Context: an optimization exercise on an open-source flow, tuned for small area. The choices shown serve that exercise and are no tape-out recipe. Only simulation tests tie the RTL to the original design; equivalence was not proved. The series may have gaps, and a smaller design here may also do less where the tests do not look. No activity file was given, so power comes from the tool's default toggle rates.

[design.v]
module Game_trinity (SW, B1, B2, CLK, RST, LED, HEX0, HEX1, HEX2, HEX3, HEX4, HEX5);
input [9:0] SW;
input B1, CLK, B2, RST;
output [0:6] HEX0, HEX1, HEX2, HEX3, HEX4, HEX5;
output [9:0] LED;
wire [17:0] V;
wire [3:0] count, set_count, d;
wire W, R_PS, reset;
randomV vector (RST, R_PS, d, CLK, V);
timer t (RST, set_count, CLK, count, LED);													 
GM1 G (RST, reset, SW[5:0], count, CLK, V, W);
controller CC (RST, V, B1, B2, W, CLK, count, SW[9:0], set_count, R_PS, reset, d, HEX0, HEX1, HEX2, HEX3, HEX4, HEX5);
endmodule
module controller(RST, V, B1, B2, W, CLK, count, SW, set_count, R_PS, reset, d, HEX0, HEX1, HEX2, HEX3, HEX4, HEX5);
input RST;
input [17:0] V;
input [9:0] SW;
input [3:0] count;
input B1, B2, W, CLK;
output reg R_PS, reset;
output reg [3:0] set_count, d;
output reg [0:6] HEX0, HEX1, HEX2, HEX3, HEX4, HEX5;
parameter [2:0] S0 = 3'd0, S1 = 3'd1, S2 = 3'd2, S3 = 3'd3;
reg cp, off_c, sp, off_s, sp_q, S, T;
reg [3:0] Hscore_1, Hscore_2, Hscore_3, Hscore_4, read, x, score;
reg [1:0] PS, NS;
integer count_c;
integer count_s;
wire ON_c = ~off_c;
wire ON_s = ~off_s;
always @ (posedge CLK)
if (RST) begin x <= 4'd2; d <= 4'd1; end
else if (score == 4'd0 & PS == S0)
begin
	if(SW[7] == 0 & SW[6] == 0) begin x <= 4'd2; d <= 4'd1; end 		 
	else if(SW[7] == 0 & SW[6] == 1) begin x <= 4'd4; d <= 4'd2; end	 
	else if(SW[7] == 1 & SW[6] == 0) begin x <= 4'd6; d <= 4'd3; end  
	else if(SW[7] == 1 & SW[6] == 1) begin x <= 4'd8; d <= 4'd4; end  
end
always @ (posedge CLK)
if (RST) begin off_c <= 0; count_c <= 0; cp <= 0; end
else if (count != 0)  off_c <= 0;				 
else
begin
	if ((ON_c == 1) &&  (count_c <5))
	begin
	 count_c <= count_c +1;
	 cp <= 1;
	end
	 else if ( (count_c == 5) && (ON_c == 1))
	 begin
	  count_c <= 0;
	  cp <= 0;
	  off_c <= 1;
	 end
end
always @ (posedge CLK)
if (RST) begin off_s <= 0; count_s <= 0; sp <= 0; end
else if (S == 0)  off_s <= 0;				 
else
begin
	if ((ON_s == 1) &&  (count_s <5))
	begin
	 count_s <= count_s +1;
	 sp <= 1;
	end
	 else if ( (count_s == 5) && (ON_s == 1))
	 begin
	  count_s <= 0;
	  sp <= 0;
	  off_s <= 1;
	 end
end
always @ (posedge CLK)		 
if (RST) begin
	sp_q <= 0; score <= 4'd0;
	Hscore_1 <= 4'd0; Hscore_2 <= 4'd0; Hscore_3 <= 4'd0; Hscore_4 <= 4'd0;
end
else
begin
	sp_q <= sp;
	if (sp & !sp_q)		 
	begin
		if(T & d == 1 & Hscore_1 <= score) Hscore_1 <= score;
		else if(T & d == 2 & Hscore_2 <= score) Hscore_2 <= score;
		else if(T & d == 3 & Hscore_3 <= score) Hscore_3 <= score;
		else if(T & d == 4 & Hscore_4 <= score) Hscore_4 <= score;
		else if(!T) score <= score + 4'd1;
		if(T) score <= 4'd0;
	end
end
always @ (SW[9], SW[8], Hscore_1, Hscore_2, Hscore_3, Hscore_4)			 
begin
	if(SW[9] == 0 & SW[8] == 0) read = Hscore_1;
	else if(SW[9] == 0 & SW[8] == 1) read = Hscore_2;
	else if(SW[9] == 1 & SW[8] == 0) read = Hscore_3;
	else read = Hscore_4;
end
always @ (V, PS, cp, SW[9:0], B1, W, score, B2, read, x, count)
begin
	NS = PS;
	case(PS)
	S0: begin																	 
			set_count = 0;
			R_PS = 0;
			reset = 1;
			S = 0;
			T = 0;
			if(B2)
			begin
				HEX0 = 7'h7E; HEX1 = 7'h7E; HEX2 = 7'h7E; HEX3 = 7'h7E; HEX4 = 7'h7E;
				case (score)  
				0: HEX5 = 7'h01;
				1: HEX5 = 7'h4F;
				2: HEX5 = 7'h12;
				3: HEX5 = 7'h06;
				4: HEX5 = 7'h4C;
				5: HEX5 = 7'h24;
				6: HEX5 = 7'h20;
				7: HEX5 = 7'h0F;
				8: HEX5 = 7'h00;
				9: HEX5 = 7'h04;
				default: HEX5 = 7'h7F;
				endcase
			end
			else begin
				HEX5 = 7'h42; HEX4 = 7'h7E; HEX2 = 7'h7E; HEX1 = 7'h7E; HEX0 = 7'h7E;
				case (read)  
				0: HEX3 = 7'h01;
				1: HEX3 = 7'h4F;
				2: HEX3 = 7'h12;
				3: HEX3 = 7'h06;
				4: HEX3 = 7'h4C;
				5: HEX3 = 7'h24;
				6: HEX3 = 7'h20;
				7: HEX3 = 7'h0F;
				8: HEX3 = 7'h00;
				9: HEX3 = 7'h04;
				default: HEX3 = 7'h7F;
				endcase
			end
			if(!B1 & !W) NS = S1; else NS = S0;
		 end
	S1: begin															 
			set_count = x;  
			R_PS = 1;
			reset = 0;
			case (V[2:0])  
			0: HEX0 = 7'h01;
			1: HEX0 = 7'h4F;
			2: HEX0 = 7'h12;
			3: HEX0 = 7'h06;
			4: HEX0 = 7'h4C;
			5: HEX0 = 7'h24;
			6: HEX0 = 7'h20;
			7: HEX0 = 7'h0F;
			default: HEX0 = 7'h7F;
			endcase
			case (V[5:3])	 
			0: HEX1 = 7'h01;
			1: HEX1 = 7'h4F;
			2: HEX1 = 7'h12;
			3: HEX1 = 7'h06;
			4: HEX1 = 7'h4C;
			5: HEX1 = 7'h24;
			6: HEX1 = 7'h20;
			7: HEX1 = 7'h0F;
			default: HEX1 = 7'h7F;
			endcase
			case (V[8:6])	 
			0: HEX2 = 7'h01;
			1: HEX2 = 7'h4F;
			2: HEX2 = 7'h12;
			3: HEX2 = 7'h06;
			4: HEX2 = 7'h4C;
			5: HEX2 = 7'h24;
			6: HEX2 = 7'h20;
			7: HEX2 = 7'h0F;
			default: HEX2 = 7'h7F;
			endcase
			case (V[11:9])	 
			0: HEX3 = 7'h01;
			1: HEX3 = 7'h4F;
			2: HEX3 = 7'h12;
			3: HEX3 = 7'h06;
			4: HEX3 = 7'h4C;
			5: HEX3 = 7'h24;
			6: HEX3 = 7'h20;
			7: HEX3 = 7'h0F;
			default: HEX3 = 7'h7F;
			endcase
			case (V[14:12])	 
			0: HEX4 = 7'h01;
			1: HEX4 = 7'h4F;
			2: HEX4 = 7'h12;
			3: HEX4 = 7'h06;
			4: HEX4 = 7'h4C;
			5: HEX4 = 7'h24;
			6: HEX4 = 7'h20;
			7: HEX4 = 7'h0F;
			default: HEX4 = 7'h7F;
			endcase
			case (V[17:15])	 
			0: HEX5 = 7'h01;
			1: HEX5 = 7'h4F;
			2: HEX5 = 7'h12;
			3: HEX5 = 7'h06;
			4: HEX5 = 7'h4C;
			5: HEX5 = 7'h24;
			6: HEX5 = 7'h20;
			7: HEX5 = 7'h0F;
			default: HEX5 = 7'h7F;
			endcase
			S = 0;
			T = 0;
			if(W) NS = S2;
			if(cp) NS = S3;
		 end
	S2: begin											 
			set_count = 0;
			R_PS = 0;
			reset = 0;
			HEX0 = 7'h3F; HEX1 = 7'h3F; HEX2 = 7'h3F; HEX3 = 7'h3F; HEX4 = 7'h3F; HEX5 = 7'h3F;
			S = 1;
			T = 0;
			if(SW[5:0] == 5'd0 & count == 0) NS = S0;
		 end
	default: begin									 
			set_count = 0;
			R_PS = 0;
			reset = 0;
			HEX0 = 7'h77; HEX1 = 7'h77; HEX2 = 7'h77; HEX3 = 7'h77; HEX4 = 7'h77; HEX5 = 7'h77;
			S = 1;
			T = 1;
			if(SW[5:0] == 5'd0 & count == 0) NS = S0;
		 end
	endcase
end
always @ (posedge CLK)			 
begin
	if (RST) PS <= S0;
	else PS <= NS;
end
endmodule
module randomV (RST, R_PS, d, CLK, V);
input RST, R_PS, CLK;
input [3:0] d;
output reg [17:0] V;
parameter DIV = 2500;			 
reg [3:0] H;
reg [3:0] H0;
reg [3:0] H_n, H0_n;
reg sclk;
reg [4:0] A;
reg [3:0] B;
integer count;
wire S;
wire tick;
assign S = R_PS;
assign tick = (count >= DIV) & ~sclk;			 
always @ (posedge CLK)							 
if (RST) begin count <= 0; sclk <= 0; end
else if (count < DIV) count <= count +1;
else begin
	count <= 0;
	sclk <= ~sclk;
end
always @ (posedge CLK) 						 
if (RST) begin A <= 5'b10000; B <= 4'd0; H0 <= 4'd0; H <= 4'd0; V <= 18'o000123; end
else if (tick)
begin
	H0_n = H0;
	A <= {A[2]^A[0],A[4:1]};
	if (A[4:1] > 4'b1001) B <= A[4:1] - 10;
	else
	begin
		B <= A[4:1];
		case (B)
		0: H0_n = 4'd0;
		1: H0_n = 4'd1;
		2: H0_n = 4'd2;
		3: H0_n = 4'd3;
		4: H0_n = 4'd4;
		5: H0_n = 4'd5;
		6: H0_n = 4'd6;
		7: H0_n = 4'd7;
		8: H0_n = 4'd8;
		9: H0_n = 4'd9;
		default: H0_n = 4'd0;
		endcase
	end
	H0 <= H0_n;
	H_n = H;
	if(!S) H_n = H0_n; 	 
	H <= H_n;
	if (d == 4'd1)  
	begin
		case(H_n)
		0: V <= 18'o000123;
		1: V <= 18'o000132;
		2: V <= 18'o000213;
		3: V <= 18'o000231;
		4: V <= 18'o000321;
		5: V <= 18'o000312;
		6: V <= 18'o000312;
		7: V <= 18'o000132;
		8: V <= 18'o000213;
		9: V <= 18'o000231;
		default: V <= 18'o000123;
		endcase
	end
	else if (d == 4'd2)   
	begin
		case(H_n)
		0: V <= 18'o003421;
		1: V <= 18'o001234;
		2: V <= 18'o001342;
		3: V <= 18'o001432;
		4: V <= 18'o002413;
		5: V <= 18'o002143;
		6: V <= 18'o003124;
		7: V <= 18'o003214;
		8: V <= 18'o004321;
		9: V <= 18'o004213;
		default: V <= 18'o001234;
		endcase
	end
	else if (d == 4'd3)  
	begin
		case(H_n)
		0: V <= 18'o012345;
		1: V <= 18'o014532;
		2: V <= 18'o025143;
		3: V <= 18'o021354;
		4: V <= 18'o032145;
		5: V <= 18'o035241;
		6: V <= 18'o042513;
		7: V <= 18'o043125;
		8: V <= 18'o054312;
		9: V <= 18'o051243;
		default: V <= 18'o012345;
		endcase
	end
	else if (d == 4'd4)  
	begin
		case(H_n)
		0: V <= 18'o124365;
		1: V <= 18'o231546;
		2: V <= 18'o254631;
		3: V <= 18'o342156;
		4: V <= 18'o364521;
		5: V <= 18'o465312;
		6: V <= 18'o412536;
		7: V <= 18'o541236;
		8: V <= 18'o654321;
		9: V <= 18'o621345;
		default: V <= 18'o621345;
		endcase
	end
end
endmodule
module timer(RST, set_count, CLK, count, LED);
input RST;
input [3:0] set_count;
input CLK;
output reg [9:0] LED;
output reg [3:0] count;
parameter DIV = 1250;			 
integer J;
reg SCLK;
wire tick;
assign tick = (J >= DIV) & ~SCLK;			 
always @ (posedge CLK) 				 
if (RST) begin J <= 0; SCLK <= 0; end
else if(J < DIV) J <= J+1;
else
begin
	J <= 0;
	SCLK <= ~SCLK;
end
always @ (posedge CLK)				 
if (RST) count <= 4'd0;
else if (tick)
begin
	count <= set_count;
	if(count != 0) count <= count - 4'd1;
end
always @ (count)				 
begin
	case(count)
	10: LED = 10'h3FF;
	9: LED = 10'h1FF;
	8: LED = 10'h0FF;
	7: LED = 10'h07F;
	6: LED = 10'h03F;
	5: LED = 10'h01F;
	4: LED = 10'h00F;
	3: LED = 10'h007;
	2: LED = 10'h003;
	1: LED = 10'h001;
	0: LED = 10'h000;
	default: LED = 10'h111;
	endcase
end
endmodule
module GM1 (RST, reset, SW, count, CLK, V, W);
input [5:0] SW;
input [17:0] V;
input [3:0] count;
input CLK, reset, RST;
output reg W;
parameter DIV = 140;			 
reg ap, bp, cp, dp, ep, fp, sp;
reg ap_q, bp_q, cp_q, dp_q, ep_q, fp_q, sp_q;
reg [2:0] Y;
reg [2:0] A, B, C, D, E, F;
wire [17:0] SET;
wire S;
reg slow_clk;
integer j;
wire tick;
integer count_a, count_b, count_c, count_d, count_e, count_f, count_s;
reg off_a, off_b, off_c, off_d, off_e, off_f, off_s;
wire ON_a = ~off_a, ON_b = ~off_b, ON_c = ~off_c, ON_d = ~off_d, ON_e = ~off_e, ON_f = ~off_f, ON_s = ~off_s;	 
assign tick = (j >= DIV) & ~slow_clk;		 
always @ (posedge CLK)						 
if (RST) begin j <= 0; slow_clk <= 0; end
else if (j < DIV) j <= j+1;
else begin
j <= 0;
slow_clk <= ~ slow_clk;
end
always @ (posedge CLK)				 
if (RST) begin off_a <= 0; count_a <= 0; ap <= 0; end
else if (tick)
begin
if (SW[0] == 0)  off_a <= 0;
else
begin
	if ((ON_a == 1) &&  (count_a <5))
	begin
	 count_a <= count_a +1;
	 ap <= 1;
	end
	 else if ( (count_a == 5) && (ON_a == 1))
	 begin
	  count_a <= 0;
	  ap <= 0;
	  off_a <= 1;
	 end
end
end
always @ (posedge CLK)				 
if (RST) begin off_b <= 0; count_b <= 0; bp <= 0; end
else if (tick)
begin
if (SW[1] == 0)  off_b <= 0;
else
begin
	if ((ON_b == 1) &&  (count_b <5))
	begin
	 count_b <= count_b +1;
	 bp <= 1;
	end
	 else if ( (count_b == 5) && (ON_b == 1))
	 begin
	  count_b <= 0;
	  bp <= 0;
	  off_b <= 1;
	 end
end
end
always @ (posedge CLK)				 
if (RST) begin off_c <= 0; count_c <= 0; cp <= 0; end
else if (tick)
begin
if (SW[2] == 0)  off_c <= 0;
else
begin
	if ((ON_c == 1) &&  (count_c <5))
	begin
	 count_c <= count_c +1;
	 cp <= 1;
	end
	 else if ( (count_c == 5) && (ON_c == 1))
	 begin
	  count_c <= 0;
	  cp <= 0;
	  off_c <= 1;
	 end
end
end
always @ (posedge CLK)				 
if (RST) begin off_d <= 0; count_d <= 0; dp <= 0; end
else if (tick)
begin
if (SW[3] == 0)  off_d <= 0;
else
begin
	if ((ON_d == 1) &&  (count_d <5))
	begin
	 count_d <= count_d +1;
	 dp <= 1;
	end
	 else if ( (count_d == 5) && (ON_d == 1))
	 begin
	  count_d <= 0;
	  dp <= 0;
	  off_d <= 1;
	 end
end
end
always @ (posedge CLK)				 
if (RST) begin off_e <= 0; count_e <= 0; ep <= 0; end
else if (tick)
begin
if (SW[4] == 0)  off_e <= 0;
else
begin
	if ((ON_e == 1) &&  (count_e <5))
	begin
	 count_e <= count_e +1;
	 ep <= 1;
	end
	 else if ( (count_e == 5) && (ON_e == 1))
	 begin
	  count_e <= 0;
	  ep <= 0;
	  off_e <= 1;
	 end
end
end
always @ (posedge CLK)				 
if (RST) begin off_f <= 0; count_f <= 0; fp <= 0; end
else if (tick)
begin
if (SW[5] == 0)  off_f <= 0;
else
begin
	if ((ON_f == 1) &&  (count_f <5))
	begin
	 count_f <= count_f +1;
	 fp <= 1;
	end
	 else if ( (count_f == 5) && (ON_f == 1))
	 begin
	  count_f <= 0;
	  fp <= 0;
	  off_f <= 1;
	 end
end
end
always @ (A, B, C, D, E, F)
begin
	if(A < F & B < F & C < F & D < F & E < F) Y = F;
	else if(A < E & B < E & C < E & D < E & F < E) Y = E;
	else if(A < D & B < D & C < D & E < D & F < D) Y = D;
	else if(A < C & B < C & E < C & D < C & F < C) Y = C;		 
	else if(A < B & E < B & C < B & D < B & F < B) Y = B;
	else if(E < A & B < A & C < A & D < A & F < A) Y = A;
	else Y = A;
end
always @ (posedge CLK)						 
if (RST) begin ap_q <= 0; bp_q <= 0; cp_q <= 0; dp_q <= 0; ep_q <= 0; fp_q <= 0; sp_q <= 0; end
else begin ap_q <= ap; bp_q <= bp; cp_q <= cp; dp_q <= dp; ep_q <= ep; fp_q <= fp; sp_q <= sp; end
always @ (posedge CLK)
begin
	if(RST | reset) A <= 0; else if (ap & !ap_q) A <= Y + 3'b001;		 
end
always @ (posedge CLK)
begin
	if(RST | reset) B <= 0; else if (bp & !bp_q) B <= Y + 3'b001;		 
end
always @ (posedge CLK)
begin
	if(RST | reset) C <= 0; else if (cp & !cp_q) C <= Y + 3'b001;		 
end
always @ (posedge CLK)
begin
	if(RST | reset) D <= 0; else if (dp & !dp_q) D <= Y + 3'b001;		 
end
always @ (posedge CLK)
begin
	if(RST | reset) E <= 0; else if (ep & !ep_q) E <= Y + 3'b001;		 
end
always @ (posedge CLK)
begin
	if(RST | reset) F <= 0; else if (fp & !fp_q) F <= Y + 3'b001;		 
end
assign SET = {F,E,D,C,B,A};
assign S = (SET[17:0] == V[17:0]);					 
always @ ( posedge CLK)
if (RST) begin off_s <= 0; count_s <= 0; sp <= 0; end
else if (S == 0)  off_s <= 0;								 
else														 
begin
	if ((ON_s == 1) &&  (count_s <5))
	begin
	 count_s <= count_s +1;
	 sp <= 1;
	end
	 else if ( (count_s == 5) && (ON_s == 1))
	 begin
	  count_s <= 0;
	  sp <= 0;
	  off_s <= 1;
	 end
	end
always @ (posedge CLK)
begin
	if(RST | reset) W <= 0;
	else if(sp & !sp_q & count != 0) W <= 1; 			 
end												 
endmodule
[run.sh]
#!/bin/bash
# synth_recipe.tcl (not shown) runs the flow's synth.tcl, then flattens the netlist and writes it again
# the make line also repeats each setting of config.mk as NAME=value (left out here)
make -C /OpenROAD-flow-scripts/flow DESIGN_CONFIG=/design/flow/config.mk WORK_HOME=/design/flow/orfs CLKGATE_MAP_FILE= SYNTH_SCRIPT=/design/flow/synth_recipe.tcl finish
[config.mk]
export PLATFORM = sky130hd
export DESIGN_NAME = Game_trinity
export DESIGN_NICKNAME = Game_trinity
export VERILOG_FILES = /design/flow/design.v
export SDC_FILE = /design/flow/constraint.sdc
export NUM_CORES = 4
export LEC_CHECK = 0
export CAP_MARGIN = 20
export CORE_MARGIN = 2
export CORE_UTILIZATION = 40
export PLACE_DENSITY = 0.6
export SLEW_MARGIN = 20
[constraint.sdc]
create_clock -name core_clock -period 10.0 [get_ports {CLK}]
set_input_delay 2.0000 -clock core_clock [delete_from_list [all_inputs] [get_ports {CLK}]]
set_output_delay 2.0000 -clock core_clock [all_outputs]
set_load 0.01 [all_outputs]
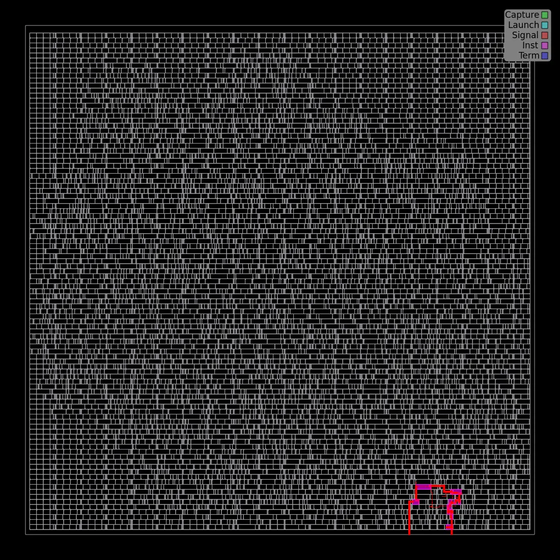
**Above:** run 1 (worst path highlighted).
final non-filler cell total: 4642
Setup TNS: 0 ns
slack of the critical path: 3.47 ns
final standard cell utilization of the core: 0.455

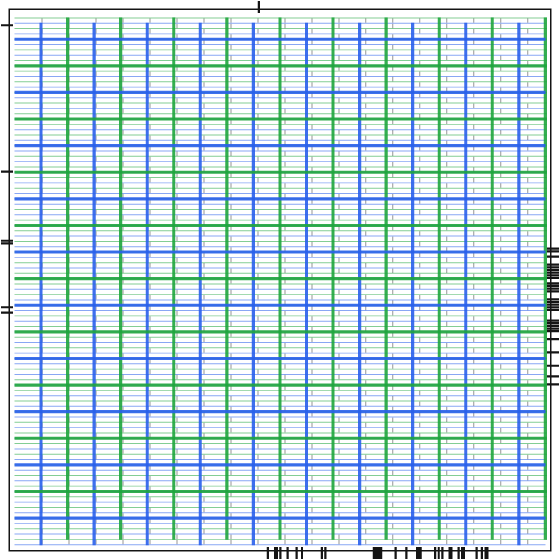
**Above:** run 1 (supply network).
Pins as bars on the die edge. Tap cells in grey.
| colour | net |
|---|---|
| green | VDD |
| blue | VSS |
tap cells: 959
met5 straps: 19
horizontal die dimension: 276 µm
Die H: 276 µm
Core Region: 73100 µm²

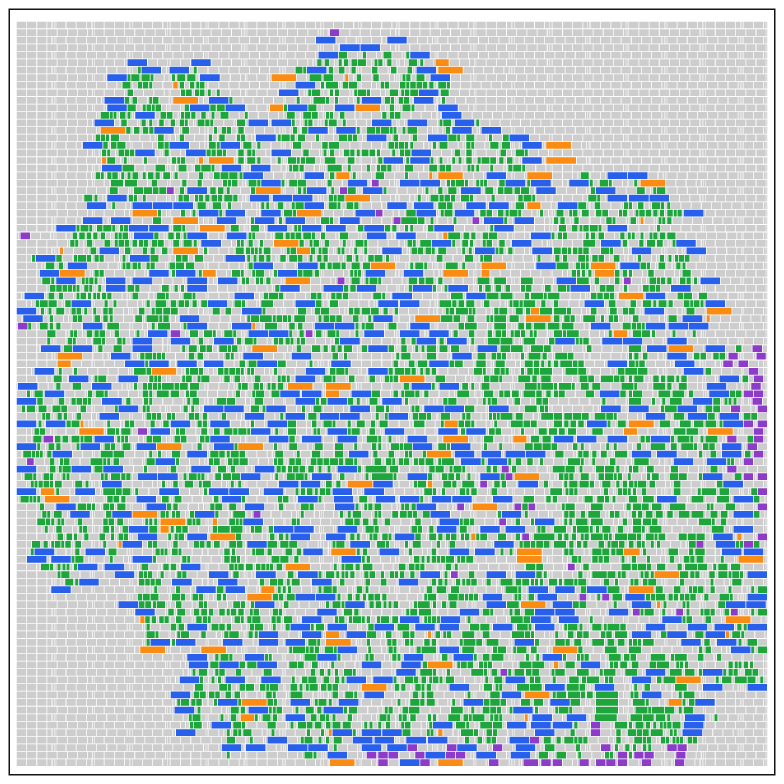
**Above:** run 1 (cell classes on the final placement).
Fill, decap, tap and diode cells in grey.
| colour | class | cells | share of their area |
|---|---|---|---|
| blue | sequential cells | 558 | 35% |
| green | remaining logic cells | 2915 | 56% |
| purple | remaining buffers and delay cells | 93 | 2.7% |
| orange | clock drivers and dummy loads | 117 | 6.8% |
Post-Layout Inst Area: 33300 µm²
number of rows created at floorplan: 99
sequential fraction of total cell area: 0.336

==> results.json, run 1 <==
{
  "timing.max_slew.rel_slack": 0.284,
  "cts_resized": 0,
  "synth.area.top_cells": "sky130_fd_sc_hd__dfxtp_1, sky130_fd_sc_hd__nor2_1, sky130_fd_sc_hd__ha_1",
  "first_global_vias": 23800,
  "termination_of_the_worst_setup_path": "HEX3[4]",
  "fp.dieArea_um2": 76200,
  "final.fill_count": 7253,
  "yosysSeqAreaShare": 0.377,
  "timing.final.hold_violations": 0,
  "mostFrequentLayoutCells": "sky130_fd_sc_hd__dfxtp_1, sky130_fd_sc_hd__nor2_1, sky130_fd_sc_hd__nand2_1, sky130_fd_sc_hd__a21oi_1, sky130_fd_sc_hd__nand3_1",
  "multi_input_logic_area_um2": 17200,
  "critical_path.startpoint_type": "primary input",
  "synthesis.instances": 3623,
  "clock-skew-final_ns": 0.0246,
  "number_of_ordinary_and_repair_buffers_in_the_finished_layout": 93,
  "initial_core_util": 0.405,
  "ff_latch_area_um2": 11200,
  "synthToLayoutAreaGrowth_pct": 12.4,
  "maxClockFrequency_mhz": 153,
  "grt_first_pass_wirelength_um": 121000,
  "grt_overflow_total": 0,
  "wl_um": 72000,
  "inverters": 162,
  "drtPass1Iterations": 16,
  "grt_setup_unrepaired": "false",
  "max-cap-violations": 0,
  "cts_hold_repair.buffers": 0,
  "grt_most_used_layer": "met2",
  "tritoncts_num_sinks": 558,
  "synthArstFlopShare": 0,
  "synth.cells.most_frequent": "sky130_fd_sc_hd__dfxtp_1, sky130_fd_sc_hd__nor2_1, sky130_fd_sc_hd__nand2_1",
  "vdd_drop_max_mv": 0.101,
  "n_sequential_cell": 558,
  "synth-edff-count": 0,
  "number_of_antenna_violations_at_the_first_check_in_global_routing": 1,
  "finalNetCount": 3800,
  "tritoncts": "yes",
  "clk_share": 0.0656,
  "end_kind": "primary output",
  "post-route-period-util": 0.653,
  "worst_setup_hold_path_clk_slew_ns": 0.05,
  "ctsRootBufferMaster": "sky130_fd_sc_hd__clkbuf_16",
  "cts_post_setup_buffers_inserted": 0,
  "grt_start_max_net_pins": 74,
  "worst_ep_arrival_time_ns": 4.53,
  "wl_met1_um": 35500,
  "yosys.cell_count.top_type": "sky130_fd_sc_hd__dfxtp_1",
  "grtUsageMet3": 0.0338,
  "rrSetupSlack_ns": 5.02,
  "synth_area_um2": 29600,
  "dominant_cells": "multi-input gates",
  "synth-warning-count": 4,
  "globalRouteTotalUtil": 0.185,
  "routed.top_layer": "met5",
  "ff2ff_path_depth": 17,
  "vias": 25400,
  "yosys.area.top_type": "sky130_fd_sc_hd__dfxtp_1",
  "non_clock_buffer_area_share": 0.0260,
  "cts-htree-levels": 3,
  "design_power_total_mw": 5.03,
  "avgRoutedWirePerCell_um": 15.5,
  "pin_count": 66,
  "holdCritPathClass": "reg -> reg",
  "mostFrequentLayoutCell": "sky130_fd_sc_hd__dfxtp_1",
  "nMultiInputCombCells": 2753,
  "ys_seq_elements": 558,
  "multi_input_combinational_area_share": 0.518,
  "cp_max_fo": 7,
  "inserted_clock_buffers": 67,
  "tap_cells": 959,
  "power.density_cell_area_nw_per_um2": 151,
  "status": "complete, no violations",
  "worst_slew_pin_slew_ns": 1.06,
  "io_buffers": 65,
  "gr-usage-met1": 0.255,
  "wl_met3_um": 3270,
  "fin_worst_hold_slack_ns": 0.457,
  "cp-startpoint": "SW[8]",
  "synth_top_area_share": 0.377,
  "drive_above_1_share": 0.0570,
  "fin_crit_ns": 6.53,
  "drt-initial-drc-count": 1552,
  "post_synthesis_mean_instance_area_um2": 8.17,
  "final_count_of_negative_setup_slack_endpoints": 0,
  "post_detailed_route_count_of_antenna_violating_nets": 0
}
==> run 1: flip-flops by register name, indices dropped and copies added, names as in the netlist, 10 cells and up, named ones only <==
register      cells
CC.count_c       32
CC.count_s       32
G.count_a        32
G.count_b        32
G.count_c        32
G.count_d        32
G.count_e        32
G.count_f        32
G.count_s        32
G.j              32
LED              10
t.J              32
vector.V         18
vector.count     32
==> run 1: logic make-up (layout without fill, tap and decap cells) <==
group,Yosys count,count (layout),synth area share
compound gates,670,670,0.150
simple gates,1623,1623,0.271
mux,76,76,0.0283
fa+ha+maj,151,151,0.0638
buf+inv,312,372,0.0409
xor+xnor,233,233,0.0689
flops,558,558,0.377
==> run 1: critical path: stages <==
cell	delay [ns]
sky130_fd_sc_hd__clkdlybuf4s50_1	0.60
sky130_fd_sc_hd__mux4_2	0.63
sky130_fd_sc_hd__inv_1	0.13
sky130_fd_sc_hd__ha_1	0.15
sky130_fd_sc_hd__inv_1	0.05
sky130_fd_sc_hd__nand2_1	0.04
sky130_fd_sc_hd__o21ai_0	0.07
sky130_fd_sc_hd__o22ai_1	0.15
sky130_fd_sc_hd__nand2_1	0.06
sky130_fd_sc_hd__o21ai_0	0.07
sky130_fd_sc_hd__nand2_1	0.07
sky130_fd_sc_hd__clkdlybuf4s50_1	0.50
==> run 1: power breakdown <==
part	switching [mW]	total, mW	leakage [nW]	internal (mW)
Clock	0.975	2.41	1.09	1.44
Combinational	0.239	0.368	6.61	0.130
Sequential	0.0166	2.25	4.50	2.23
Total	1.23	5.03	12.2	3.80
==> run 1: worst min path at each step <==
stage / start / cells after the start / to / slack (ns)
after floorplan: CC.count_c[31] / 2 / CC.count_c[31] / 0.43
after global placement: G.fp / 2 / G.fp_q / 0.45
after detailed placement: G.fp / 2 / G.fp_q / 0.46
after CTS: G.fp / 2 / G.fp_q / 0.46
after global routing: G.fp / 2 / G.fp_q / 0.49
final: G.fp / 2 / G.fp_q / 0.46
==> run 1: through the flow <==
stage | cell area [µm²] | setup slack, ns | instances
2_1_floorplan | 29600 | 4.68 | 3623
3_3_place_gp | 31100 | 3.44 | 4525
3_5_place_dp | 31100 | 3.45 | 4525
4_1_cts | 33300 | 3.45 | 4642
5_1_grt | 33300 | 3.27 | 4642
6_report | 33300 | 3.47 | 4642
**Run 1: clock distribution**

The bar under the picture is 100 µm long.
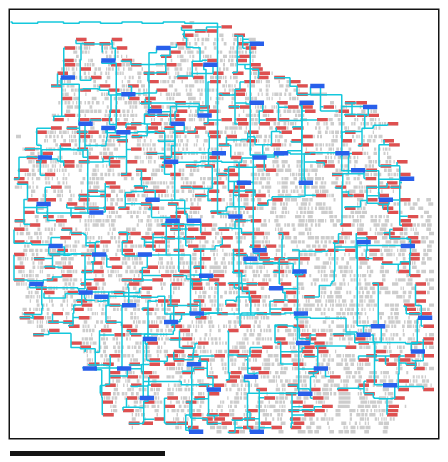

==> run 2: a larger rewrite; changed files in full <==
==> design.v <==
module Game_trinity (SW, B1, B2, CLK, RST, LED, HEX0, HEX1, HEX2, HEX3, HEX4, HEX5);
input [9:0] SW;
input B1, CLK, B2, RST;
output reg [0:6] HEX0, HEX1, HEX2, HEX3, HEX4, HEX5;
output reg [9:0] LED;
localparam [12:0] R_R = 13'd2365, R_L = 13'd2353, R_T = 13'd3929, R_M = 13'd7037;
localparam [11:0] T_R = 12'd1125, T_L = 12'd1639, T_T = 12'd2921, T_M = 12'd2554;
localparam [8:0]  G_R = 9'd447, G_L = 9'd171, G_T = 9'd197, G_M = 9'd302;
reg [12:0] rdiv;
reg [11:0] tdiv;
reg [8:0]  gdiv;
wire rtick = ((rdiv ^ R_T) & R_M) == 13'd0;
wire ttick = ((tdiv ^ T_T) & T_M) == 12'd0;
wire gtick = ((gdiv ^ G_T) & G_M) == 9'd0;
always @(posedge CLK)
	if (RST) rdiv <= R_R;
	else if (rtick) rdiv <= R_L;
	else rdiv <= {rdiv[11:0], rdiv[12] ^ rdiv[9]};
always @(posedge CLK)
	if (RST) tdiv <= T_R;
	else if (ttick) tdiv <= T_L;
	else tdiv <= {tdiv[10:0], tdiv[11] ^ tdiv[10]};
always @(posedge CLK)
	if (RST) gdiv <= G_R;
	else if (gtick) gdiv <= G_L;
	else gdiv <= {gdiv[7:0], gdiv[8] ^ gdiv[1]};
localparam [1:0] S0 = 2'd0, S1 = 2'd1, S2 = 2'd2, S3 = 2'd3;
reg [1:0] PS, NS;
reg [1:0] diff;			 
reg [3:0] score, Hs1, Hs2, Hs3, Hs4;
reg [3:0] count;		 
reg [4:0] A;			 
reg [3:0] H;			 
reg [1:0] dV;			 
reg [2:0] XA, XB, XC, XD, XE, XF;	 
reg W;
wire idle = (PS == S0);
wire play = (PS == S1);
localparam [2:0] P_I = 3'd0, P_F = 3'd1, P_1 = 3'd2, P_2 = 3'd3, P_3 = 3'd4, P_4 = 3'd5, P_5 = 3'd6, P_O = 3'd7;
function [2:0] pulse_c;
	input [2:0] s;
	input x;
	case (s)
	P_I: pulse_c = x ? P_F : P_I;
	P_F: pulse_c = x ? P_2 : P_1;
	P_1: pulse_c = x ? P_2 : P_1;
	P_2: pulse_c = x ? P_3 : P_2;
	P_3: pulse_c = x ? P_4 : P_3;
	P_4: pulse_c = x ? P_5 : P_4;
	P_5: pulse_c = x ? P_O : P_5;
	default: pulse_c = x ? P_O : P_I;
	endcase
endfunction
function [2:0] pulse_t;
	input [2:0] s;
	input x, t;
	case (s)
	P_I: pulse_t = (t & x) ? P_F : P_I;
	P_F: pulse_t = P_1;
	P_1: pulse_t = (t & x) ? P_2 : P_1;
	P_2: pulse_t = (t & x) ? P_3 : P_2;
	P_3: pulse_t = (t & x) ? P_4 : P_3;
	P_4: pulse_t = (t & x) ? P_5 : P_4;
	P_5: pulse_t = (t & x) ? P_O : P_5;
	default: pulse_t = (t & ~x) ? P_I : P_O;
	endcase
endfunction
reg [2:0] cst;			 
reg [2:0] sst;			 
reg [2:0] mst;			 
reg [2:0] wa, wb, wc, wd, we, wf;	 
wire cp = (cst != P_I) & (cst != P_O);
wire srise = (sst == P_F);
wire mrise = (mst == P_F);
reg [3:0] H0n;
always @(*)
	case (A)
	5'd1: H0n = 4'd1;  5'd2: H0n = 4'd2;  5'd3: H0n = 4'd3;  5'd4: H0n = 4'd4;
	5'd5: H0n = 4'd5;  5'd6: H0n = 4'd6;  5'd7: H0n = 4'd7;  5'd8: H0n = 4'd8;
	5'd9: H0n = 4'd9;  5'd10: H0n = 4'd0; 5'd11: H0n = 4'd1; 5'd12: H0n = 4'd2;
	5'd13: H0n = 4'd3; 5'd14: H0n = 4'd4; 5'd15: H0n = 4'd5; 5'd16: H0n = 4'd0;
	5'd17: H0n = 4'd1; 5'd18: H0n = 4'd2; 5'd19: H0n = 4'd3; 5'd20: H0n = 4'd9;
	5'd21: H0n = 4'd1; 5'd22: H0n = 4'd2; 5'd23: H0n = 4'd4; 5'd24: H0n = 4'd1;
	5'd25: H0n = 4'd3; 5'd26: H0n = 4'd9; 5'd27: H0n = 4'd2; 5'd28: H0n = 4'd3;
	5'd29: H0n = 4'd2; 5'd30: H0n = 4'd3; 5'd31: H0n = 4'd3;
	default: H0n = 4'd0;
	endcase
always @(posedge CLK)
	if (RST) begin A <= 5'b10000; H <= 4'd0; dV <= 2'd0; end
	else if (rtick) begin
		A <= {A[2] ^ A[0], A[4:1]};
		if (!play) H <= H0n;
		dV <= diff;
	end
reg [17:0] V;
always @(*)
	case (dV)
	2'd0:
		case (H)
		0: V = 18'o000123; 1: V = 18'o000132; 2: V = 18'o000213; 3: V = 18'o000231;
		4: V = 18'o000321; 5: V = 18'o000312; 6: V = 18'o000312; 7: V = 18'o000132;
		8: V = 18'o000213; 9: V = 18'o000231; default: V = 18'o000123;
		endcase
	2'd1:
		case (H)
		0: V = 18'o003421; 1: V = 18'o001234; 2: V = 18'o001342; 3: V = 18'o001432;
		4: V = 18'o002413; 5: V = 18'o002143; 6: V = 18'o003124; 7: V = 18'o003214;
		8: V = 18'o004321; 9: V = 18'o004213; default: V = 18'o001234;
		endcase
	2'd2:
		case (H)
		0: V = 18'o012345; 1: V = 18'o014532; 2: V = 18'o025143; 3: V = 18'o021354;
		4: V = 18'o032145; 5: V = 18'o035241; 6: V = 18'o042513; 7: V = 18'o043125;
		8: V = 18'o054312; 9: V = 18'o051243; default: V = 18'o012345;
		endcase
	default:
		case (H)
		0: V = 18'o124365; 1: V = 18'o231546; 2: V = 18'o254631; 3: V = 18'o342156;
		4: V = 18'o364521; 5: V = 18'o465312; 6: V = 18'o412536; 7: V = 18'o541236;
		8: V = 18'o654321; 9: V = 18'o621345; default: V = 18'o621345;
		endcase
	endcase
always @(posedge CLK)
	if (RST) count <= 4'd0;
	else if (ttick) begin
		if (count != 4'd0) count <= count - 4'd1;
		else if (play) count <= {{1'b0, diff} + 3'd1, 1'b0};
		else count <= 4'd0;
	end
integer i;
always @(*)
	for (i = 0; i < 10; i = i + 1) LED[i] = (count > i);
always @(posedge CLK)
	if (RST) begin wa <= P_I; wb <= P_I; wc <= P_I; wd <= P_I; we <= P_I; wf <= P_I; end
	else begin
		wa <= pulse_t(wa, SW[0], gtick);
		wb <= pulse_t(wb, SW[1], gtick);
		wc <= pulse_t(wc, SW[2], gtick);
		wd <= pulse_t(wd, SW[3], gtick);
		we <= pulse_t(we, SW[4], gtick);
		wf <= pulse_t(wf, SW[5], gtick);
	end
reg [2:0] Y;
always @(*)
begin
	if(XA < XF & XB < XF & XC < XF & XD < XF & XE < XF) Y = XF;
	else if(XA < XE & XB < XE & XC < XE & XD < XE & XF < XE) Y = XE;
	else if(XA < XD & XB < XD & XC < XD & XE < XD & XF < XD) Y = XD;
	else if(XA < XC & XB < XC & XE < XC & XD < XC & XF < XC) Y = XC;
	else if(XA < XB & XE < XB & XC < XB & XD < XB & XF < XB) Y = XB;
	else Y = XA;
end
wire [2:0] Y1 = Y + 3'd1;
always @(posedge CLK)
	if (RST | idle) begin XA <= 0; XB <= 0; XC <= 0; XD <= 0; XE <= 0; XF <= 0; end
	else begin
		if (wa == P_F) XA <= Y1;
		if (wb == P_F) XB <= Y1;
		if (wc == P_F) XC <= Y1;
		if (wd == P_F) XD <= Y1;
		if (we == P_F) XE <= Y1;
		if (wf == P_F) XF <= Y1;
	end
wire match = ({XF, XE, XD, XC, XB, XA} == V);
always @(posedge CLK)
	if (RST) begin cst <= P_I; sst <= P_I; mst <= P_I; end
	else begin
		cst <= pulse_c(cst, count == 4'd0);
		sst <= pulse_c(sst, PS[1]);
		mst <= pulse_c(mst, match);
	end
always @(posedge CLK)
	if (RST | idle) W <= 1'b0;
	else if (mrise & (count != 4'd0)) W <= 1'b1;
always @(posedge CLK)
	if (RST) diff <= 2'd0;
	else if (score == 4'd0 & idle) diff <= SW[7:6];
always @(posedge CLK)
	if (RST) begin score <= 4'd0; Hs1 <= 4'd0; Hs2 <= 4'd0; Hs3 <= 4'd0; Hs4 <= 4'd0; end
	else if (srise) begin
		if (PS == S3) begin
			case (diff)
			2'd0: if (Hs1 <= score) Hs1 <= score;
			2'd1: if (Hs2 <= score) Hs2 <= score;
			2'd2: if (Hs3 <= score) Hs3 <= score;
			default: if (Hs4 <= score) Hs4 <= score;
			endcase
			score <= 4'd0;
		end
		else score <= score + 4'd1;
	end
always @(*)
	case (PS)
	S0: NS = (!B1 & !W) ? S1 : S0;
	S1: NS = cp ? S3 : (W ? S2 : S1);
	default: NS = (SW[5:0] == 6'd0 & count == 4'd0) ? S0 : PS;
	endcase
always @(posedge CLK)
	if (RST) PS <= S0;
	else PS <= NS;
function [0:6] seg;
	input [3:0] v;
	case (v)
	0: seg = 7'h01; 1: seg = 7'h4F; 2: seg = 7'h12; 3: seg = 7'h06;
	4: seg = 7'h4C; 5: seg = 7'h24; 6: seg = 7'h20; 7: seg = 7'h0F;
	8: seg = 7'h00; 9: seg = 7'h04; default: seg = 7'h7F;
	endcase
endfunction
reg [3:0] read;
always @(*)
	case (SW[9:8])
	2'd0: read = Hs1;
	2'd1: read = Hs2;
	2'd2: read = Hs3;
	default: read = Hs4;
	endcase
always @(*)
	case (PS)
	S0: begin
		HEX0 = 7'h7E; HEX1 = 7'h7E; HEX2 = 7'h7E; HEX4 = 7'h7E;
		if (B2) begin HEX3 = 7'h7E; HEX5 = seg(score); end
		else begin HEX3 = seg(read); HEX5 = 7'h42; end
	end
	S1: begin
		HEX0 = seg({1'b0, V[2:0]});
		HEX1 = seg({1'b0, V[5:3]});
		HEX2 = seg({1'b0, V[8:6]});
		HEX3 = seg({1'b0, V[11:9]});
		HEX4 = seg({1'b0, V[14:12]});
		HEX5 = seg({1'b0, V[17:15]});
	end
	S2: begin
		HEX0 = 7'h3F; HEX1 = 7'h3F; HEX2 = 7'h3F; HEX3 = 7'h3F; HEX4 = 7'h3F; HEX5 = 7'h3F;
	end
	default: begin
		HEX0 = 7'h77; HEX1 = 7'h77; HEX2 = 7'h77; HEX3 = 7'h77; HEX4 = 7'h77; HEX5 = 7'h77;
	end
	endcase
endmodule
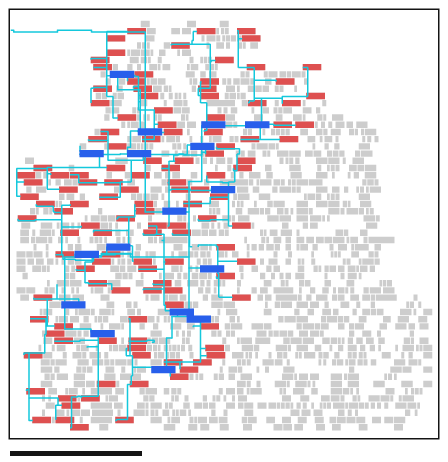
**Above:** run 2 (clock distribution).
The bar under the picture is 50 µm long.
[red] flip-flops | count: 126
[blue] clock-net drivers | count: 17
[cyan] clock wires | length: 1710 µm
routed clock nets: 18
clock latency on the worst-skew pair: 0.42 ns
Fin Clk Skew: 0.00757 ns

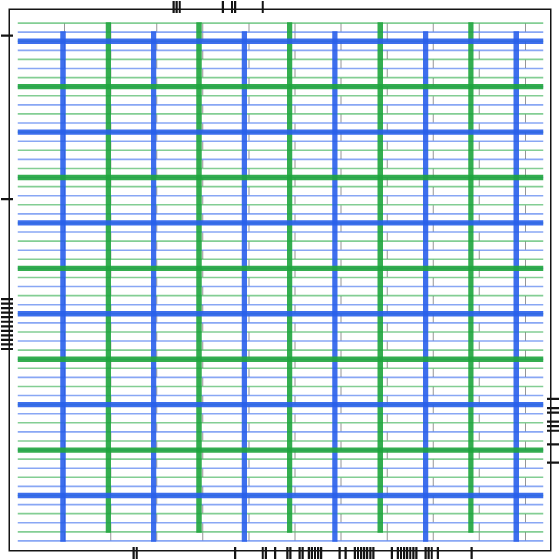
**Above:** run 2 (supply network).
Pins as bars on the die edge. Tap cells in grey.
| colour | net |
|---|---|
| green | VDD |
| blue | VSS |
met4 straps: 11
signal pins: 66
peak ir drop on the vdd network: 0.114 mV
Die H: 162 µm
horizontal die dimension: 162 µm

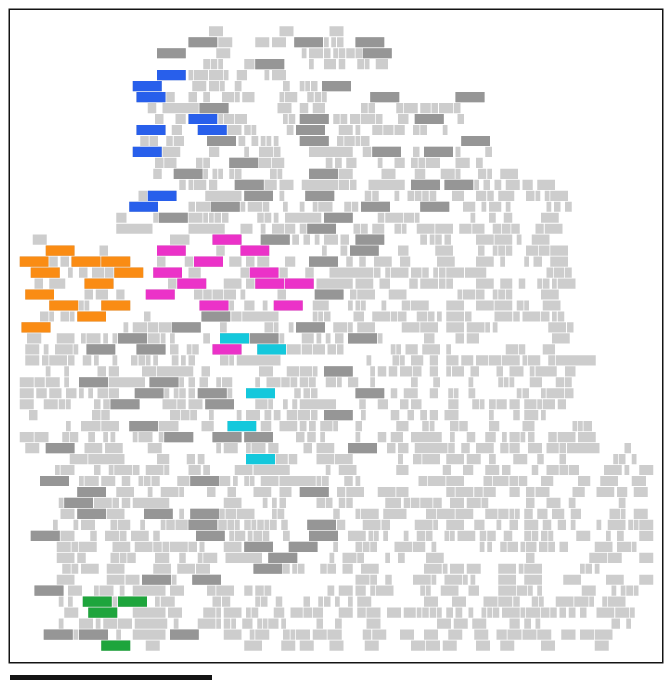
**Above:** run 2 (register map, names as in the netlist).
The bar under the picture is 50 µm long.
| colour | netlist name | sequential cells |
|---|---|---|
| blue | `gdiv` | 9 |
| cyan | `A` | 5 |
| orange | `tdiv` | 12 |
| magenta | `rdiv` | 13 |
| green | `Hs2` | 4 |
not coloured: 83

==> results.json, run 2 <==
{
  "holdCritPathClass": "reg -> reg",
  "max-cap-violations": 0,
  "synth_area_um2": 9940,
  "io_buffers": 65,
  "ys_seq_elements": 126,
  "synth.area.top_cells": "sky130_fd_sc_hd__dfxtp_1, sky130_fd_sc_hd__ha_1, sky130_fd_sc_hd__mux2i_1",
  "pin_count": 66,
  "cts_post_setup_buffers_inserted": 0,
  "inserted_clock_buffers": 17,
  "met2_usage": 0.313,
  "initial_core_util": 0.408,
  "routed.top_layer": "met4",
  "remaining_drc_errors": 0,
  "tritoncts_num_sinks": 126,
  "synth.cells.most_frequent": "sky130_fd_sc_hd__dfxtp_1, sky130_fd_sc_hd__ha_1, sky130_fd_sc_hd__nor2_1",
  "end_kind": "primary output",
  "number_of_antenna_violations_at_the_first_check_in_global_routing": 0,
  "globalRouteTotalUtil": 0.196,
  "power.density_cell_area_nw_per_um2": 115,
  "wl_um": 25700,
  "setup_tns_ns": 0,
  "ff2ff_path_depth": 16,
  "wl_met1_um": 12400,
  "tritoncts": "yes",
  "cts-htree-levels": 4,
  "rrSetupSlack_ns": 5.74,
  "drt-initial-drc-count": 521,
  "wl_met3_um": 1100,
  "whs_path_depth": 1,
  "synthArstFlopShare": 0,
  "finalNetCount": 1406,
  "worst_slew_pin_slew_ns": 1.03,
  "synthToLayoutAreaGrowth_pct": 15.0,
  "post-route-worst-setup-slack_ns": 3.21,
  "design_power_total_mw": 1.32,
  "largest_register_ffs": 13,
  "yosys.area.top_type": "sky130_fd_sc_hd__dfxtp_1",
  "yosysSeqAreaShare": 0.254,
  "synthesis.instances": 1237,
  "worst_hold_path.endpoint": "rdiv[8]",
  "hold_path_startpoint": "rdiv[7]",
  "synth_top_area_share": 0.254,
  "critical_path.cell_chain": "clkdlybuf4s50_1 > mux4_2 > inv_1 > ha_1 > nor2_1 > a21oi_1 > o22ai_1 > a21oi_1 > nor2_1 > a31oi_1 > clkdlybuf4s50_1",
  "timing.max_slew.rel_slack": 0.312,
  "drtPass1Iterations": 5,
  "final_count_of_negative_setup_slack_endpoints": 0,
  "grt_most_used_layer": "met2",
  "post-route-period-util": 0.679,
  "avgRoutedWirePerCell_um": 16.0,
  "max_stage_delay_ns": 0.61,
  "worst_path_dominant_cell_family": "buffers and inverters",
  "post_detailed_route_count_of_antenna_violating_nets": 0,
  "worst_setup_hold_path_clk_slew_ns": 0.05,
  "synth-warning-count": 1,
  "fp.dieArea_um2": 26100,
  "critical-path-slowest-cell": "sky130_fd_sc_hd__clkdlybuf4s50_1",
  "vias": 8925,
  "first_global_vias": 8210,
  "grt_setup_unrepaired": "false",
  "placeableCoreArea_um2": 24400,
  "critical_path.n_buffers_inverters": 3,
  "reg.largest.list": "rdiv: 13 flops, tdiv: 12 flops, gdiv: 9 flops",
  "grt_start_max_net_pins": 83,
  "cts_resized": 0,
  "post_synthesis_mean_instance_area_um2": 8.04,
  "setup_ws_pre_cts_ns": 3.21,
  "fin_crit_ns": 6.79,
  "maxClockFrequency_mhz": 147,
  "gr-usage-met1": 0.271,
  "worst_ep_arrival_time_ns": 4.79,
  "grt_overflow_total": 0,
  "drive_above_1_share": 0.0688,
  "max_flop_register": "rdiv",
  "grt_first_pass_wirelength_um": 42300,
  "mostFrequentLayoutCells": "sky130_fd_sc_hd__dfxtp_1, sky130_fd_sc_hd__ha_1, sky130_fd_sc_hd__nor2_1, sky130_fd_sc_hd__a21oi_1, sky130_fd_sc_hd__nand2_1",
  "synth-edff-count": 0,
  "grtUsageMet3": 0.0291,
  "status": "complete, no violations"
}
[run 2: worst max-delay path by stage]
| stage | startpoint | end | slack (ns) | cells after the start |
|---|---|---|---|---|
| 2_1_floorplan | SW[8] | HEX3[4] | 4.49 | 8 |
| 4_1_cts | SW[8] | HEX3[0] | 3.19 | 11 |
| 3_3_place_gp | SW[8] | HEX3[0] | 3.27 | 11 |
| 3_5_place_dp | SW[8] | HEX3[0] | 3.21 | 11 |
| 5_1_grt | SW[8] | HEX3[0] | 3.02 | 11 |
| 6_report | SW[8] | HEX3[0] | 3.21 | 11 |
[run 2: metrics by stage]
step,instance area (µm²),util,std cells,hold WS (ns)
finish,11400,0.469,1603,0.406
global route,11400,0.469,1603,0.427
global placement,10800,0.443,1571,0.394
detailed placement,10800,0.443,1571,0.400
CTS,11400,0.469,1603,0.411
floorplan,9940,-,1237,0.390
[run 2: power breakdown]
part           switching [mW]  internal [mW]  total, mW
clock                   0.232          0.413      0.645
sequential             0.0105          0.516      0.527
combinational          0.0761         0.0734      0.150
total                   0.318           1.00       1.32
[run 2: cell families after synthesis]
kind of cell,share of synthesized area
simple gates,0.228
buf+inv,0.0560
compound gates,0.201
xor+xnor,0.0159
fa+ha+maj,0.164
flops,0.254
mux,0.0819
[run 2: final cells by class]
type / instances / area, µm²
clock buffer: 20 / 467
clock inverter: 12 / 159
fill: 2410 / 13000
inverter: 72 / 270
multi-input combinational: 973 / 6890
sequential: 126 / 2520
tap: 324 / 405
timing repair buffer: 76 / 728
[run 2: worst register-to-register path: stages (launching register included)]
cell,delay (ns)
sky130_fd_sc_hd__dfxtp_1,0.54
sky130_fd_sc_hd__inv_1,0.22
sky130_fd_sc_hd__ha_1,0.37
sky130_fd_sc_hd__nor2b_1,0.14
sky130_fd_sc_hd__a221oi_1,0.42
sky130_fd_sc_hd__nand4b_1,0.14
sky130_fd_sc_hd__nor3_1,0.47
sky130_fd_sc_hd__a22o_1,0.24
sky130_fd_sc_hd__a31o_1,0.17
sky130_fd_sc_hd__nand2_1,0.06
sky130_fd_sc_hd__o21ai_0,0.09
sky130_fd_sc_hd__ha_1,0.44
sky130_fd_sc_hd__nand2b_1,0.30
sky130_fd_sc_hd__nor2_1,0.07
sky130_fd_sc_hd__a221o_1,0.27
sky130_fd_sc_hd__a21oi_1,0.12
sky130_fd_sc_hd__a21oi_1,0.08
**Run 2: cell classes on the final placement**

Fill, decap, tap and diode cells in grey.
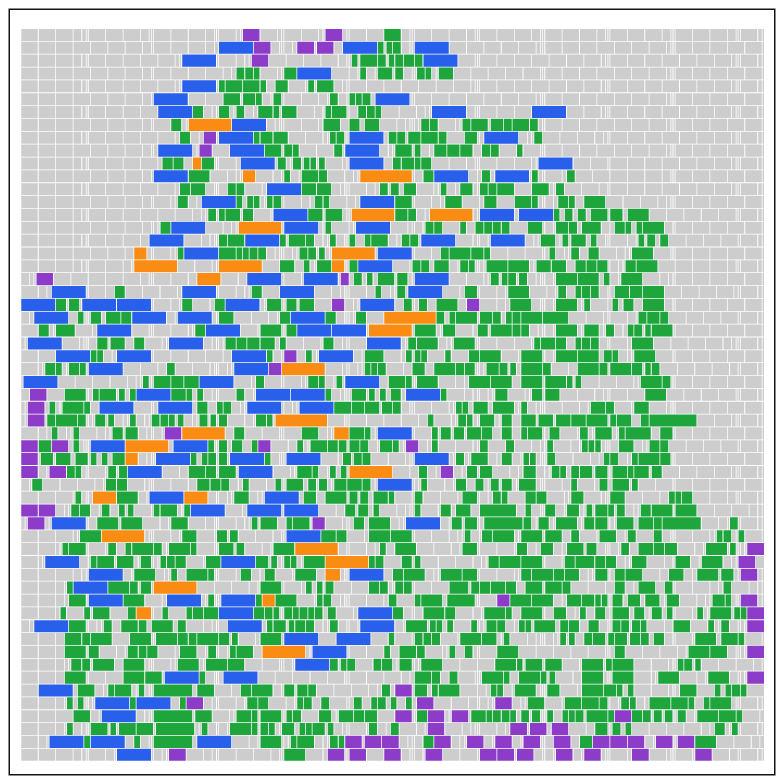

==> run 3: a larger rewrite; changed files in full <==
removed: run.sh
==> design.v <==
module Game_trinity (SW, B1, B2, CLK, RST, LED, HEX0, HEX1, HEX2, HEX3, HEX4, HEX5);
input [9:0] SW;
input B1, CLK, B2, RST;
output reg [0:6] HEX0, HEX1, HEX2, HEX3, HEX4, HEX5;
output reg [9:0] LED;
localparam [12:0] R_R = 13'd2365, R_L = 13'd2353, R_T = 13'd3929, R_M = 13'd7037;
localparam [11:0] T_R = 12'd1125, T_L = 12'd1639, T_T = 12'd2921, T_M = 12'd2554;
localparam [8:0]  G_R = 9'd447, G_L = 9'd171, G_T = 9'd197, G_M = 9'd302;
reg [12:0] rdiv;
reg [11:0] tdiv;
reg [8:0]  gdiv;
wire rtick = ((rdiv ^ R_T) & R_M) == 13'd0;
wire ttick = ((tdiv ^ T_T) & T_M) == 12'd0;
wire gtick = ((gdiv ^ G_T) & G_M) == 9'd0;
always @(posedge CLK)
	if (RST) rdiv <= R_R;
	else if (rtick) rdiv <= R_L;
	else rdiv <= {rdiv[11:0], rdiv[12] ^ rdiv[9]};
always @(posedge CLK)
	if (RST) tdiv <= T_R;
	else if (ttick) tdiv <= T_L;
	else tdiv <= {tdiv[10:0], tdiv[11] ^ tdiv[10]};
always @(posedge CLK)
	if (RST) gdiv <= G_R;
	else if (gtick) gdiv <= G_L;
	else gdiv <= {gdiv[7:0], gdiv[8] ^ gdiv[1]};
localparam [1:0] S0 = 2'd0, S1 = 2'd1, S2 = 2'd2, S3 = 2'd3;
reg [1:0] PS, NS;
reg [1:0] diff;			 
reg [3:0] score, Hs1, Hs2, Hs3, Hs4;
reg [3:0] count;		 
reg [4:0] A;			 
reg [3:0] H;			 
reg [1:0] dV;			 
reg [2:0] XA, XB, XC, XD, XE, XF;	 
reg W;
wire idle = (PS == S0);
wire play = (PS == S1);
localparam [2:0] P_I = 3'd0, P_F = 3'd1, P_1 = 3'd2, P_2 = 3'd3, P_3 = 3'd4, P_4 = 3'd5, P_5 = 3'd6, P_O = 3'd7;
function [2:0] pulse_c;
	input [2:0] s;
	input x;
	case (s)
	P_I: pulse_c = x ? P_F : P_I;
	P_F: pulse_c = x ? P_2 : P_1;
	P_1: pulse_c = x ? P_2 : P_1;
	P_2: pulse_c = x ? P_3 : P_2;
	P_3: pulse_c = x ? P_4 : P_3;
	P_4: pulse_c = x ? P_5 : P_4;
	P_5: pulse_c = x ? P_O : P_5;
	default: pulse_c = x ? P_O : P_I;
	endcase
endfunction
function [2:0] pulse_t;
	input [2:0] s;
	input x, t;
	case (s)
	P_I: pulse_t = (t & x) ? P_F : P_I;
	P_F: pulse_t = P_1;
	P_1: pulse_t = (t & x) ? P_2 : P_1;
	P_2: pulse_t = (t & x) ? P_3 : P_2;
	P_3: pulse_t = (t & x) ? P_4 : P_3;
	P_4: pulse_t = (t & x) ? P_5 : P_4;
	P_5: pulse_t = (t & x) ? P_O : P_5;
	default: pulse_t = (t & ~x) ? P_I : P_O;
	endcase
endfunction
reg [2:0] cst;			 
reg [2:0] sst;			 
reg [2:0] mst;			 
reg [2:0] wa, wb, wc, wd, we, wf;	 
wire cp = (cst != P_I) & (cst != P_O);
wire srise = (sst == P_F);
wire mrise = (mst == P_F);
wire [3:0] H0n =
	(A == 5'd1) ? 4'd1 :
	(A == 5'd2) ? 4'd2 :
	(A == 5'd3) ? 4'd3 :
	(A == 5'd4) ? 4'd4 :
	(A == 5'd5) ? 4'd5 :
	(A == 5'd6) ? 4'd6 :
	(A == 5'd7) ? 4'd7 :
	(A == 5'd8) ? 4'd8 :
	(A == 5'd9) ? 4'd9 :
	(A == 5'd10) ? 4'd0 :
	(A == 5'd11) ? 4'd1 :
	(A == 5'd12) ? 4'd2 :
	(A == 5'd13) ? 4'd3 :
	(A == 5'd14) ? 4'd4 :
	(A == 5'd15) ? 4'd5 :
	(A == 5'd16) ? 4'd0 :
	(A == 5'd17) ? 4'd1 :
	(A == 5'd18) ? 4'd2 :
	(A == 5'd19) ? 4'd3 :
	(A == 5'd20) ? 4'd9 :
	(A == 5'd21) ? 4'd1 :
	(A == 5'd22) ? 4'd2 :
	(A == 5'd23) ? 4'd4 :
	(A == 5'd24) ? 4'd1 :
	(A == 5'd25) ? 4'd3 :
	(A == 5'd26) ? 4'd9 :
	(A == 5'd27) ? 4'd2 :
	(A == 5'd28) ? 4'd3 :
	(A == 5'd29) ? 4'd2 :
	(A == 5'd30) ? 4'd3 :
	(A == 5'd31) ? 4'd3 :
	4'd0;
always @(posedge CLK)
	if (RST) begin A <= 5'b10000; H <= 4'd0; dV <= 2'd0; end
	else if (rtick) begin
		A <= {A[2] ^ A[0], A[4:1]};
		if (!play) H <= H0n;
		dV <= diff;
	end
wire [17:0] V =
	({dV, H} == 6'd0) ? 18'o000123 :
	({dV, H} == 6'd1) ? 18'o000132 :
	({dV, H} == 6'd2) ? 18'o000213 :
	({dV, H} == 6'd3) ? 18'o000231 :
	({dV, H} == 6'd4) ? 18'o000321 :
	({dV, H} == 6'd5) ? 18'o000312 :
	({dV, H} == 6'd6) ? 18'o000312 :
	({dV, H} == 6'd7) ? 18'o000132 :
	({dV, H} == 6'd8) ? 18'o000213 :
	({dV, H} == 6'd9) ? 18'o000231 :
	({dV, H} == 6'd16) ? 18'o003421 :
	({dV, H} == 6'd17) ? 18'o001234 :
	({dV, H} == 6'd18) ? 18'o001342 :
	({dV, H} == 6'd19) ? 18'o001432 :
	({dV, H} == 6'd20) ? 18'o002413 :
	({dV, H} == 6'd21) ? 18'o002143 :
	({dV, H} == 6'd22) ? 18'o003124 :
	({dV, H} == 6'd23) ? 18'o003214 :
	({dV, H} == 6'd24) ? 18'o004321 :
	({dV, H} == 6'd25) ? 18'o004213 :
	({dV, H} == 6'd32) ? 18'o012345 :
	({dV, H} == 6'd33) ? 18'o014532 :
	({dV, H} == 6'd34) ? 18'o025143 :
	({dV, H} == 6'd35) ? 18'o021354 :
	({dV, H} == 6'd36) ? 18'o032145 :
	({dV, H} == 6'd37) ? 18'o035241 :
	({dV, H} == 6'd38) ? 18'o042513 :
	({dV, H} == 6'd39) ? 18'o043125 :
	({dV, H} == 6'd40) ? 18'o054312 :
	({dV, H} == 6'd41) ? 18'o051243 :
	({dV, H} == 6'd48) ? 18'o124365 :
	({dV, H} == 6'd49) ? 18'o231546 :
	({dV, H} == 6'd50) ? 18'o254631 :
	({dV, H} == 6'd51) ? 18'o342156 :
	({dV, H} == 6'd52) ? 18'o364521 :
	({dV, H} == 6'd53) ? 18'o465312 :
	({dV, H} == 6'd54) ? 18'o412536 :
	({dV, H} == 6'd55) ? 18'o541236 :
	({dV, H} == 6'd56) ? 18'o654321 :
	({dV, H} == 6'd57) ? 18'o621345 :
	18'o000123;
always @(posedge CLK)
	if (RST) count <= 4'd0;
	else if (ttick) begin
		case (count)
		4'd0: count <= play ? {diff[1] & diff[0], diff[1] ^ diff[0], ~diff[0], 1'b0} : 4'd0;
		4'd1: count <= 4'd0;
		4'd2: count <= 4'd1;
		4'd3: count <= 4'd2;
		4'd4: count <= 4'd3;
		4'd5: count <= 4'd4;
		4'd6: count <= 4'd5;
		4'd7: count <= 4'd6;
		default: count <= 4'd7;
		endcase
	end
always @(*) begin
	LED[0] = |count;
	LED[1] = count[3] | count[2] | count[1];
	LED[2] = count[3] | count[2] | (count[1] & count[0]);
	LED[3] = count[3] | count[2];
	LED[4] = count[3] | (count[2] & (count[1] | count[0]));
	LED[5] = count[3] | (count[2] & count[1]);
	LED[6] = count[3] | (count[2] & count[1] & count[0]);
	LED[7] = count[3];
	LED[8] = 1'b0;
	LED[9] = 1'b0;
end
always @(posedge CLK)
	if (RST) begin wa <= P_I; wb <= P_I; wc <= P_I; wd <= P_I; we <= P_I; wf <= P_I; end
	else begin
		wa <= pulse_t(wa, SW[0], gtick);
		wb <= pulse_t(wb, SW[1], gtick);
		wc <= pulse_t(wc, SW[2], gtick);
		wd <= pulse_t(wd, SW[3], gtick);
		we <= pulse_t(we, SW[4], gtick);
		wf <= pulse_t(wf, SW[5], gtick);
	end
wire [5:0] b2 = {XF[2], XE[2], XD[2], XC[2], XB[2], XA[2]};
wire [5:0] b1 = {XF[1], XE[1], XD[1], XC[1], XB[1], XA[1]};
wire [5:0] b0 = {XF[0], XE[0], XD[0], XC[0], XB[0], XA[0]};
wire m2 = |b2;
wire [5:0] c2 = m2 ? b2 : 6'h3F;
wire [5:0] t1 = c2 & b1;
wire m1 = |t1;
wire [5:0] c1 = m1 ? t1 : c2;
wire [5:0] t0 = c1 & b0;
wire m0 = |t0;
wire [5:0] c0 = m0 ? t0 : c1;
wire multi = (c0[0] & (|c0[5:1])) | (c0[1] & (|c0[5:2])) | (c0[2] & (|c0[5:3])) | (c0[3] & (|c0[5:4])) | (c0[4] & c0[5]);
wire [2:0] Y = multi ? XA : {m2, m1, m0};
wire [2:0] Y1 = {Y[2] ^ (Y[1] & Y[0]), Y[1] ^ Y[0], ~Y[0]};
always @(posedge CLK)
	if (RST | idle) begin XA <= 0; XB <= 0; XC <= 0; XD <= 0; XE <= 0; XF <= 0; end
	else begin
		if (wa == P_F) XA <= Y1;
		if (wb == P_F) XB <= Y1;
		if (wc == P_F) XC <= Y1;
		if (wd == P_F) XD <= Y1;
		if (we == P_F) XE <= Y1;
		if (wf == P_F) XF <= Y1;
	end
wire match = ({XF, XE, XD, XC, XB, XA} == V);
always @(posedge CLK)
	if (RST) begin cst <= P_I; sst <= P_I; mst <= P_I; end
	else begin
		cst <= pulse_c(cst, count == 4'd0);
		sst <= pulse_c(sst, PS[1]);
		mst <= pulse_c(mst, match);
	end
always @(posedge CLK)
	if (RST | idle) W <= 1'b0;
	else if (mrise & (count != 4'd0)) W <= 1'b1;
always @(posedge CLK)
	if (RST) diff <= 2'd0;
	else if (score == 4'd0 & idle) diff <= SW[7:6];
reg [3:0] best;
always @(*)
	case (diff)
	2'd0: best = Hs1;
	2'd1: best = Hs2;
	2'd2: best = Hs3;
	default: best = Hs4;
	endcase
wire best_gt = (best[3] & ~score[3]) |
	(~(best[3] ^ score[3]) & ((best[2] & ~score[2]) |
	(~(best[2] ^ score[2]) & ((best[1] & ~score[1]) |
	(~(best[1] ^ score[1]) & best[0] & ~score[0])))));
wire lose = PS[1] & PS[0];
wire hs_we = srise & lose & ~best_gt;
wire [3:0] score_inc = {score[3] ^ (score[2] & score[1] & score[0]), score[2] ^ (score[1] & score[0]), score[1] ^ score[0], ~score[0]};
always @(posedge CLK)
	if (RST) begin score <= 4'd0; Hs1 <= 4'd0; Hs2 <= 4'd0; Hs3 <= 4'd0; Hs4 <= 4'd0; end
	else begin
		if (srise) score <= lose ? 4'd0 : score_inc;
		if (hs_we & (diff == 2'd0)) Hs1 <= score;
		if (hs_we & (diff == 2'd1)) Hs2 <= score;
		if (hs_we & (diff == 2'd2)) Hs3 <= score;
		if (hs_we & (diff == 2'd3)) Hs4 <= score;
	end
always @(*)
	case (PS)
	S0: NS = (!B1 & !W) ? S1 : S0;
	S1: NS = cp ? S3 : (W ? S2 : S1);
	default: NS = (SW[5:0] == 6'd0 & count == 4'd0) ? S0 : PS;
	endcase
always @(posedge CLK)
	if (RST) PS <= S0;
	else PS <= NS;
function [0:6] seg;
	input [3:0] v;
	seg =
		(v == 4'd0) ? 7'h01 :
		(v == 4'd1) ? 7'h4F :
		(v == 4'd2) ? 7'h12 :
		(v == 4'd3) ? 7'h06 :
		(v == 4'd4) ? 7'h4C :
		(v == 4'd5) ? 7'h24 :
		(v == 4'd6) ? 7'h20 :
		(v == 4'd7) ? 7'h0F :
		(v == 4'd8) ? 7'h00 :
		(v == 4'd9) ? 7'h04 :
		7'h7F;
endfunction
reg [3:0] read;
always @(*)
	case (SW[9:8])
	2'd0: read = Hs1;
	2'd1: read = Hs2;
	2'd2: read = Hs3;
	default: read = Hs4;
	endcase
always @(*)
	case (PS)
	S0: begin
		HEX0 = 7'h7E; HEX1 = 7'h7E; HEX2 = 7'h7E; HEX4 = 7'h7E;
		if (B2) begin HEX3 = 7'h7E; HEX5 = seg(score); end
		else begin HEX3 = seg(read); HEX5 = 7'h42; end
	end
	S1: begin
		HEX0 = seg({1'b0, V[2:0]});
		HEX1 = seg({1'b0, V[5:3]});
		HEX2 = seg({1'b0, V[8:6]});
		HEX3 = seg({1'b0, V[11:9]});
		HEX4 = seg({1'b0, V[14:12]});
		HEX5 = seg({1'b0, V[17:15]});
	end
	S2: begin
		HEX0 = 7'h3F; HEX1 = 7'h3F; HEX2 = 7'h3F; HEX3 = 7'h3F; HEX4 = 7'h3F; HEX5 = 7'h3F;
	end
	default: begin
		HEX0 = 7'h77; HEX1 = 7'h77; HEX2 = 7'h77; HEX3 = 7'h77; HEX4 = 7'h77; HEX5 = 7'h77;
	end
	endcase
endmodule
==> flow/run.sh <==
#!/bin/bash
# The standard layout, with the port buffers made of the smallest buffer cell.
set -euo pipefail
bash standard.sh finish BUFFER_PORTS_ARGS="-buffer_cell sky130_fd_sc_hd__buf_1" > standard_flow.log 2>&1
==> standard.sh <==
#!/bin/bash
# synth_recipe.tcl (not shown) runs the flow's synth.tcl, then flattens the netlist and writes it again
# the make line also repeats each setting of config.mk as NAME=value (left out here)
make -C /OpenROAD-flow-scripts/flow DESIGN_CONFIG=/design/flow/config.mk WORK_HOME=/design/flow/orfs CLKGATE_MAP_FILE= SYNTH_SCRIPT=/design/flow/synth_recipe.tcl "${@:-finish}"
==> config.mk <==
export PLATFORM = sky130hd
export DESIGN_NAME = Game_trinity
export DESIGN_NICKNAME = Game_trinity
export VERILOG_FILES = /design/flow/design.v
export SDC_FILE = /design/flow/constraint.sdc
export NUM_CORES = 4
export LEC_CHECK = 0
export ABC_AREA = 1
export CAP_MARGIN = 20
export CORE_MARGIN = 2
export CORE_UTILIZATION = 40
export CTS_BUF_LIST = sky130_fd_sc_hd__clkbuf_4 sky130_fd_sc_hd__clkbuf_8
export CTS_CLUSTER_DIAMETER = 100
export CTS_CLUSTER_SIZE = 30
export PLACE_DENSITY = 0.6
export SLEW_MARGIN = 20
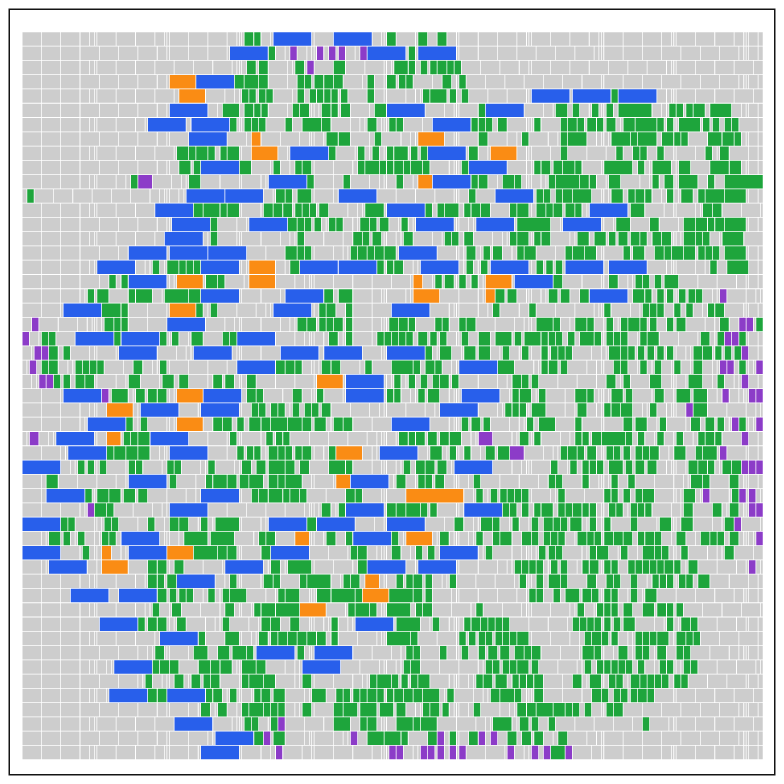
**Above:** run 3 (cell classes on the final placement).
Fill, decap, tap and diode cells in grey.
| colour | class | cells | share of their area |
|---|---|---|---|
| orange | clock drivers and dummy loads | 31 | 4.4% |
| green | remaining logic cells | 1150 | 65% |
| purple | remaining buffers and delay cells | 66 | 3.0% |
| blue | sequential cells | 119 | 28% |

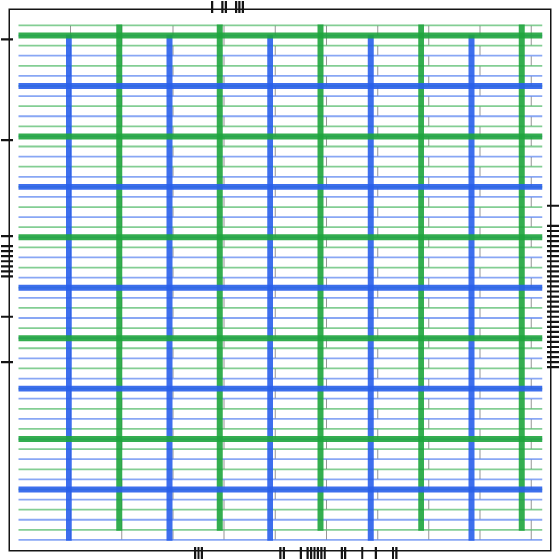
**Above:** run 3 (supply network).
Pins as bars on the die edge. Tap cells in grey.
| colour | net |
|---|---|
| green | VDD |
| blue | VSS |
rows: 51
tap cells: 265
met4 straps: 10
signal pins: 66

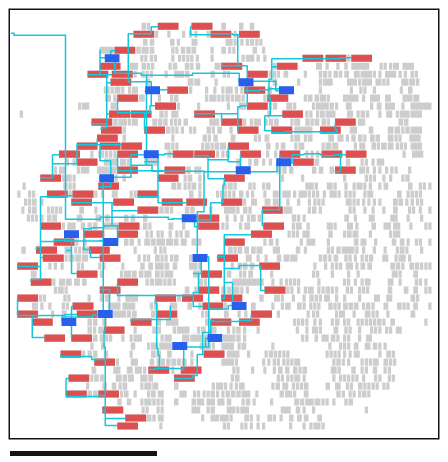
**Above:** run 3 (clock distribution).
The bar under the picture is 50 µm long.
[blue] clock-net drivers | count: 17
[cyan] clock wires | length: 1620 µm
[red] flip-flops | count: 119
routed clock nets: 18
clock latency on the worst-skew pair: 0.44 ns
relative contribution of the clock network to total power: 0.389
Fin Clk Skew: 0.0125 ns

==> results.json, run 3 <==
{
  "regToRegStartpoint": "XE[2]",
  "power.leakage_nw": 4.08,
  "remaining_drc_errors": 0,
  "yosys.area.top_type": "sky130_fd_sc_hd__dfxtp_1",
  "die-width_um": 146,
  "wl_um": 22900,
  "finalNetCount": 1380,
  "power.density_cell_area_nw_per_um2": 119,
  "cts_hold_repair.buffers": 0,
  "end_kind": "primary output",
  "dp_hpwl_um": 17600,
  "placeableCoreArea_um2": 19600,
  "timing_max_transition_violations_final": 0,
  "worst_ep_arrival_time_ns": 4.09,
  "synth_flop_cell": "sky130_fd_sc_hd__dfxtp_1",
  "post_synth_fa_ha_maj_area_fraction": 0.0187,
  "worst_slew_pin_slew_ns": 0.916,
  "post_synthesis_mean_instance_area_um2": 6.20,
  "cts_resized": 0,
  "worst_setup_hold_path_clk_slew_ns": 0.06,
  "mostFrequentLayoutCells": "sky130_fd_sc_hd__nand2_1, sky130_fd_sc_hd__inv_1, sky130_fd_sc_hd__nor2_1, sky130_fd_sc_hd__dfxtp_1",
  "status": "complete, no violations",
  "worst_hold_path.endpoint": "tdiv[3]",
  "synth_area_um2": 8020,
  "post-route-period-util": 0.609,
  "combinational_family_with_the_most_area_after_synthesis": "simple AND/OR/NAND/NOR gates",
  "synth.area.top_cells": "sky130_fd_sc_hd__dfxtp_1, sky130_fd_sc_hd__nand2_1, sky130_fd_sc_hd__inv_1",
  "yosysSeqAreaShare": 0.297,
  "synth.cells.most_frequent": "sky130_fd_sc_hd__nand2_1, sky130_fd_sc_hd__inv_1, sky130_fd_sc_hd__nor2_1",
  "critical_path.cell_chain": "buf_1 > inv_1 > nor2_1 > inv_1 > o211ai_1 > o21ai_0 > nand2_1 > inv_1 > nand2_1 > o221ai_1 > a21oi_1 > inv_1 > o31ai_1 > a31oi_1 > nand3_1 > o311ai_0 > buf_1",
  "muxShareOfSynthArea": 0.00140,
  "cts_post_setup_buffers_inserted": 0,
  "initial_core_util": 0.409,
  "worstReg2RegEnd": "XE[2]",
  "grt_setup_unrepaired": "false",
  "hold_path_startpoint": "tdiv[2]",
  "drtPass1Iterations": 6,
  "worst_ep_required_time_ns": 8.00,
  "floorplan.rows": 51,
  "cpMostUsedCell": "sky130_fd_sc_hd__inv_1",
  "io_buffers": 63,
  "tritoncts_num_sinks": 119,
  "utilization": 0.454,
  "vias": 8539,
  "timing_worst_setup_path_type": "in -> out",
  "grt_overflow_total": 0,
  "timing.max_slew.rel_slack": 0.390,
  "gp_routability_congestion": 0.951,
  "fin_crit_ns": 6.09,
  "synth-warning-count": 1,
  "cts-htree-levels": 4,
  "first_global_vias": 7640,
  "tritoncts": "yes",
  "pin_count": 66,
  "post_drt_via_cell_ratio": 5.24,
  "synth-edff-count": 0,
  "globalRouteTotalUtil": 0.212,
  "critical_path.startpoint_type": "primary input",
  "timing.final.hold_violations": 0,
  "number_of_antenna_violations_at_the_first_check_in_global_routing": 0,
  "synthesis.instances": 1293,
  "reg.largest.list": "rdiv: 13 flops, tdiv: 12 flops, gdiv: 9 flops",
  "synth.lib_cells_used.distinct": 52,
  "vdd_drop_max_mv": 0.0718,
  "grt_first_pass_wirelength_um": 37100,
  "grt_start_max_net_pins": 40,
  "drt-initial-drc-count": 734,
  "setup_tns_ns": 0,
  "largest_register_ffs": 13,
  "num_antenna_cells": 0,
  "synth_simple_gate_area_frac": 0.379,
  "synthArstFlopShare": 0,
  "max_stage_delay_ns": 0.23,
  "max_flop_register": "rdiv",
  "ff2ff_path_depth": 24,
  "fp.dieArea_um2": 21200,
  "mostFrequentLayoutCell": "sky130_fd_sc_hd__nand2_1",
  "final_count_of_negative_setup_slack_endpoints": 0,
  "synth_top_area_share": 0.297,
  "critical-path-slowest-cell": "sky130_fd_sc_hd__o21ai_0",
  "ys_seq_elements": 119,
  "inserted_clock_buffers": 17,
  "yosys.area_share.xor_xnor": 0.00764,
  "final.fill_count": 2139,
  "max-cap-violations": 0,
  "cp_max_fo": 6,
  "fp.dieH_um": 146,
  "ctsRootBufferMaster": "sky130_fd_sc_hd__clkbuf_8",
  "post_detailed_route_count_of_antenna_violating_nets": 0,
  "holdCritPathClass": "reg -> reg",
  "post_synthesis_compound_gate_area_fraction": 0.178,
  "drive_above_1_share": 0.0900,
  "synthToLayoutAreaGrowth_pct": 10.9,
  "yosys.cell_count.top_type": "sky130_fd_sc_hd__nand2_1",
  "rrSetupSlack_ns": 6.83,
  "clk_path_buf_depth": 2,
  "maxClockFrequency_mhz": 164,
  "whs_path_depth": 2,
  "avgRoutedWirePerCell_um": 14.0
}
[run 3: cell types whose count changed in the layout (fill, tap and decap cells not counted), sizes merged, moves of 20 or more]
cell / change
nand2b: -33
inv: +147
o21ai: +20
nor2: +45
nand4: +27
buf: +53
nand3: +60
ha: -114
nand2: +209
nor2b: -26
clkdlybuf4s50: -64
mux2i: -63
[run 3: kinds of logic after synthesis]
logic type | count (synthesis)
muxes | 1
DFF | 119
adders and majority gates | 12
and+or+nand+nor | 659
other | 1
buffers and inverters | 248
AOI/OAI and AO/OA | 246
xor gates and xnor gates | 7
[run 3: routing by layer]
layer	share of wire	global-route usage	vias up
met5	0	0	-
met1	0.47	0.284	3860
met4	0.022	0.0784	0
met2	0.45	0.346	280
met3	0.051	0.0310	41
li1	-	-	4358
[run 3: worst max path at each step]
stage               start       to  slack [ns]  cells past startpoint
global route        SW[9]  HEX3[6]        3.58                     17
finish              SW[9]  HEX3[6]        3.91                     17
detailed placement  SW[9]  HEX3[6]        3.98                     17
floorplan           SW[9]  HEX3[6]        4.57                     15
CTS                 SW[9]  HEX3[6]        3.96                     17
global placement    SW[9]  HEX3[6]        4.06                     17
[run 3: cell type report]
class,instances,area (µm²),area share
well taps,265,332,0.0373
clock buffers,23,304,0.0342
clock inverters,8,72.6,0.00816
inverters,223,837,0.0941
flip-flops and latches,119,2380,0.268
multi-input cells,927,4710,0.529
repair buffers,66,260,0.0293
[run 3: through the flow]
| step | area, µm² | hold WS (ns) | setup slack [ns] | power, mW | cells |
|---|---|---|---|---|---|
| floorplan | 8030 | 0.393 | 4.57 | 0.606 | 1294 |
| global placement | 8510 | 0.395 | 4.06 | 0.657 | 1600 |
| detailed placement | 8510 | 0.403 | 3.98 | 0.657 | 1600 |
| CTS | 8890 | 0.411 | 3.96 | 1.07 | 1631 |
| global route | 8900 | 0.428 | 3.58 | 1.11 | 1631 |
| finish | 8900 | 0.411 | 3.91 | 1.06 | 1631 |
[run 3: power by group]
part	total, mW	internal [mW]	switching [mW]
registers	0.498	0.487	0.0111
logic	0.149	0.0471	0.102
clock network	0.413	0.225	0.188
total	1.06	0.759	0.301
[run 3: worst max-delay path, delay by kind of cell]
family | cells | cell delay (ns)
compound gates | 7 | 1.02
buf+inv | 6 | 0.66
simple gates | 4 | 0.42
**Run 3: worst path highlighted**

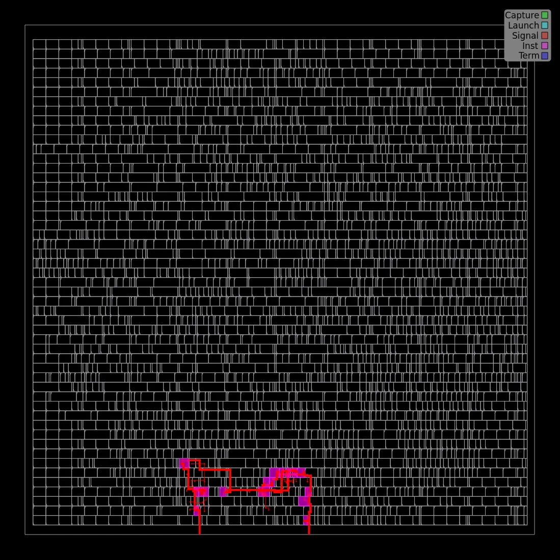

==> run 3 -> run 4 <==
==> run.sh (new file) <==
#!/bin/bash
# synth_recipe.tcl (not shown) runs the flow's synth.tcl, then flattens the netlist and writes it again
# the make line also repeats each setting of config.mk as NAME=value (left out here)
make -C /OpenROAD-flow-scripts/flow DESIGN_CONFIG=/design/flow/config.mk WORK_HOME=/design/flow/orfs CLKGATE_MAP_FILE= SYNTH_SCRIPT=/design/flow/synth_recipe.tcl finish
--- a/config.mk
+++ b/config.mk
@@ -10,7 +10,4 @@
 export CORE_MARGIN = 2
 export CORE_UTILIZATION = 40
-export CTS_BUF_LIST = sky130_fd_sc_hd__clkbuf_4 sky130_fd_sc_hd__clkbuf_8
-export CTS_CLUSTER_DIAMETER = 100
-export CTS_CLUSTER_SIZE = 30
 export PLACE_DENSITY = 0.6
 export SLEW_MARGIN = 20
removed: flow/run.sh
removed: standard.sh
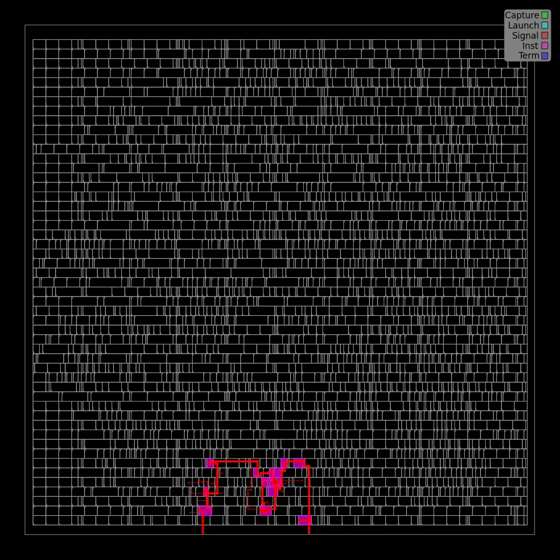
**Above:** run 4 (worst path highlighted).
final period demand of the worst path: 6.82 ns
final standard cell utilization of the core: 0.482
slack of the critical path: 3.18 ns

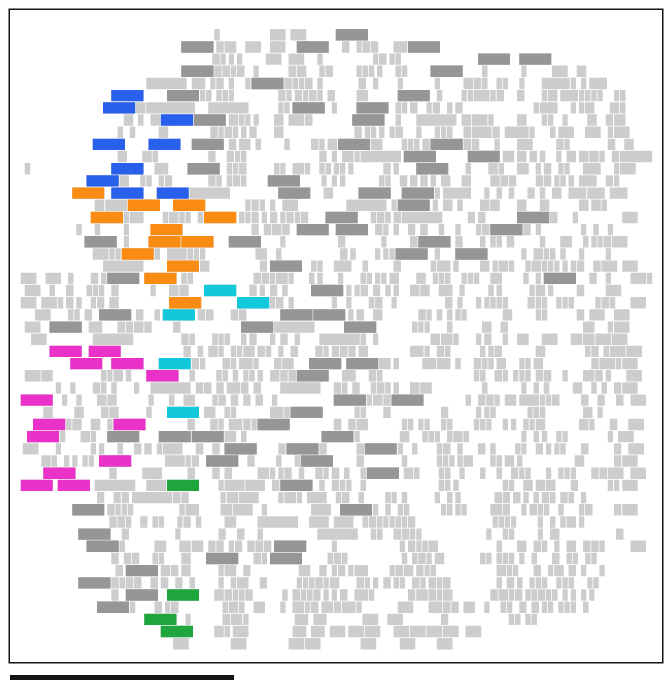
**Above:** run 4 (register map, names as in the netlist).
The bar under the picture is 50 µm long.
| colour | netlist name | sequential cells |
|---|---|---|
| magenta | `rdiv` | 13 |
| cyan | `A` | 5 |
| green | `Hs2` | 4 |
| blue | `gdiv` | 9 |
| orange | `tdiv` | 12 |
not coloured: 76
sequential fraction of total cell area: 0.252
sequential logic power: 499 µW
FF/Latch Area: 2380 µm²

==> results.json, run 4 <==
{
  "setup_tns_ns": 0,
  "yosys.cell_count.top_type": "sky130_fd_sc_hd__nand2_1",
  "placed_cells_incl_taps": 1601,
  "largest_register_ffs": 13,
  "initial_core_util": 0.409,
  "inserted_clock_buffers": 17,
  "globalRouteTotalUtil": 0.215,
  "worst_ep_arrival_time_ns": 4.82,
  "number_of_antenna_violations_at_the_first_check_in_global_routing": 0,
  "termination_of_the_worst_setup_path": "HEX3[6]",
  "cp_max_fo": 8,
  "cts_resized": 0,
  "synth_flop_cell": "sky130_fd_sc_hd__dfxtp_1",
  "vdd_drop_max_mv": 0.114,
  "synth_top_area_share": 0.297,
  "drive_above_1_share": 0.0879,
  "fin_worst_hold_slack_ns": 0.410,
  "fp.dieH_um": 146,
  "status": "complete, no violations",
  "timing_max_transition_violations_final": 0,
  "max-cap-violations": 0,
  "drtPass1Iterations": 5,
  "post_drt_via_cell_ratio": 5.18,
  "gp_routability_congestion": 0.983,
  "grt_first_pass_wirelength_um": 37400,
  "synth.lib_cells_used.distinct": 52,
  "pin_count": 66,
  "timing.final.hold_violations": 0,
  "cts_hold_repair.buffers": 0,
  "final_design_area_no_fill_um2": 9450,
  "design_power_total_mw": 1.23,
  "cp-startpoint": "SW[8]",
  "reg.largest.list": "rdiv: 13 flops, tdiv: 12 flops, gdiv: 9 flops",
  "ff2ff_path_depth": 21,
  "setup_ws_pre_cts_ns": 3.21,
  "worst_setup_hold_path_clk_slew_ns": 0.05,
  "vias": 8439,
  "final_cell_count_no_fill": 1630,
  "worst_ep_required_time_ns": 8.00,
  "placeableCoreArea_um2": 19600,
  "synth.cells.most_frequent": "sky130_fd_sc_hd__nand2_1, sky130_fd_sc_hd__inv_1, sky130_fd_sc_hd__nor2_1",
  "placed_cell_area_um2": 8910,
  "post_synthesis_mean_instance_area_um2": 6.20,
  "drt-initial-drc-count": 616,
  "synthesis.instances": 1293,
  "grt_setup_unrepaired": "false",
  "dp_hpwl_um": 18100,
  "rrSetupSlack_ns": 6.82,
  "power.leakage_nw": 4.32,
  "io_buffers": 63,
  "synthToLayoutAreaGrowth_pct": 17.8,
  "yosys.area.top_type": "sky130_fd_sc_hd__dfxtp_1",
  "synth_area_um2": 8020,
  "synth-warning-count": 1,
  "cts_post_setup_buffers_inserted": 0,
  "timing_worst_setup_path_type": "in -> out",
  "worstReg2RegEnd": "XB[1]",
  "max_flop_register": "rdiv",
  "regToRegStartpoint": "XE[2]",
  "die-width_um": 146,
  "tritoncts_num_sinks": 119,
  "finalNetCount": 1381,
  "cts-htree-levels": 4,
  "wl_um": 23200,
  "synth-edff-count": 0,
  "remaining_drc_errors": 0,
  "post-route-period-util": 0.682
}
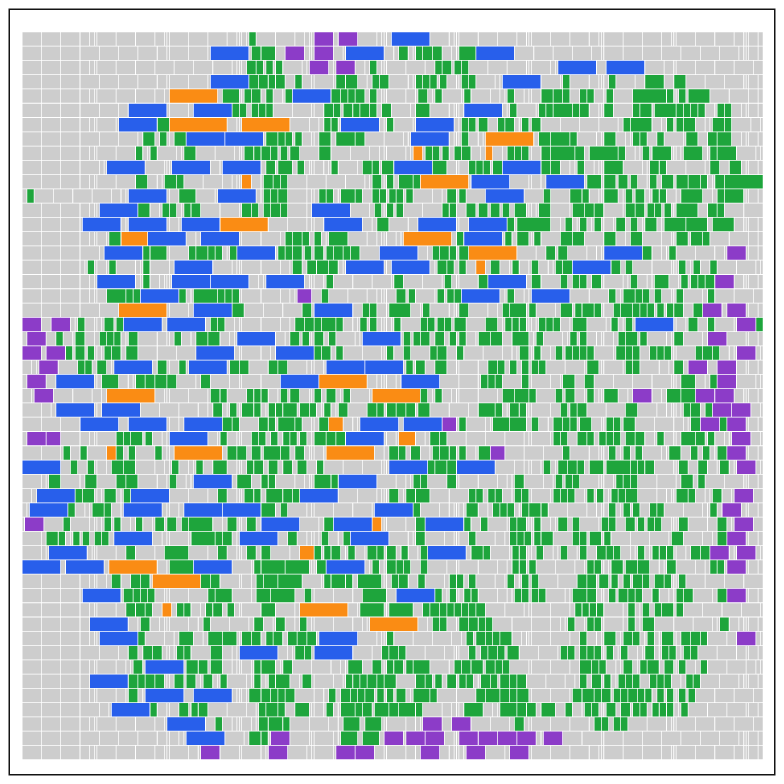
**Above:** run 4 (cell classes on the final placement).
Fill, decap, tap and diode cells in grey.
| colour | class | cells | share of their area |
|---|---|---|---|
| purple | remaining buffers and delay cells | 67 | 7.2% |
| orange | clock drivers and dummy loads | 29 | 5.8% |
| blue | sequential cells | 119 | 26% |
| green | remaining logic cells | 1150 | 61% |

## run 4: cell counts after synthesis
No cell type changed its count.
## run 4: how the worst min path moves through the flow
stage	start	end	slack, ns	depth (start not counted)
after detailed placement	gdiv[0]	gdiv[1]	0.40	1
after global placement	tdiv[9]	tdiv[10]	0.39	1
final	gdiv[0]	gdiv[1]	0.41	1
after CTS	gdiv[0]	gdiv[1]	0.41	1
after floorplan	gdiv[0]	gdiv[1]	0.39	1
after global routing	gdiv[0]	gdiv[1]	0.41	1
## run 4: cell families after synthesis
| kind of cell | Yosys count | share of synthesized area |
|---|---|---|
| buffers and inverters | 248 | 0.117 |
| xor gates and xnor gates | 7 | 0.00764 |
| other | 1 | 0.000467 |
| adders and majority gates | 12 | 0.0187 |
| DFF | 119 | 0.297 |
| and+or+nand+nor | 659 | 0.379 |
| muxes | 1 | 0.00140 |
| AOI/OAI and AO/OA | 246 | 0.178 |
## run 4: layer usage
metal / wire (µm) / vias up / track usage
met4: 624 / 0 / 0.0863
met5: 0 / - / 0
met3: 1170 / 40 / 0.0361
met1: 10800 / 3807 / 0.284
li1: - / 4368 / -
met2: 10600 / 224 / 0.348
## run 4: report_power, final
group | total, mW | internal, mW | switching [mW]
Sequential | 0.499 | 0.488 | 0.0110
Combinational | 0.184 | 0.0816 | 0.102
Clock | 0.551 | 0.340 | 0.210
Total | 1.23 | 0.909 | 0.324
## run 4: layout make-up
type                       instances  area, µm²  area share
sequential                       119       2380       0.252
tap                              265        332      0.0351
clock buffer                      19        443      0.0469
inverter                         223        837      0.0886
timing repair buffer              67        661      0.0699
clock inverter                    10       83.8     0.00887
multi-input combinational        927       4710       0.498
## run 4: worst max-delay path: stages
cell	delay, ns
sky130_fd_sc_hd__clkdlybuf4s50_1	0.58
sky130_fd_sc_hd__nand2_1	0.14
sky130_fd_sc_hd__o21ai_0	0.46
sky130_fd_sc_hd__nand2_1	0.13
sky130_fd_sc_hd__inv_1	0.10
sky130_fd_sc_hd__nand2_1	0.08
sky130_fd_sc_hd__o221ai_1	0.11
sky130_fd_sc_hd__a21oi_1	0.07
sky130_fd_sc_hd__inv_1	0.07
sky130_fd_sc_hd__o31ai_1	0.08
sky130_fd_sc_hd__a31oi_1	0.16
sky130_fd_sc_hd__nand3_1	0.09
sky130_fd_sc_hd__o311ai_0	0.14
sky130_fd_sc_hd__clkdlybuf4s50_1	0.61
**Run 4: clock distribution**

The bar under the picture is 50 µm long.
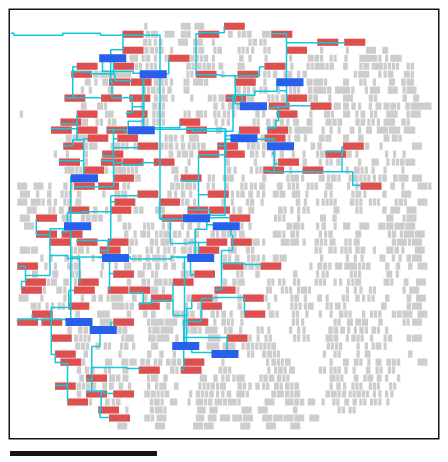

==> run 4 -> run 5 <==
==> flow/run.sh (new file) <==
#!/bin/bash
# The standard layout, with the port buffers made of the smallest buffer cell and a clock
# tree of a few small buffers (each cluster of registers gets one buffer; no dummy loads).
set -euo pipefail
bash standard.sh finish \
  BUFFER_PORTS_ARGS="-buffer_cell sky130_fd_sc_hd__buf_1" \
  CTS_ARGS="-sink_clustering_enable -repair_clock_nets -sink_clustering_size 32 -sink_clustering_max_diameter 200 -buf_list sky130_fd_sc_hd__clkbuf_4 -root_buf sky130_fd_sc_hd__clkbuf_4 -dont_use_dummy_load" \
  > standard_flow.log 2>&1
==> standard.sh (new file) <==
#!/bin/bash
# synth_recipe.tcl (not shown) runs the flow's synth.tcl, then flattens the netlist and writes it again
# the make line also repeats each setting of config.mk as NAME=value (left out here)
make -C /OpenROAD-flow-scripts/flow DESIGN_CONFIG=/design/flow/config.mk WORK_HOME=/design/flow/orfs CLKGATE_MAP_FILE= SYNTH_SCRIPT=/design/flow/synth_recipe.tcl "${@:-finish}"
removed: run.sh
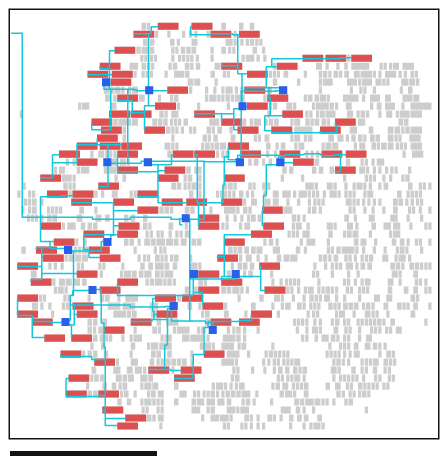
**Above:** run 5 (clock distribution).
The bar under the picture is 50 µm long.
[blue] clock-net drivers | count: 17
[red] flip-flops | count: 119
[cyan] clock wires | length: 1520 µm
routed clock nets: 18

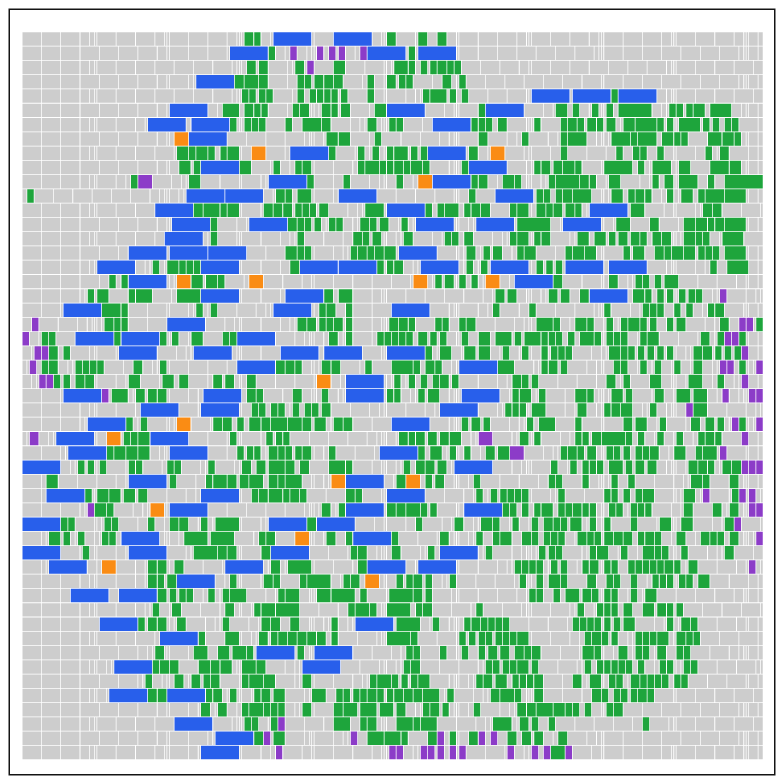
**Above:** run 5 (cell classes on the final placement).
Fill, decap, tap and diode cells in grey.
| colour | class | cells | share of their area |
|---|---|---|---|
| purple | remaining buffers and delay cells | 66 | 3.1% |
| green | remaining logic cells | 1150 | 67% |
| orange | clock-net drivers | 17 | 1.5% |
| blue | sequential cells | 119 | 29% |
Post-Layout Inst Area: 8650 µm²
final standard cell utilization of the core: 0.442
sequential fraction of total cell area: 0.275

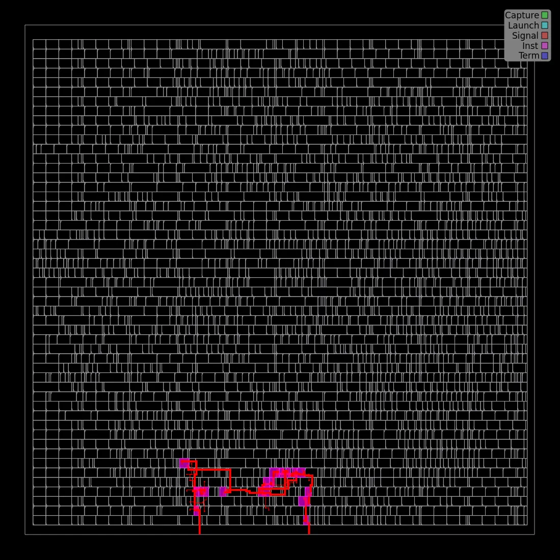
**Above:** run 5 (worst path highlighted).
final non-filler cell total: 1618
slack of the critical path: 3.91 ns
final period demand of the worst path: 6.09 ns

==> results.json, run 5 <==
{
  "worst_setup_hold_path_clk_slew_ns": 0.08,
  "grt_overflow_total": 0,
  "setup_tns_ns": 0,
  "critical_path.n_buffers_inverters": 6,
  "initial_core_util": 0.409,
  "whs_path_depth": 2,
  "synth_top_area_share": 0.297,
  "globalRouteTotalUtil": 0.211,
  "mostFrequentLayoutCell": "sky130_fd_sc_hd__nand2_1",
  "cts-htree-levels": 4,
  "post_detailed_route_count_of_antenna_violating_nets": 0,
  "synth-warning-count": 1,
  "worst_hold_path.endpoint": "tdiv[3]",
  "yosys.area.top_type": "sky130_fd_sc_hd__dfxtp_1",
  "worst_ep_required_time_ns": 8.00,
  "synth_flop_cell": "sky130_fd_sc_hd__dfxtp_1",
  "number_of_antenna_violations_at_the_first_check_in_global_routing": 1,
  "synth.area.top_cells": "sky130_fd_sc_hd__dfxtp_1, sky130_fd_sc_hd__nand2_1, sky130_fd_sc_hd__inv_1",
  "remaining_drc_errors": 0,
  "hold_path_startpoint": "tdiv[2]",
  "worst_path_dominant_cell_family": "compound AO/OA/AOI/OAI gates",
  "grt_start_max_net_pins": 40,
  "synth.cells.most_frequent": "sky130_fd_sc_hd__nand2_1, sky130_fd_sc_hd__inv_1, sky130_fd_sc_hd__nor2_1",
  "cpMostUsedCell": "sky130_fd_sc_hd__inv_1",
  "first_global_vias": 7608,
  "max-cap-violations": 0,
  "ff2ff_path_depth": 25,
  "grt_first_pass_wirelength_um": 37100,
  "yosys.cell_count.top_type": "sky130_fd_sc_hd__nand2_1",
  "mostFrequentLayoutCells": "sky130_fd_sc_hd__nand2_1, sky130_fd_sc_hd__inv_1, sky130_fd_sc_hd__nor2_1, sky130_fd_sc_hd__dfxtp_1",
  "largest_register_ffs": 13,
  "design_power_total_uw": 873,
  "fp.dieH_um": 146,
  "synthArstFlopShare": 0,
  "worst_ep_arrival_time_ns": 4.09,
  "end_kind": "primary output",
  "drtPass1Iterations": 5,
  "avgRoutedWirePerCell_um": 14.1,
  "power.leakage_nw": 3.97,
  "placeableCoreArea_um2": 19600,
  "critical-path-slowest-cell": "sky130_fd_sc_hd__o21ai_0",
  "clock-skew-final_ns": 0.0352,
  "max_stage_delay_ns": 0.24,
  "cts_post_setup_buffers_inserted": 0,
  "clk_path_buf_depth": 2,
  "drive_above_1_share": 0.0806,
  "status": "complete, no violations",
  "tritoncts_num_sinks": 119,
  "ys_seq_elements": 119,
  "post_synthesis_mean_instance_area_um2": 6.20,
  "max_flop_register": "rdiv",
  "dp_hpwl_um": 17600,
  "regToRegStartpoint": "XA[2]",
  "cts_resized": 0,
  "finalNetCount": 1380,
  "final_count_of_negative_setup_slack_endpoints": 0,
  "worst_slew_pin_slew_ns": 0.910,
  "synth-edff-count": 0,
  "synth_area_um2": 8020,
  "vdd_drop_max_mv": 0.0844,
  "ctsRootBufferMaster": "sky130_fd_sc_hd__clkbuf_4",
  "final.fill_count": 2160,
  "synthesis.instances": 1293,
  "timing_worst_setup_path_type": "in -> out",
  "yosysSeqAreaShare": 0.297,
  "grt_setup_unrepaired": "false",
  "clk-insertion-delay-late_ns": 0.53,
  "synth.lib_cells_used.distinct": 52,
  "pin_count": 66,
  "io_buffers": 63,
  "power.density_cell_area_nw_per_um2": 101,
  "drt-initial-drc-count": 766,
  "critical_path.startpoint_type": "primary input",
  "wl_um": 22800,
  "inserted_clock_buffers": 17,
  "tritoncts": "yes",
  "synthToLayoutAreaGrowth_pct": 7.85,
  "gp_routability_congestion": 0.951,
  "die-width_um": 146,
  "worstReg2RegEnd": "XE[2]",
  "maxClockFrequency_mhz": 164,
  "holdCritPathClass": "reg -> reg",
  "setup_ws_pre_cts_ns": 3.98,
  "cts_hold_repair.buffers": 0,
  "floorplan.rows": 51,
  "timing.final.hold_violations": 0,
  "post_drt_via_cell_ratio": 5.27,
  "reg.largest.list": "rdiv: 13 flops, tdiv: 12 flops, gdiv: 9 flops",
  "critical_path.cell_chain": "buf_1 > inv_1 > nor2_1 > inv_1 > o211ai_1 > o21ai_0 > nand2_1 > inv_1 > nand2_1 > o221ai_1 > a21oi_1 > inv_1 > o31ai_1 > a31oi_1 > nand3_1 > o311ai_0 > buf_1",
  "rrSetupSlack_ns": 6.82,
  "cp_max_fo": 6,
  "fp.dieArea_um2": 21200,
  "vias": 8522,
  "timing_max_transition_violations_final": 0,
  "timing.max_slew.rel_slack": 0.393,
  "post-route-period-util": 0.609
}
run 5: worst max-delay path by stage:
stage          start  endpoint  depth (start not counted)
4_1_cts        SW[9]   HEX3[6]                         17
6_report       SW[9]   HEX3[6]                         17
3_3_place_gp   SW[9]   HEX3[6]                         17
3_5_place_dp   SW[9]   HEX3[6]                         17
5_1_grt        SW[9]   HEX3[6]                         17
2_1_floorplan  SW[9]   HEX3[6]                         15
run 5: layer usage:
| layer | up-vias | track usage | routed length, µm |
|---|---|---|---|
| met3 | 41 | 0.0367 | 1110 |
| met2 | 275 | 0.345 | 10300 |
| met5 | - | 0 | 0 |
| met4 | 0 | 0.0696 | 478 |
| met1 | 3856 | 0.283 | 10900 |
| li1 | 4350 | - | - |
run 5: area by class of cell:
type | instances | area (µm²) | share of cell area
Inverter | 223 | 837 | 0.0968
Multi-Input combinational cell | 927 | 4710 | 0.544
Timing Repair Buffer | 66 | 260 | 0.0301
Tap cell | 265 | 332 | 0.0383
Clock buffer | 17 | 128 | 0.0148
Antenna cell | 1 | 2.50 | 0.000289
Sequential cell | 119 | 2380 | 0.275
run 5: cells by family after synthesis:
logic type,synth area share
adder cells (fa/ha/maj),0.0187
AND/OR/NAND/NOR,0.379
other,0.000467
multiplexers,0.00140
AO/OA/AOI/OAI,0.178
flip-flops,0.297
XOR/XNOR,0.00764
buffers and inverters,0.117
run 5: report_power, final:
group / internal [mW] / leakage [nW] / switching (mW) / total [mW]
clock: 0.0775 / 0.0782 / 0.149 / 0.226
sequential: 0.487 / 0.969 / 0.0109 / 0.498
combinational: 0.0471 / 2.92 / 0.102 / 0.149
total: 0.611 / 3.97 / 0.261 / 0.873
run 5: per-stage QoR:
stage / utilization / area [µm²] / std cells / hold WS, ns
global route: 0.442 / 8650 / 1618 / 0.434
global placement: 0.435 / 8510 / 1600 / 0.395
finish: 0.442 / 8650 / 1618 / 0.412
CTS: 0.441 / 8640 / 1617 / 0.414
floorplan: - / 8030 / 1294 / 0.393
detailed placement: 0.435 / 8510 / 1600 / 0.403
run 5: worst min-delay path, delay by kind of cell (launching register included):
| kind | cells | cell delay, ns |
|---|---|---|
| DFF | 1 | 0.30 |
| and+or+nand+nor | 1 | 0.03 |
| buffers and inverters | 1 | 0.04 |
**Run 5: register map, names as in the netlist**

The bar under the picture is 50 µm long.
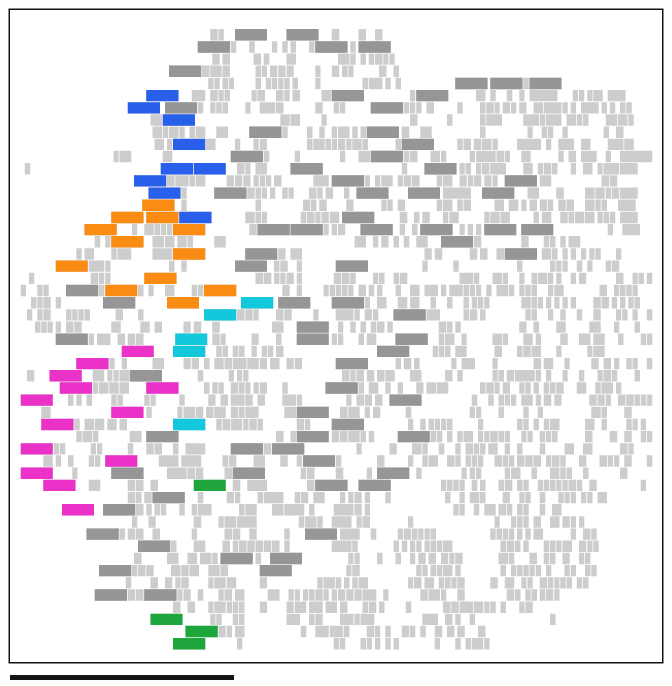

==> run 5 -> run 6 <==
--- a/design.v
+++ b/design.v
@@ -37,17 +37,19 @@
 wire idle = (PS == S0);
 wire play = (PS == S1);
-localparam [2:0] P_I = 3'd0, P_F = 3'd1, P_1 = 3'd2, P_2 = 3'd3, P_3 = 3'd4, P_4 = 3'd5, P_5 = 3'd6, P_O = 3'd7;
+localparam [2:0] T_I = 3'd0, T_F = 3'd1, T_1 = 3'd2, T_2 = 3'd3, T_3 = 3'd4, T_4 = 3'd5, T_5 = 3'd6, T_O = 3'd7;
+localparam [2:0] C_I = 3'd0, C_F = 3'd1, C_1 = 3'd2, C_2 = 3'd3, C_3 = 3'd4, C_4 = 3'd5, C_5 = 3'd6, C_O = 3'd7;
+localparam [2:0] K_I = 3'd0, K_1 = 3'd1, K_2 = 3'd2, K_3 = 3'd3, K_4 = 3'd4, K_5 = 3'd5, K_O = 3'd6;
 function [2:0] pulse_c;
 	input [2:0] s;
 	input x;
 	case (s)
-	P_I: pulse_c = x ? P_F : P_I;
-	P_F: pulse_c = x ? P_2 : P_1;
-	P_1: pulse_c = x ? P_2 : P_1;
-	P_2: pulse_c = x ? P_3 : P_2;
-	P_3: pulse_c = x ? P_4 : P_3;
-	P_4: pulse_c = x ? P_5 : P_4;
-	P_5: pulse_c = x ? P_O : P_5;
-	default: pulse_c = x ? P_O : P_I;
+	C_I: pulse_c = x ? C_F : C_I;
+	C_F: pulse_c = x ? C_2 : C_1;
+	C_1: pulse_c = x ? C_2 : C_1;
+	C_2: pulse_c = x ? C_3 : C_2;
+	C_3: pulse_c = x ? C_4 : C_3;
+	C_4: pulse_c = x ? C_5 : C_4;
+	C_5: pulse_c = x ? C_O : C_5;
+	default: pulse_c = x ? C_O : C_I;
 	endcase
 endfunction
@@ -56,12 +58,25 @@
 	input x, t;
 	case (s)
-	P_I: pulse_t = (t & x) ? P_F : P_I;
-	P_F: pulse_t = P_1;
-	P_1: pulse_t = (t & x) ? P_2 : P_1;
-	P_2: pulse_t = (t & x) ? P_3 : P_2;
-	P_3: pulse_t = (t & x) ? P_4 : P_3;
-	P_4: pulse_t = (t & x) ? P_5 : P_4;
-	P_5: pulse_t = (t & x) ? P_O : P_5;
-	default: pulse_t = (t & ~x) ? P_I : P_O;
+	T_I: pulse_t = (t & x) ? T_F : T_I;
+	T_F: pulse_t = T_1;
+	T_1: pulse_t = (t & x) ? T_2 : T_1;
+	T_2: pulse_t = (t & x) ? T_3 : T_2;
+	T_3: pulse_t = (t & x) ? T_4 : T_3;
+	T_4: pulse_t = (t & x) ? T_5 : T_4;
+	T_5: pulse_t = (t & x) ? T_O : T_5;
+	default: pulse_t = (t & ~x) ? T_I : T_O;
+	endcase
+endfunction
+function [2:0] pulse_k;
+	input [2:0] s;
+	input x;
+	if (!x) pulse_k = K_I;
+	else case (s)
+	K_I: pulse_k = K_1;
+	K_1: pulse_k = K_2;
+	K_2: pulse_k = K_3;
+	K_3: pulse_k = K_4;
+	K_4: pulse_k = K_5;
+	default: pulse_k = K_O;
 	endcase
 endfunction
@@ -70,7 +85,7 @@
 reg [2:0] mst;			 
 reg [2:0] wa, wb, wc, wd, we, wf;	 
-wire cp = (cst != P_I) & (cst != P_O);
-wire srise = (sst == P_F);
-wire mrise = (mst == P_F);
+wire cp = (cst != K_I) & (cst != K_O);
+wire srise = (sst == C_F);
+wire mrise = (mst == C_F);
 wire [3:0] H0n =
 	(A == 5'd1) ? 4'd1 :
@@ -111,5 +126,5 @@
 		A <= {A[2] ^ A[0], A[4:1]};
 		if (!play) H <= H0n;
-		dV <= diff;
+		dV <= (diff == 2'd0) ? 2'd0 : (diff == 2'd1) ? 2'd1 : (diff == 2'd2) ? 2'd2 : 2'd3;
 	end
 wire [17:0] V =
@@ -154,5 +169,5 @@
 	({dV, H} == 6'd56) ? 18'o654321 :
 	({dV, H} == 6'd57) ? 18'o621345 :
-	18'o000123;
+	18'o000000;
 always @(posedge CLK)
 	if (RST) count <= 4'd0;
@@ -183,5 +198,5 @@
 end
 always @(posedge CLK)
-	if (RST) begin wa <= P_I; wb <= P_I; wc <= P_I; wd <= P_I; we <= P_I; wf <= P_I; end
+	if (RST) begin wa <= T_I; wb <= T_I; wc <= T_I; wd <= T_I; we <= T_I; wf <= T_I; end
 	else begin
 		wa <= pulse_t(wa, SW[0], gtick);
@@ -209,17 +224,17 @@
 	if (RST | idle) begin XA <= 0; XB <= 0; XC <= 0; XD <= 0; XE <= 0; XF <= 0; end
 	else begin
-		if (wa == P_F) XA <= Y1;
-		if (wb == P_F) XB <= Y1;
-		if (wc == P_F) XC <= Y1;
-		if (wd == P_F) XD <= Y1;
-		if (we == P_F) XE <= Y1;
-		if (wf == P_F) XF <= Y1;
+		if (wa == T_F) XA <= Y1;
+		if (wb == T_F) XB <= Y1;
+		if (wc == T_F) XC <= Y1;
+		if (wd == T_F) XD <= Y1;
+		if (we == T_F) XE <= Y1;
+		if (wf == T_F) XF <= Y1;
 	end
 wire match = ({XF, XE, XD, XC, XB, XA} == V);
 always @(posedge CLK)
-	if (RST) begin cst <= P_I; sst <= P_I; mst <= P_I; end
+	if (RST) begin cst <= K_I; sst <= C_I; mst <= C_I; end
 	else begin
-		cst <= pulse_c(cst, count == 4'd0);
-		sst <= pulse_c(sst, PS[1]);
+		cst <= pulse_k(cst, count == 4'd0);
+		sst <= pulse_c(sst, (PS == S2) | (PS == S3));
 		mst <= pulse_c(mst, match);
 	end
@@ -242,5 +257,5 @@
 	(~(best[2] ^ score[2]) & ((best[1] & ~score[1]) |
 	(~(best[1] ^ score[1]) & best[0] & ~score[0])))));
-wire lose = PS[1] & PS[0];
+wire lose = (PS == S3);
 wire hs_we = srise & lose & ~best_gt;
 wire [3:0] score_inc = {score[3] ^ (score[2] & score[1] & score[0]), score[2] ^ (score[1] & score[0]), score[1] ^ score[0], ~score[0]};
@@ -278,4 +293,16 @@
 		7'h7F;
 endfunction
+function [0:6] seg3;
+	input [2:0] v;
+	seg3 =
+		(v == 3'd0) ? 7'h01 :
+		(v == 3'd1) ? 7'h4F :
+		(v == 3'd2) ? 7'h12 :
+		(v == 3'd3) ? 7'h06 :
+		(v == 3'd4) ? 7'h4C :
+		(v == 3'd5) ? 7'h24 :
+		(v == 3'd6) ? 7'h20 :
+		7'h0F;
+endfunction
 reg [3:0] read;
 always @(*)
@@ -294,10 +321,10 @@
 	end
 	S1: begin
-		HEX0 = seg({1'b0, V[2:0]});
-		HEX1 = seg({1'b0, V[5:3]});
-		HEX2 = seg({1'b0, V[8:6]});
-		HEX3 = seg({1'b0, V[11:9]});
-		HEX4 = seg({1'b0, V[14:12]});
-		HEX5 = seg({1'b0, V[17:15]});
+		HEX0 = seg3(V[2:0]);
+		HEX1 = seg3(V[5:3]);
+		HEX2 = seg3(V[8:6]);
+		HEX3 = seg3(V[11:9]);
+		HEX4 = seg3(V[14:12]);
+		HEX5 = seg3(V[17:15]);
 	end
 	S2: begin
==> flow/run.sh (replaced) <==
#!/bin/bash
# Standard synthesis, then the combinational logic re-mapped for area (registers untouched,
# proven equivalent), then the standard layout with the smallest buffer cell on the ports and
# a clock tree of small buffers without dummy loads.
set -euo pipefail
YOSYS=$FLOW_HOME/../tools/install/yosys/bin/yosys
R=orfs/results/$FLOW_PLATFORM/Game_trinity/base
export RESYN_LIB=$FLOW_HOME/platforms/$FLOW_PLATFORM/lib/sky130_fd_sc_hd__tt_025C_1v80.lib
export RESYN_TOP=$FLOW_TOP RESYN_IN=$PWD/resyn_in.v RESYN_OUT=$PWD/resyn_out.v RESYN_SCRIPT=$PWD/flow/resyn.abc

bash standard.sh synth > 1_standard_synth.log 2>&1
cp $R/1_2_yosys.v resyn_in.v
$YOSYS -c flow/resyn.tcl > 2_resyn.log 2>&1
$YOSYS -c flow/eqchk.tcl > 3_resyn_equiv.log 2>&1
cp resyn_out.v $R/1_2_yosys.v
rm -f $R/1_synth.odb $R/1_synth.sdc
bash standard.sh finish \
  BUFFER_PORTS_ARGS="-buffer_cell sky130_fd_sc_hd__buf_1" \
  CTS_ARGS="-sink_clustering_enable -repair_clock_nets -sink_clustering_size 32 -sink_clustering_max_diameter 200 -buf_list sky130_fd_sc_hd__clkbuf_4 -root_buf sky130_fd_sc_hd__clkbuf_8 -dont_use_dummy_load" \
  > 4_standard_finish.log 2>&1
==> flow/eqchk.tcl (new file) <==
# Prove the re-mapped netlist equivalent to the standard synthesis netlist (same registers).
yosys -import
read_liberty -ignore_miss_func $::env(RESYN_LIB)
read_verilog $::env(RESYN_IN)
yosys rename $::env(RESYN_TOP) gold
read_verilog $::env(RESYN_OUT)
yosys rename $::env(RESYN_TOP) gate
hierarchy -check
flatten
yosys rename -hide gold/w:_* gate/w:_*
opt_clean
equiv_make gold gate equiv
hierarchy -top equiv
equiv_simple -seq 1
equiv_induct
equiv_status -assert
==> flow/resyn.abc (new file) <==
strash
&get -n
&deepsyn -T 60
&put
dch -f
amap
topo
==> flow/resyn.tcl (new file) <==
# Re-map the combinational logic of the standard synthesis netlist with a stronger
# area-oriented ABC script. The flip-flop instances (names, cells, Q nets) are kept as they are.
yosys -import
set lib $::env(RESYN_LIB)
read_liberty -ignore_miss_func $lib
read_verilog $::env(RESYN_IN)
hierarchy -top $::env(RESYN_TOP)
foreach ff [list sky130_fd_sc_hd__dfxtp_1 sky130_fd_sc_hd__dfxtp_2 sky130_fd_sc_hd__dfxtp_4] {
  setattr -mod -set keep_hierarchy 1 $ff
}
flatten
opt_clean -purge
stat
abc -liberty $lib -script $::env(RESYN_SCRIPT) -dont_use *lpflow* -dont_use *probe*
opt_clean -purge
hilomap -singleton -hicell sky130_fd_sc_hd__conb_1 HI -locell sky130_fd_sc_hd__conb_1 LO
splitnets
insbuf -buf sky130_fd_sc_hd__buf_4 A X
opt_clean -purge
stat -liberty $lib
select -module $::env(RESYN_TOP)
write_verilog -noexpr -noattr -nohex -nodec -selected $::env(RESYN_OUT)
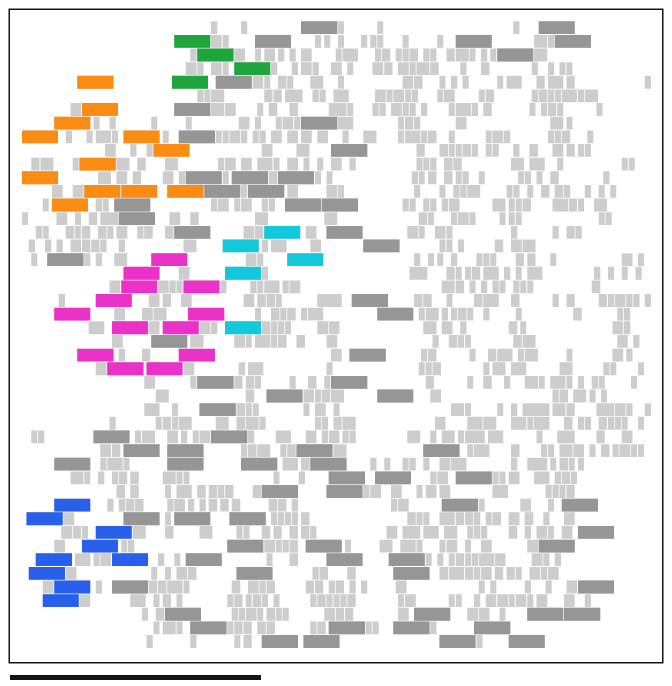
**Above:** run 6 (register map, names as in the netlist).
The bar under the picture is 50 µm long.
| colour | netlist name | sequential cells |
|---|---|---|
| magenta | `rdiv` | 13 |
| blue | `gdiv` | 9 |
| cyan | `A` | 5 |
| green | `Hs2` | 4 |
| orange | `tdiv` | 12 |
not coloured: 76

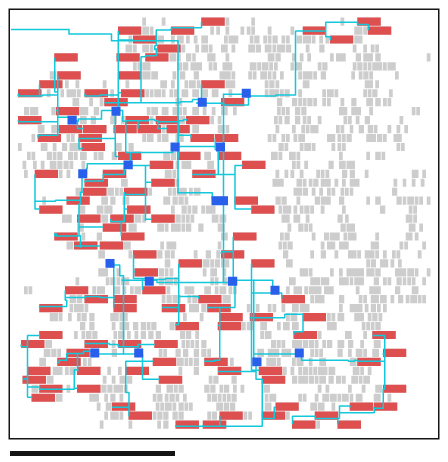
**Above:** run 6 (clock distribution).
The bar under the picture is 50 µm long.
[red] flip-flops | count: 119
[cyan] clock wires | length: 1470 µm
[blue] clock-net drivers | count: 17
routed clock nets: 18
flops lie: all over the die
clock latency on the worst-skew pair: 0.41 ns
relative contribution of the clock network to total power: 0.265
Fin Clk Skew: 0.0320 ns
Clock net power: 231 µW

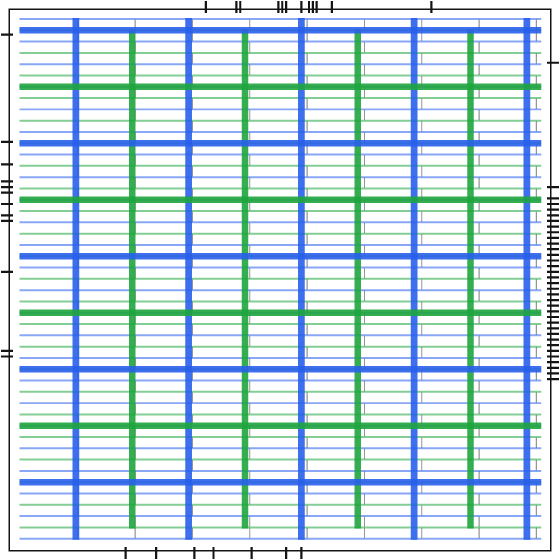
**Above:** run 6 (supply network).
Pins as bars on the die edge. Tap cells in grey.
| colour | net |
|---|---|
| blue | VSS |
| green | VDD |
rows: 46
met4 straps: 9
peak ir drop on the vdd network: 0.0955 mV
Die H: 130 µm
horizontal die dimension: 130 µm

==> results.json, run 6 <==
{
  "status": "complete, no violations",
  "drt-initial-drc-count": 793,
  "critical_path.startpoint_type": "register",
  "worst_ep_required_time_ns": 8.00,
  "globalRouteTotalUtil": 0.246,
  "reg.largest.list": "rdiv: 13 flops, tdiv: 12 flops, gdiv: 9 flops",
  "final.fill_count": 1676,
  "critical_path.cell_chain": "clkinv_1 > nor2_1 > clkinv_1 > nor2_1 > clkinv_1 > nand2_1 > nor2_1 > nor4b_1 > a211oi_1 > clkinv_1 > nor2_1 > a2111oi_0 > clkinv_1 > o211a_1 > or3_1 > buf_1",
  "floorplan.rows": 46,
  "io_buffers": 63,
  "cp_max_fo": 11,
  "mostFrequentLayoutCell": "sky130_fd_sc_hd__nor2_1",
  "cts_hold_repair.buffers": 0,
  "synth_area_um2": 6350,
  "max-cap-violations": 0,
  "synth-warning-count": 1,
  "tritoncts_num_sinks": 119,
  "maxClockFrequency_mhz": 142,
  "grt_start_max_net_pins": 43,
  "post_synthesis_mean_instance_area_um2": 6.94,
  "first_global_vias": 6119,
  "holdCritPathClass": "reg -> reg",
  "worst_slew_pin_slew_ns": 0.886,
  "cpMostUsedCell": "sky130_fd_sc_hd__clkinv_1",
  "p_sw_frac": 0.294,
  "timing_worst_setup_path_type": "reg -> out",
  "tritoncts": "yes",
  "gr-usage-met1": 0.346,
  "placed_cell_area_um2": 6900,
  "gp_routability_congestion": 1.03,
  "timing.final.hold_violations": 0,
  "post_detailed_route_count_of_antenna_violating_nets": 0,
  "max_stage_delay_ns": 0.72,
  "critical_path.n_buffers_inverters": 6,
  "final_design_area_no_fill_um2": 7040,
  "largest_register_ffs": 13,
  "worst_path_dominant_cell_family": "simple AND/OR/NAND/NOR gates",
  "grt_setup_unrepaired": "false",
  "setup_tns_ns": 0,
  "cts_resized": 0,
  "cell_internal_pwr_uw": 614,
  "met2_usage": 0.371,
  "vias": 6919,
  "power.leakage_nw": 2.32,
  "timing.max_slew.rel_slack": 0.405,
  "synthesis.instances": 915,
  "drtPass1Iterations": 6,
  "power.share.combinational": 0.167,
  "grtUsageMet3": 0.0472,
  "power.share.sequential": 0.567,
  "initial_core_util": 0.404,
  "wl_um": 20600,
  "fp.dieArea_um2": 16900,
  "avgRoutedWirePerCell_um": 16.9,
  "number_of_antenna_violations_at_the_first_check_in_global_routing": 1,
  "max_flop_register": "rdiv",
  "worst_ep_arrival_time_ns": 5.05
}
## run 6: stage by stage
step           hold slack, ns   util  cells  total power [mW]  setup WS (ns)
2_1_floorplan           0.384      -    916             0.590           4.16
3_3_place_gp            0.385  0.439   1200             0.649           3.67
3_5_place_dp            0.392  0.439   1200             0.650           3.52
4_1_cts                 0.417  0.448   1217             0.883           3.07
5_1_grt                 0.429  0.448   1217             0.918           2.54
6_report                0.412  0.448   1217             0.870           2.95
## run 6: area by class of cell
type                    count  area (µm²)  share of cell area
well taps                 216         270              0.0384
clock buffers              17         134              0.0190
flip-flops and latches    119        2380               0.338
repair buffers             71         298              0.0423
inverters                 141         529              0.0752
multi-input cells         653        3430               0.487
## run 6: worst register-to-register path, stage by stage, from the launching register on
cell and delay (ns):
sky130_fd_sc_hd__dfxtp_1 0.58, sky130_fd_sc_hd__clkinv_1 0.30, sky130_fd_sc_hd__nor2_1 0.49, sky130_fd_sc_hd__clkinv_1 0.20
sky130_fd_sc_hd__nor2_1 0.34, sky130_fd_sc_hd__clkinv_1 0.21, sky130_fd_sc_hd__o22ai_1 0.43, sky130_fd_sc_hd__clkinv_1 0.17
sky130_fd_sc_hd__a22oi_1 0.21, sky130_fd_sc_hd__o221ai_1 0.13, sky130_fd_sc_hd__a2111o_1 0.29, sky130_fd_sc_hd__a211oi_1 0.17
sky130_fd_sc_hd__o221ai_1 0.16, sky130_fd_sc_hd__a2111o_1 0.33, sky130_fd_sc_hd__a2111oi_2 0.59, sky130_fd_sc_hd__nor3_1 0.09
sky130_fd_sc_hd__a2111oi_0 0.41
## run 6: power groups by stage
stage               Combinational [mW]  Sequential [mW]  Clock [mW]
finish                           0.146            0.494       0.231
CTS                              0.146            0.493       0.244
global route                     0.161            0.496       0.261
detailed placement               0.145            0.504           0
floorplan                       0.0874            0.503           0
global placement                 0.144            0.505           0
## run 6: worst paths after layout
check	end	from	cells after the start	slack, ns
max reg2reg	mst[1]	dV[1]	16	4.77
min reg2reg	gdiv[1]	gdiv[0]	1	0.41
max	HEX2[0]	dV[1]	16	2.95
min	gdiv[1]	gdiv[0]	1	0.41
## run 6: metal layers
metal / up-vias / share of wire
met5: - / 0.00063
met4: 2 / 0.033
met3: 55 / 0.081
met2: 316 / 0.43
met1: 3109 / 0.45
li1: 3437 / -
**Run 6: worst path highlighted**

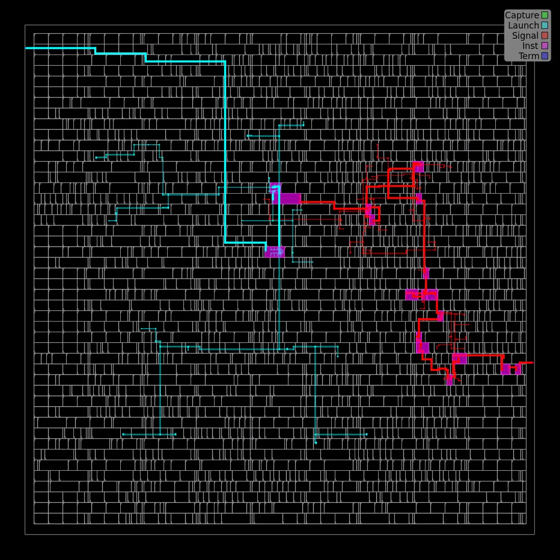

==> run 6 -> run 7 <==
--- a/flow/resyn.tcl
+++ b/flow/resyn.tcl
@@ -9,4 +9,5 @@
   setattr -mod -set keep_hierarchy 1 $ff
 }
+yosys rename -hide c:_*
 flatten
 opt_clean -purge
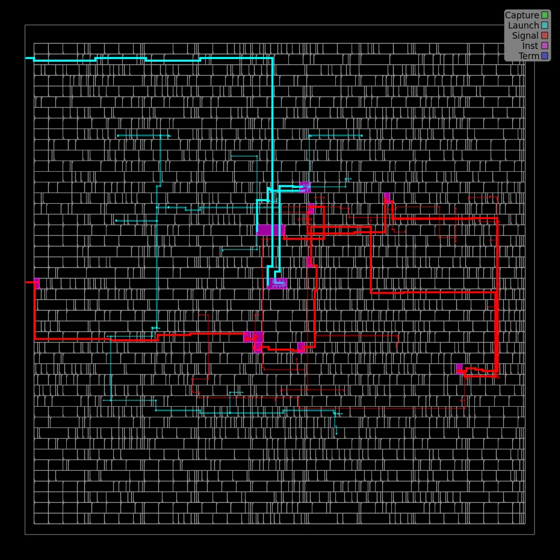
**Above:** run 7 (worst path highlighted).
final period demand of the worst path: 6.27 ns
final non-filler cell total: 1205
slack of the critical path: 3.73 ns

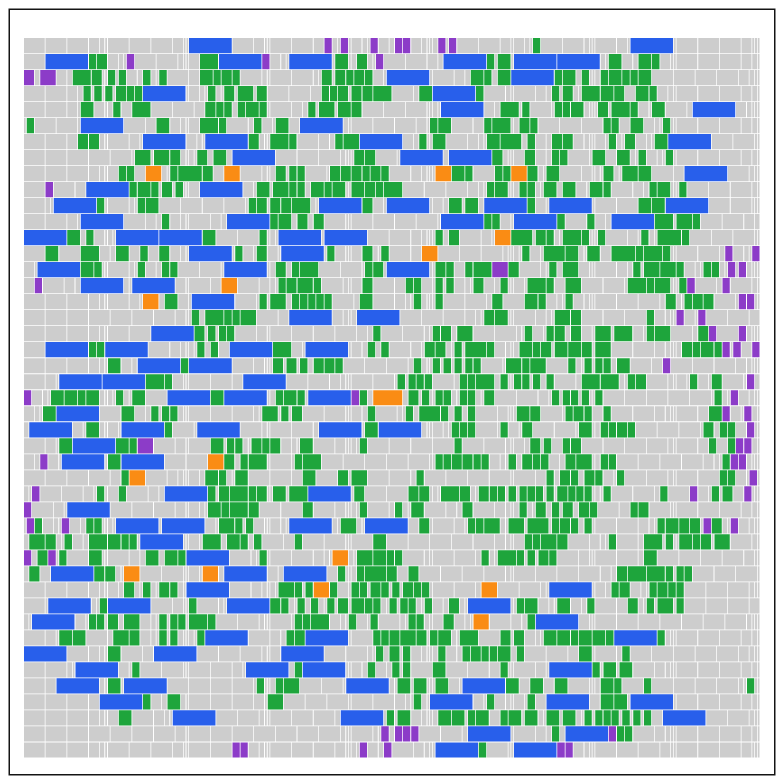
**Above:** run 7 (cell classes on the final placement).
Fill, decap, tap and diode cells in grey.
| colour | class | cells | share of their area |
|---|---|---|---|
| orange | clock-net drivers | 17 | 2.0% |
| green | remaining logic cells | 792 | 59% |
| purple | remaining buffers and delay cells | 66 | 3.9% |
| blue | sequential cells | 119 | 36% |
number of rows created at floorplan: 45
Post-Layout Inst Area: 6970 µm²
Core Region: 15300 µm²
sequential fraction of total cell area: 0.342
final standard cell utilization of the core: 0.455

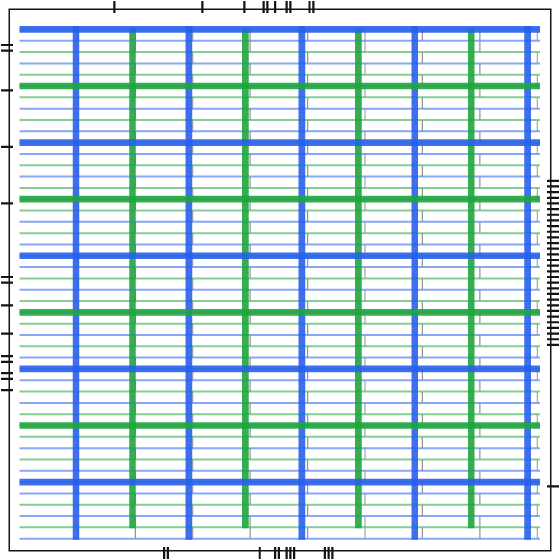
**Above:** run 7 (supply network).
Pins as bars on the die edge. Tap cells in grey.
| colour | net |
|---|---|
| blue | VSS |
| green | VDD |
tap cells: 211
met4 straps: 9
met5 straps: 9
Die H: 130 µm
peak ir drop on the vdd network: 0.0676 mV
horizontal die dimension: 130 µm

==> results.json, run 7 <==
{
  "fp.dieArea_um2": 16800,
  "grt_setup_unrepaired": "false",
  "synth_area_um2": 6330,
  "drtPass1Iterations": 5,
  "placed_cell_area_um2": 6840,
  "dr_wl_met2_um": 8580,
  "maxClockFrequency_mhz": 159,
  "timing_worst_setup_path_type": "reg -> out",
  "io_buffers": 63,
  "grt_start_max_net_pins": 44,
  "number_of_antenna_violations_at_the_first_check_in_global_routing": 0,
  "worst_ep_arrival_time_ns": 4.27,
  "cts_resized": 0,
  "synth-warning-count": 1,
  "initial_core_util": 0.413,
  "max_flop_register": "rdiv",
  "vias": 6902,
  "post_synthesis_mean_instance_area_um2": 6.93,
  "first_global_vias": 6125,
  "critical_path.startpoint_type": "register",
  "fin_worst_hold_slack_ns": 0.418,
  "post_detailed_route_count_of_antenna_violating_nets": 0,
  "tritoncts": "yes",
  "wl_um": 20300,
  "wl_met3_um": 1480,
  "multi_input_logic_area_um2": 3380,
  "max-cap-violations": 0,
  "synthesis.instances": 913,
  "ff_latch_area_um2": 2380,
  "mostFrequentLayoutCell": "sky130_fd_sc_hd__nor2_1",
  "avgRoutedWirePerCell_um": 16.9,
  "wl_met1_um": 9820,
  "drt-initial-drc-count": 740,
  "largest_register_ffs": 13,
  "clock-skew-final_ns": 0.0356,
  "power.leakage_nw": 2.32,
  "clk-insertion-delay-late_ns": 0.41,
  "worst_slew_pin_slew_ns": 1.01,
  "status": "complete, no violations",
  "gp_routability_congestion": 0.970,
  "tritoncts_num_sinks": 119
}
-- run 7: path summary, 6_finish.rpt --
kind / cells past startpoint / to / from / slack, ns
max reg2reg: 14 / mst[1] / dV[1] / 4.96
min: 1 / rdiv[8] / rdiv[7] / 0.42
min reg2reg: 1 / rdiv[8] / rdiv[7] / 0.42
max: 9 / HEX5[3] / PS[0] / 3.73
-- run 7: critical path, cell delays in order, from the launching register on --
cell and delay [ns]:
sky130_fd_sc_hd__dfxtp_1 0.68, sky130_fd_sc_hd__clkinv_1 0.50, sky130_fd_sc_hd__nor2_1 0.84, sky130_fd_sc_hd__clkinv_1 0.73, sky130_fd_sc_hd__nor2_1 0.43, sky130_fd_sc_hd__o21ai_0 0.15, sky130_fd_sc_hd__o21ai_0 0.14, sky130_fd_sc_hd__o21a_1 0.16
sky130_fd_sc_hd__nor3_1 0.08, sky130_fd_sc_hd__buf_1 0.18
-- run 7: area by class of cell --
| type | count | area share |
|---|---|---|
| clock buffers | 17 | 0.0192 |
| inverters | 147 | 0.0792 |
| multi-input cells | 645 | 0.485 |
| flip-flops and latches | 119 | 0.342 |
| well taps | 211 | 0.0379 |
| repair buffers | 66 | 0.0373 |
-- run 7: per-stage QoR --
stage                     power (mW)  utilization  setup slack (ns)  cells
after floorplan                0.574            -              4.32    914
after global placement         0.624        0.446              3.96   1188
after detailed placement       0.624        0.446              3.87   1188
after CTS                      0.861        0.455              3.82   1205
after global routing           0.892        0.455              3.43   1205
final                          0.852        0.455              3.73   1205
-- run 7: where the power goes --
group / total [mW] / internal, mW / switching (mW) / leakage (nW)
sequential: 0.494 / 0.485 / 0.00848 / 0.969
clock: 0.238 / 0.0834 / 0.155 / 0.0808
combinational: 0.120 / 0.0357 / 0.0843 / 1.27
-- run 7: per-layer routing --
layer,vias up,track usage
met5,-,0
met2,279,0.366
li1,3409,-
met4,0,0.0778
met1,3176,0.354
met3,38,0.0582

[port drivers added, routing unchanged]
Ports are ideal in the flow. The routed layouts listed here were re-timed in OpenROAD. Step 1 sets driving cells, clkbuf_16 on the clock port and buf_2 on the other inputs (assumed; they add their load-dependent delay and slew). Step 2 adds t to the input delays and takes it off the output delays; t is the mean of the earliest and latest rising clock arrival at the registers after step 1. Input paths then give back, and output paths get back, about the clock's delay inside the block. Three values: ideal ports, drivers, drivers and shift; two values: the first two.
run | t (ns) | setup WS [ns] | pins driven straight from the clock port
run 1 | 0.653 | 3.465 / 3.432 / 3.432 | 1
run 2 | 0.455 | 3.210 / 3.180 / 3.180 | 1
run 3 | 0.475 | 3.908 / 3.884 / 3.884 | 1
run 4 | 0.453 | 3.179 / 3.154 / 3.154 | 1
run 5 | 0.547 | 3.908 / 3.884 / 3.884 | 1
run 6 | 0.427 | 2.945 / 2.907 / 3.335 | 1
run 7 | 0.429 | 3.726 / 3.687 / 3.798 | 1
After both steps every run listed still meets setup and hold. For run 1, which loses most, drivers alone change the setup slack by -0.033 ns; drivers and shift together by -0.033 ns.
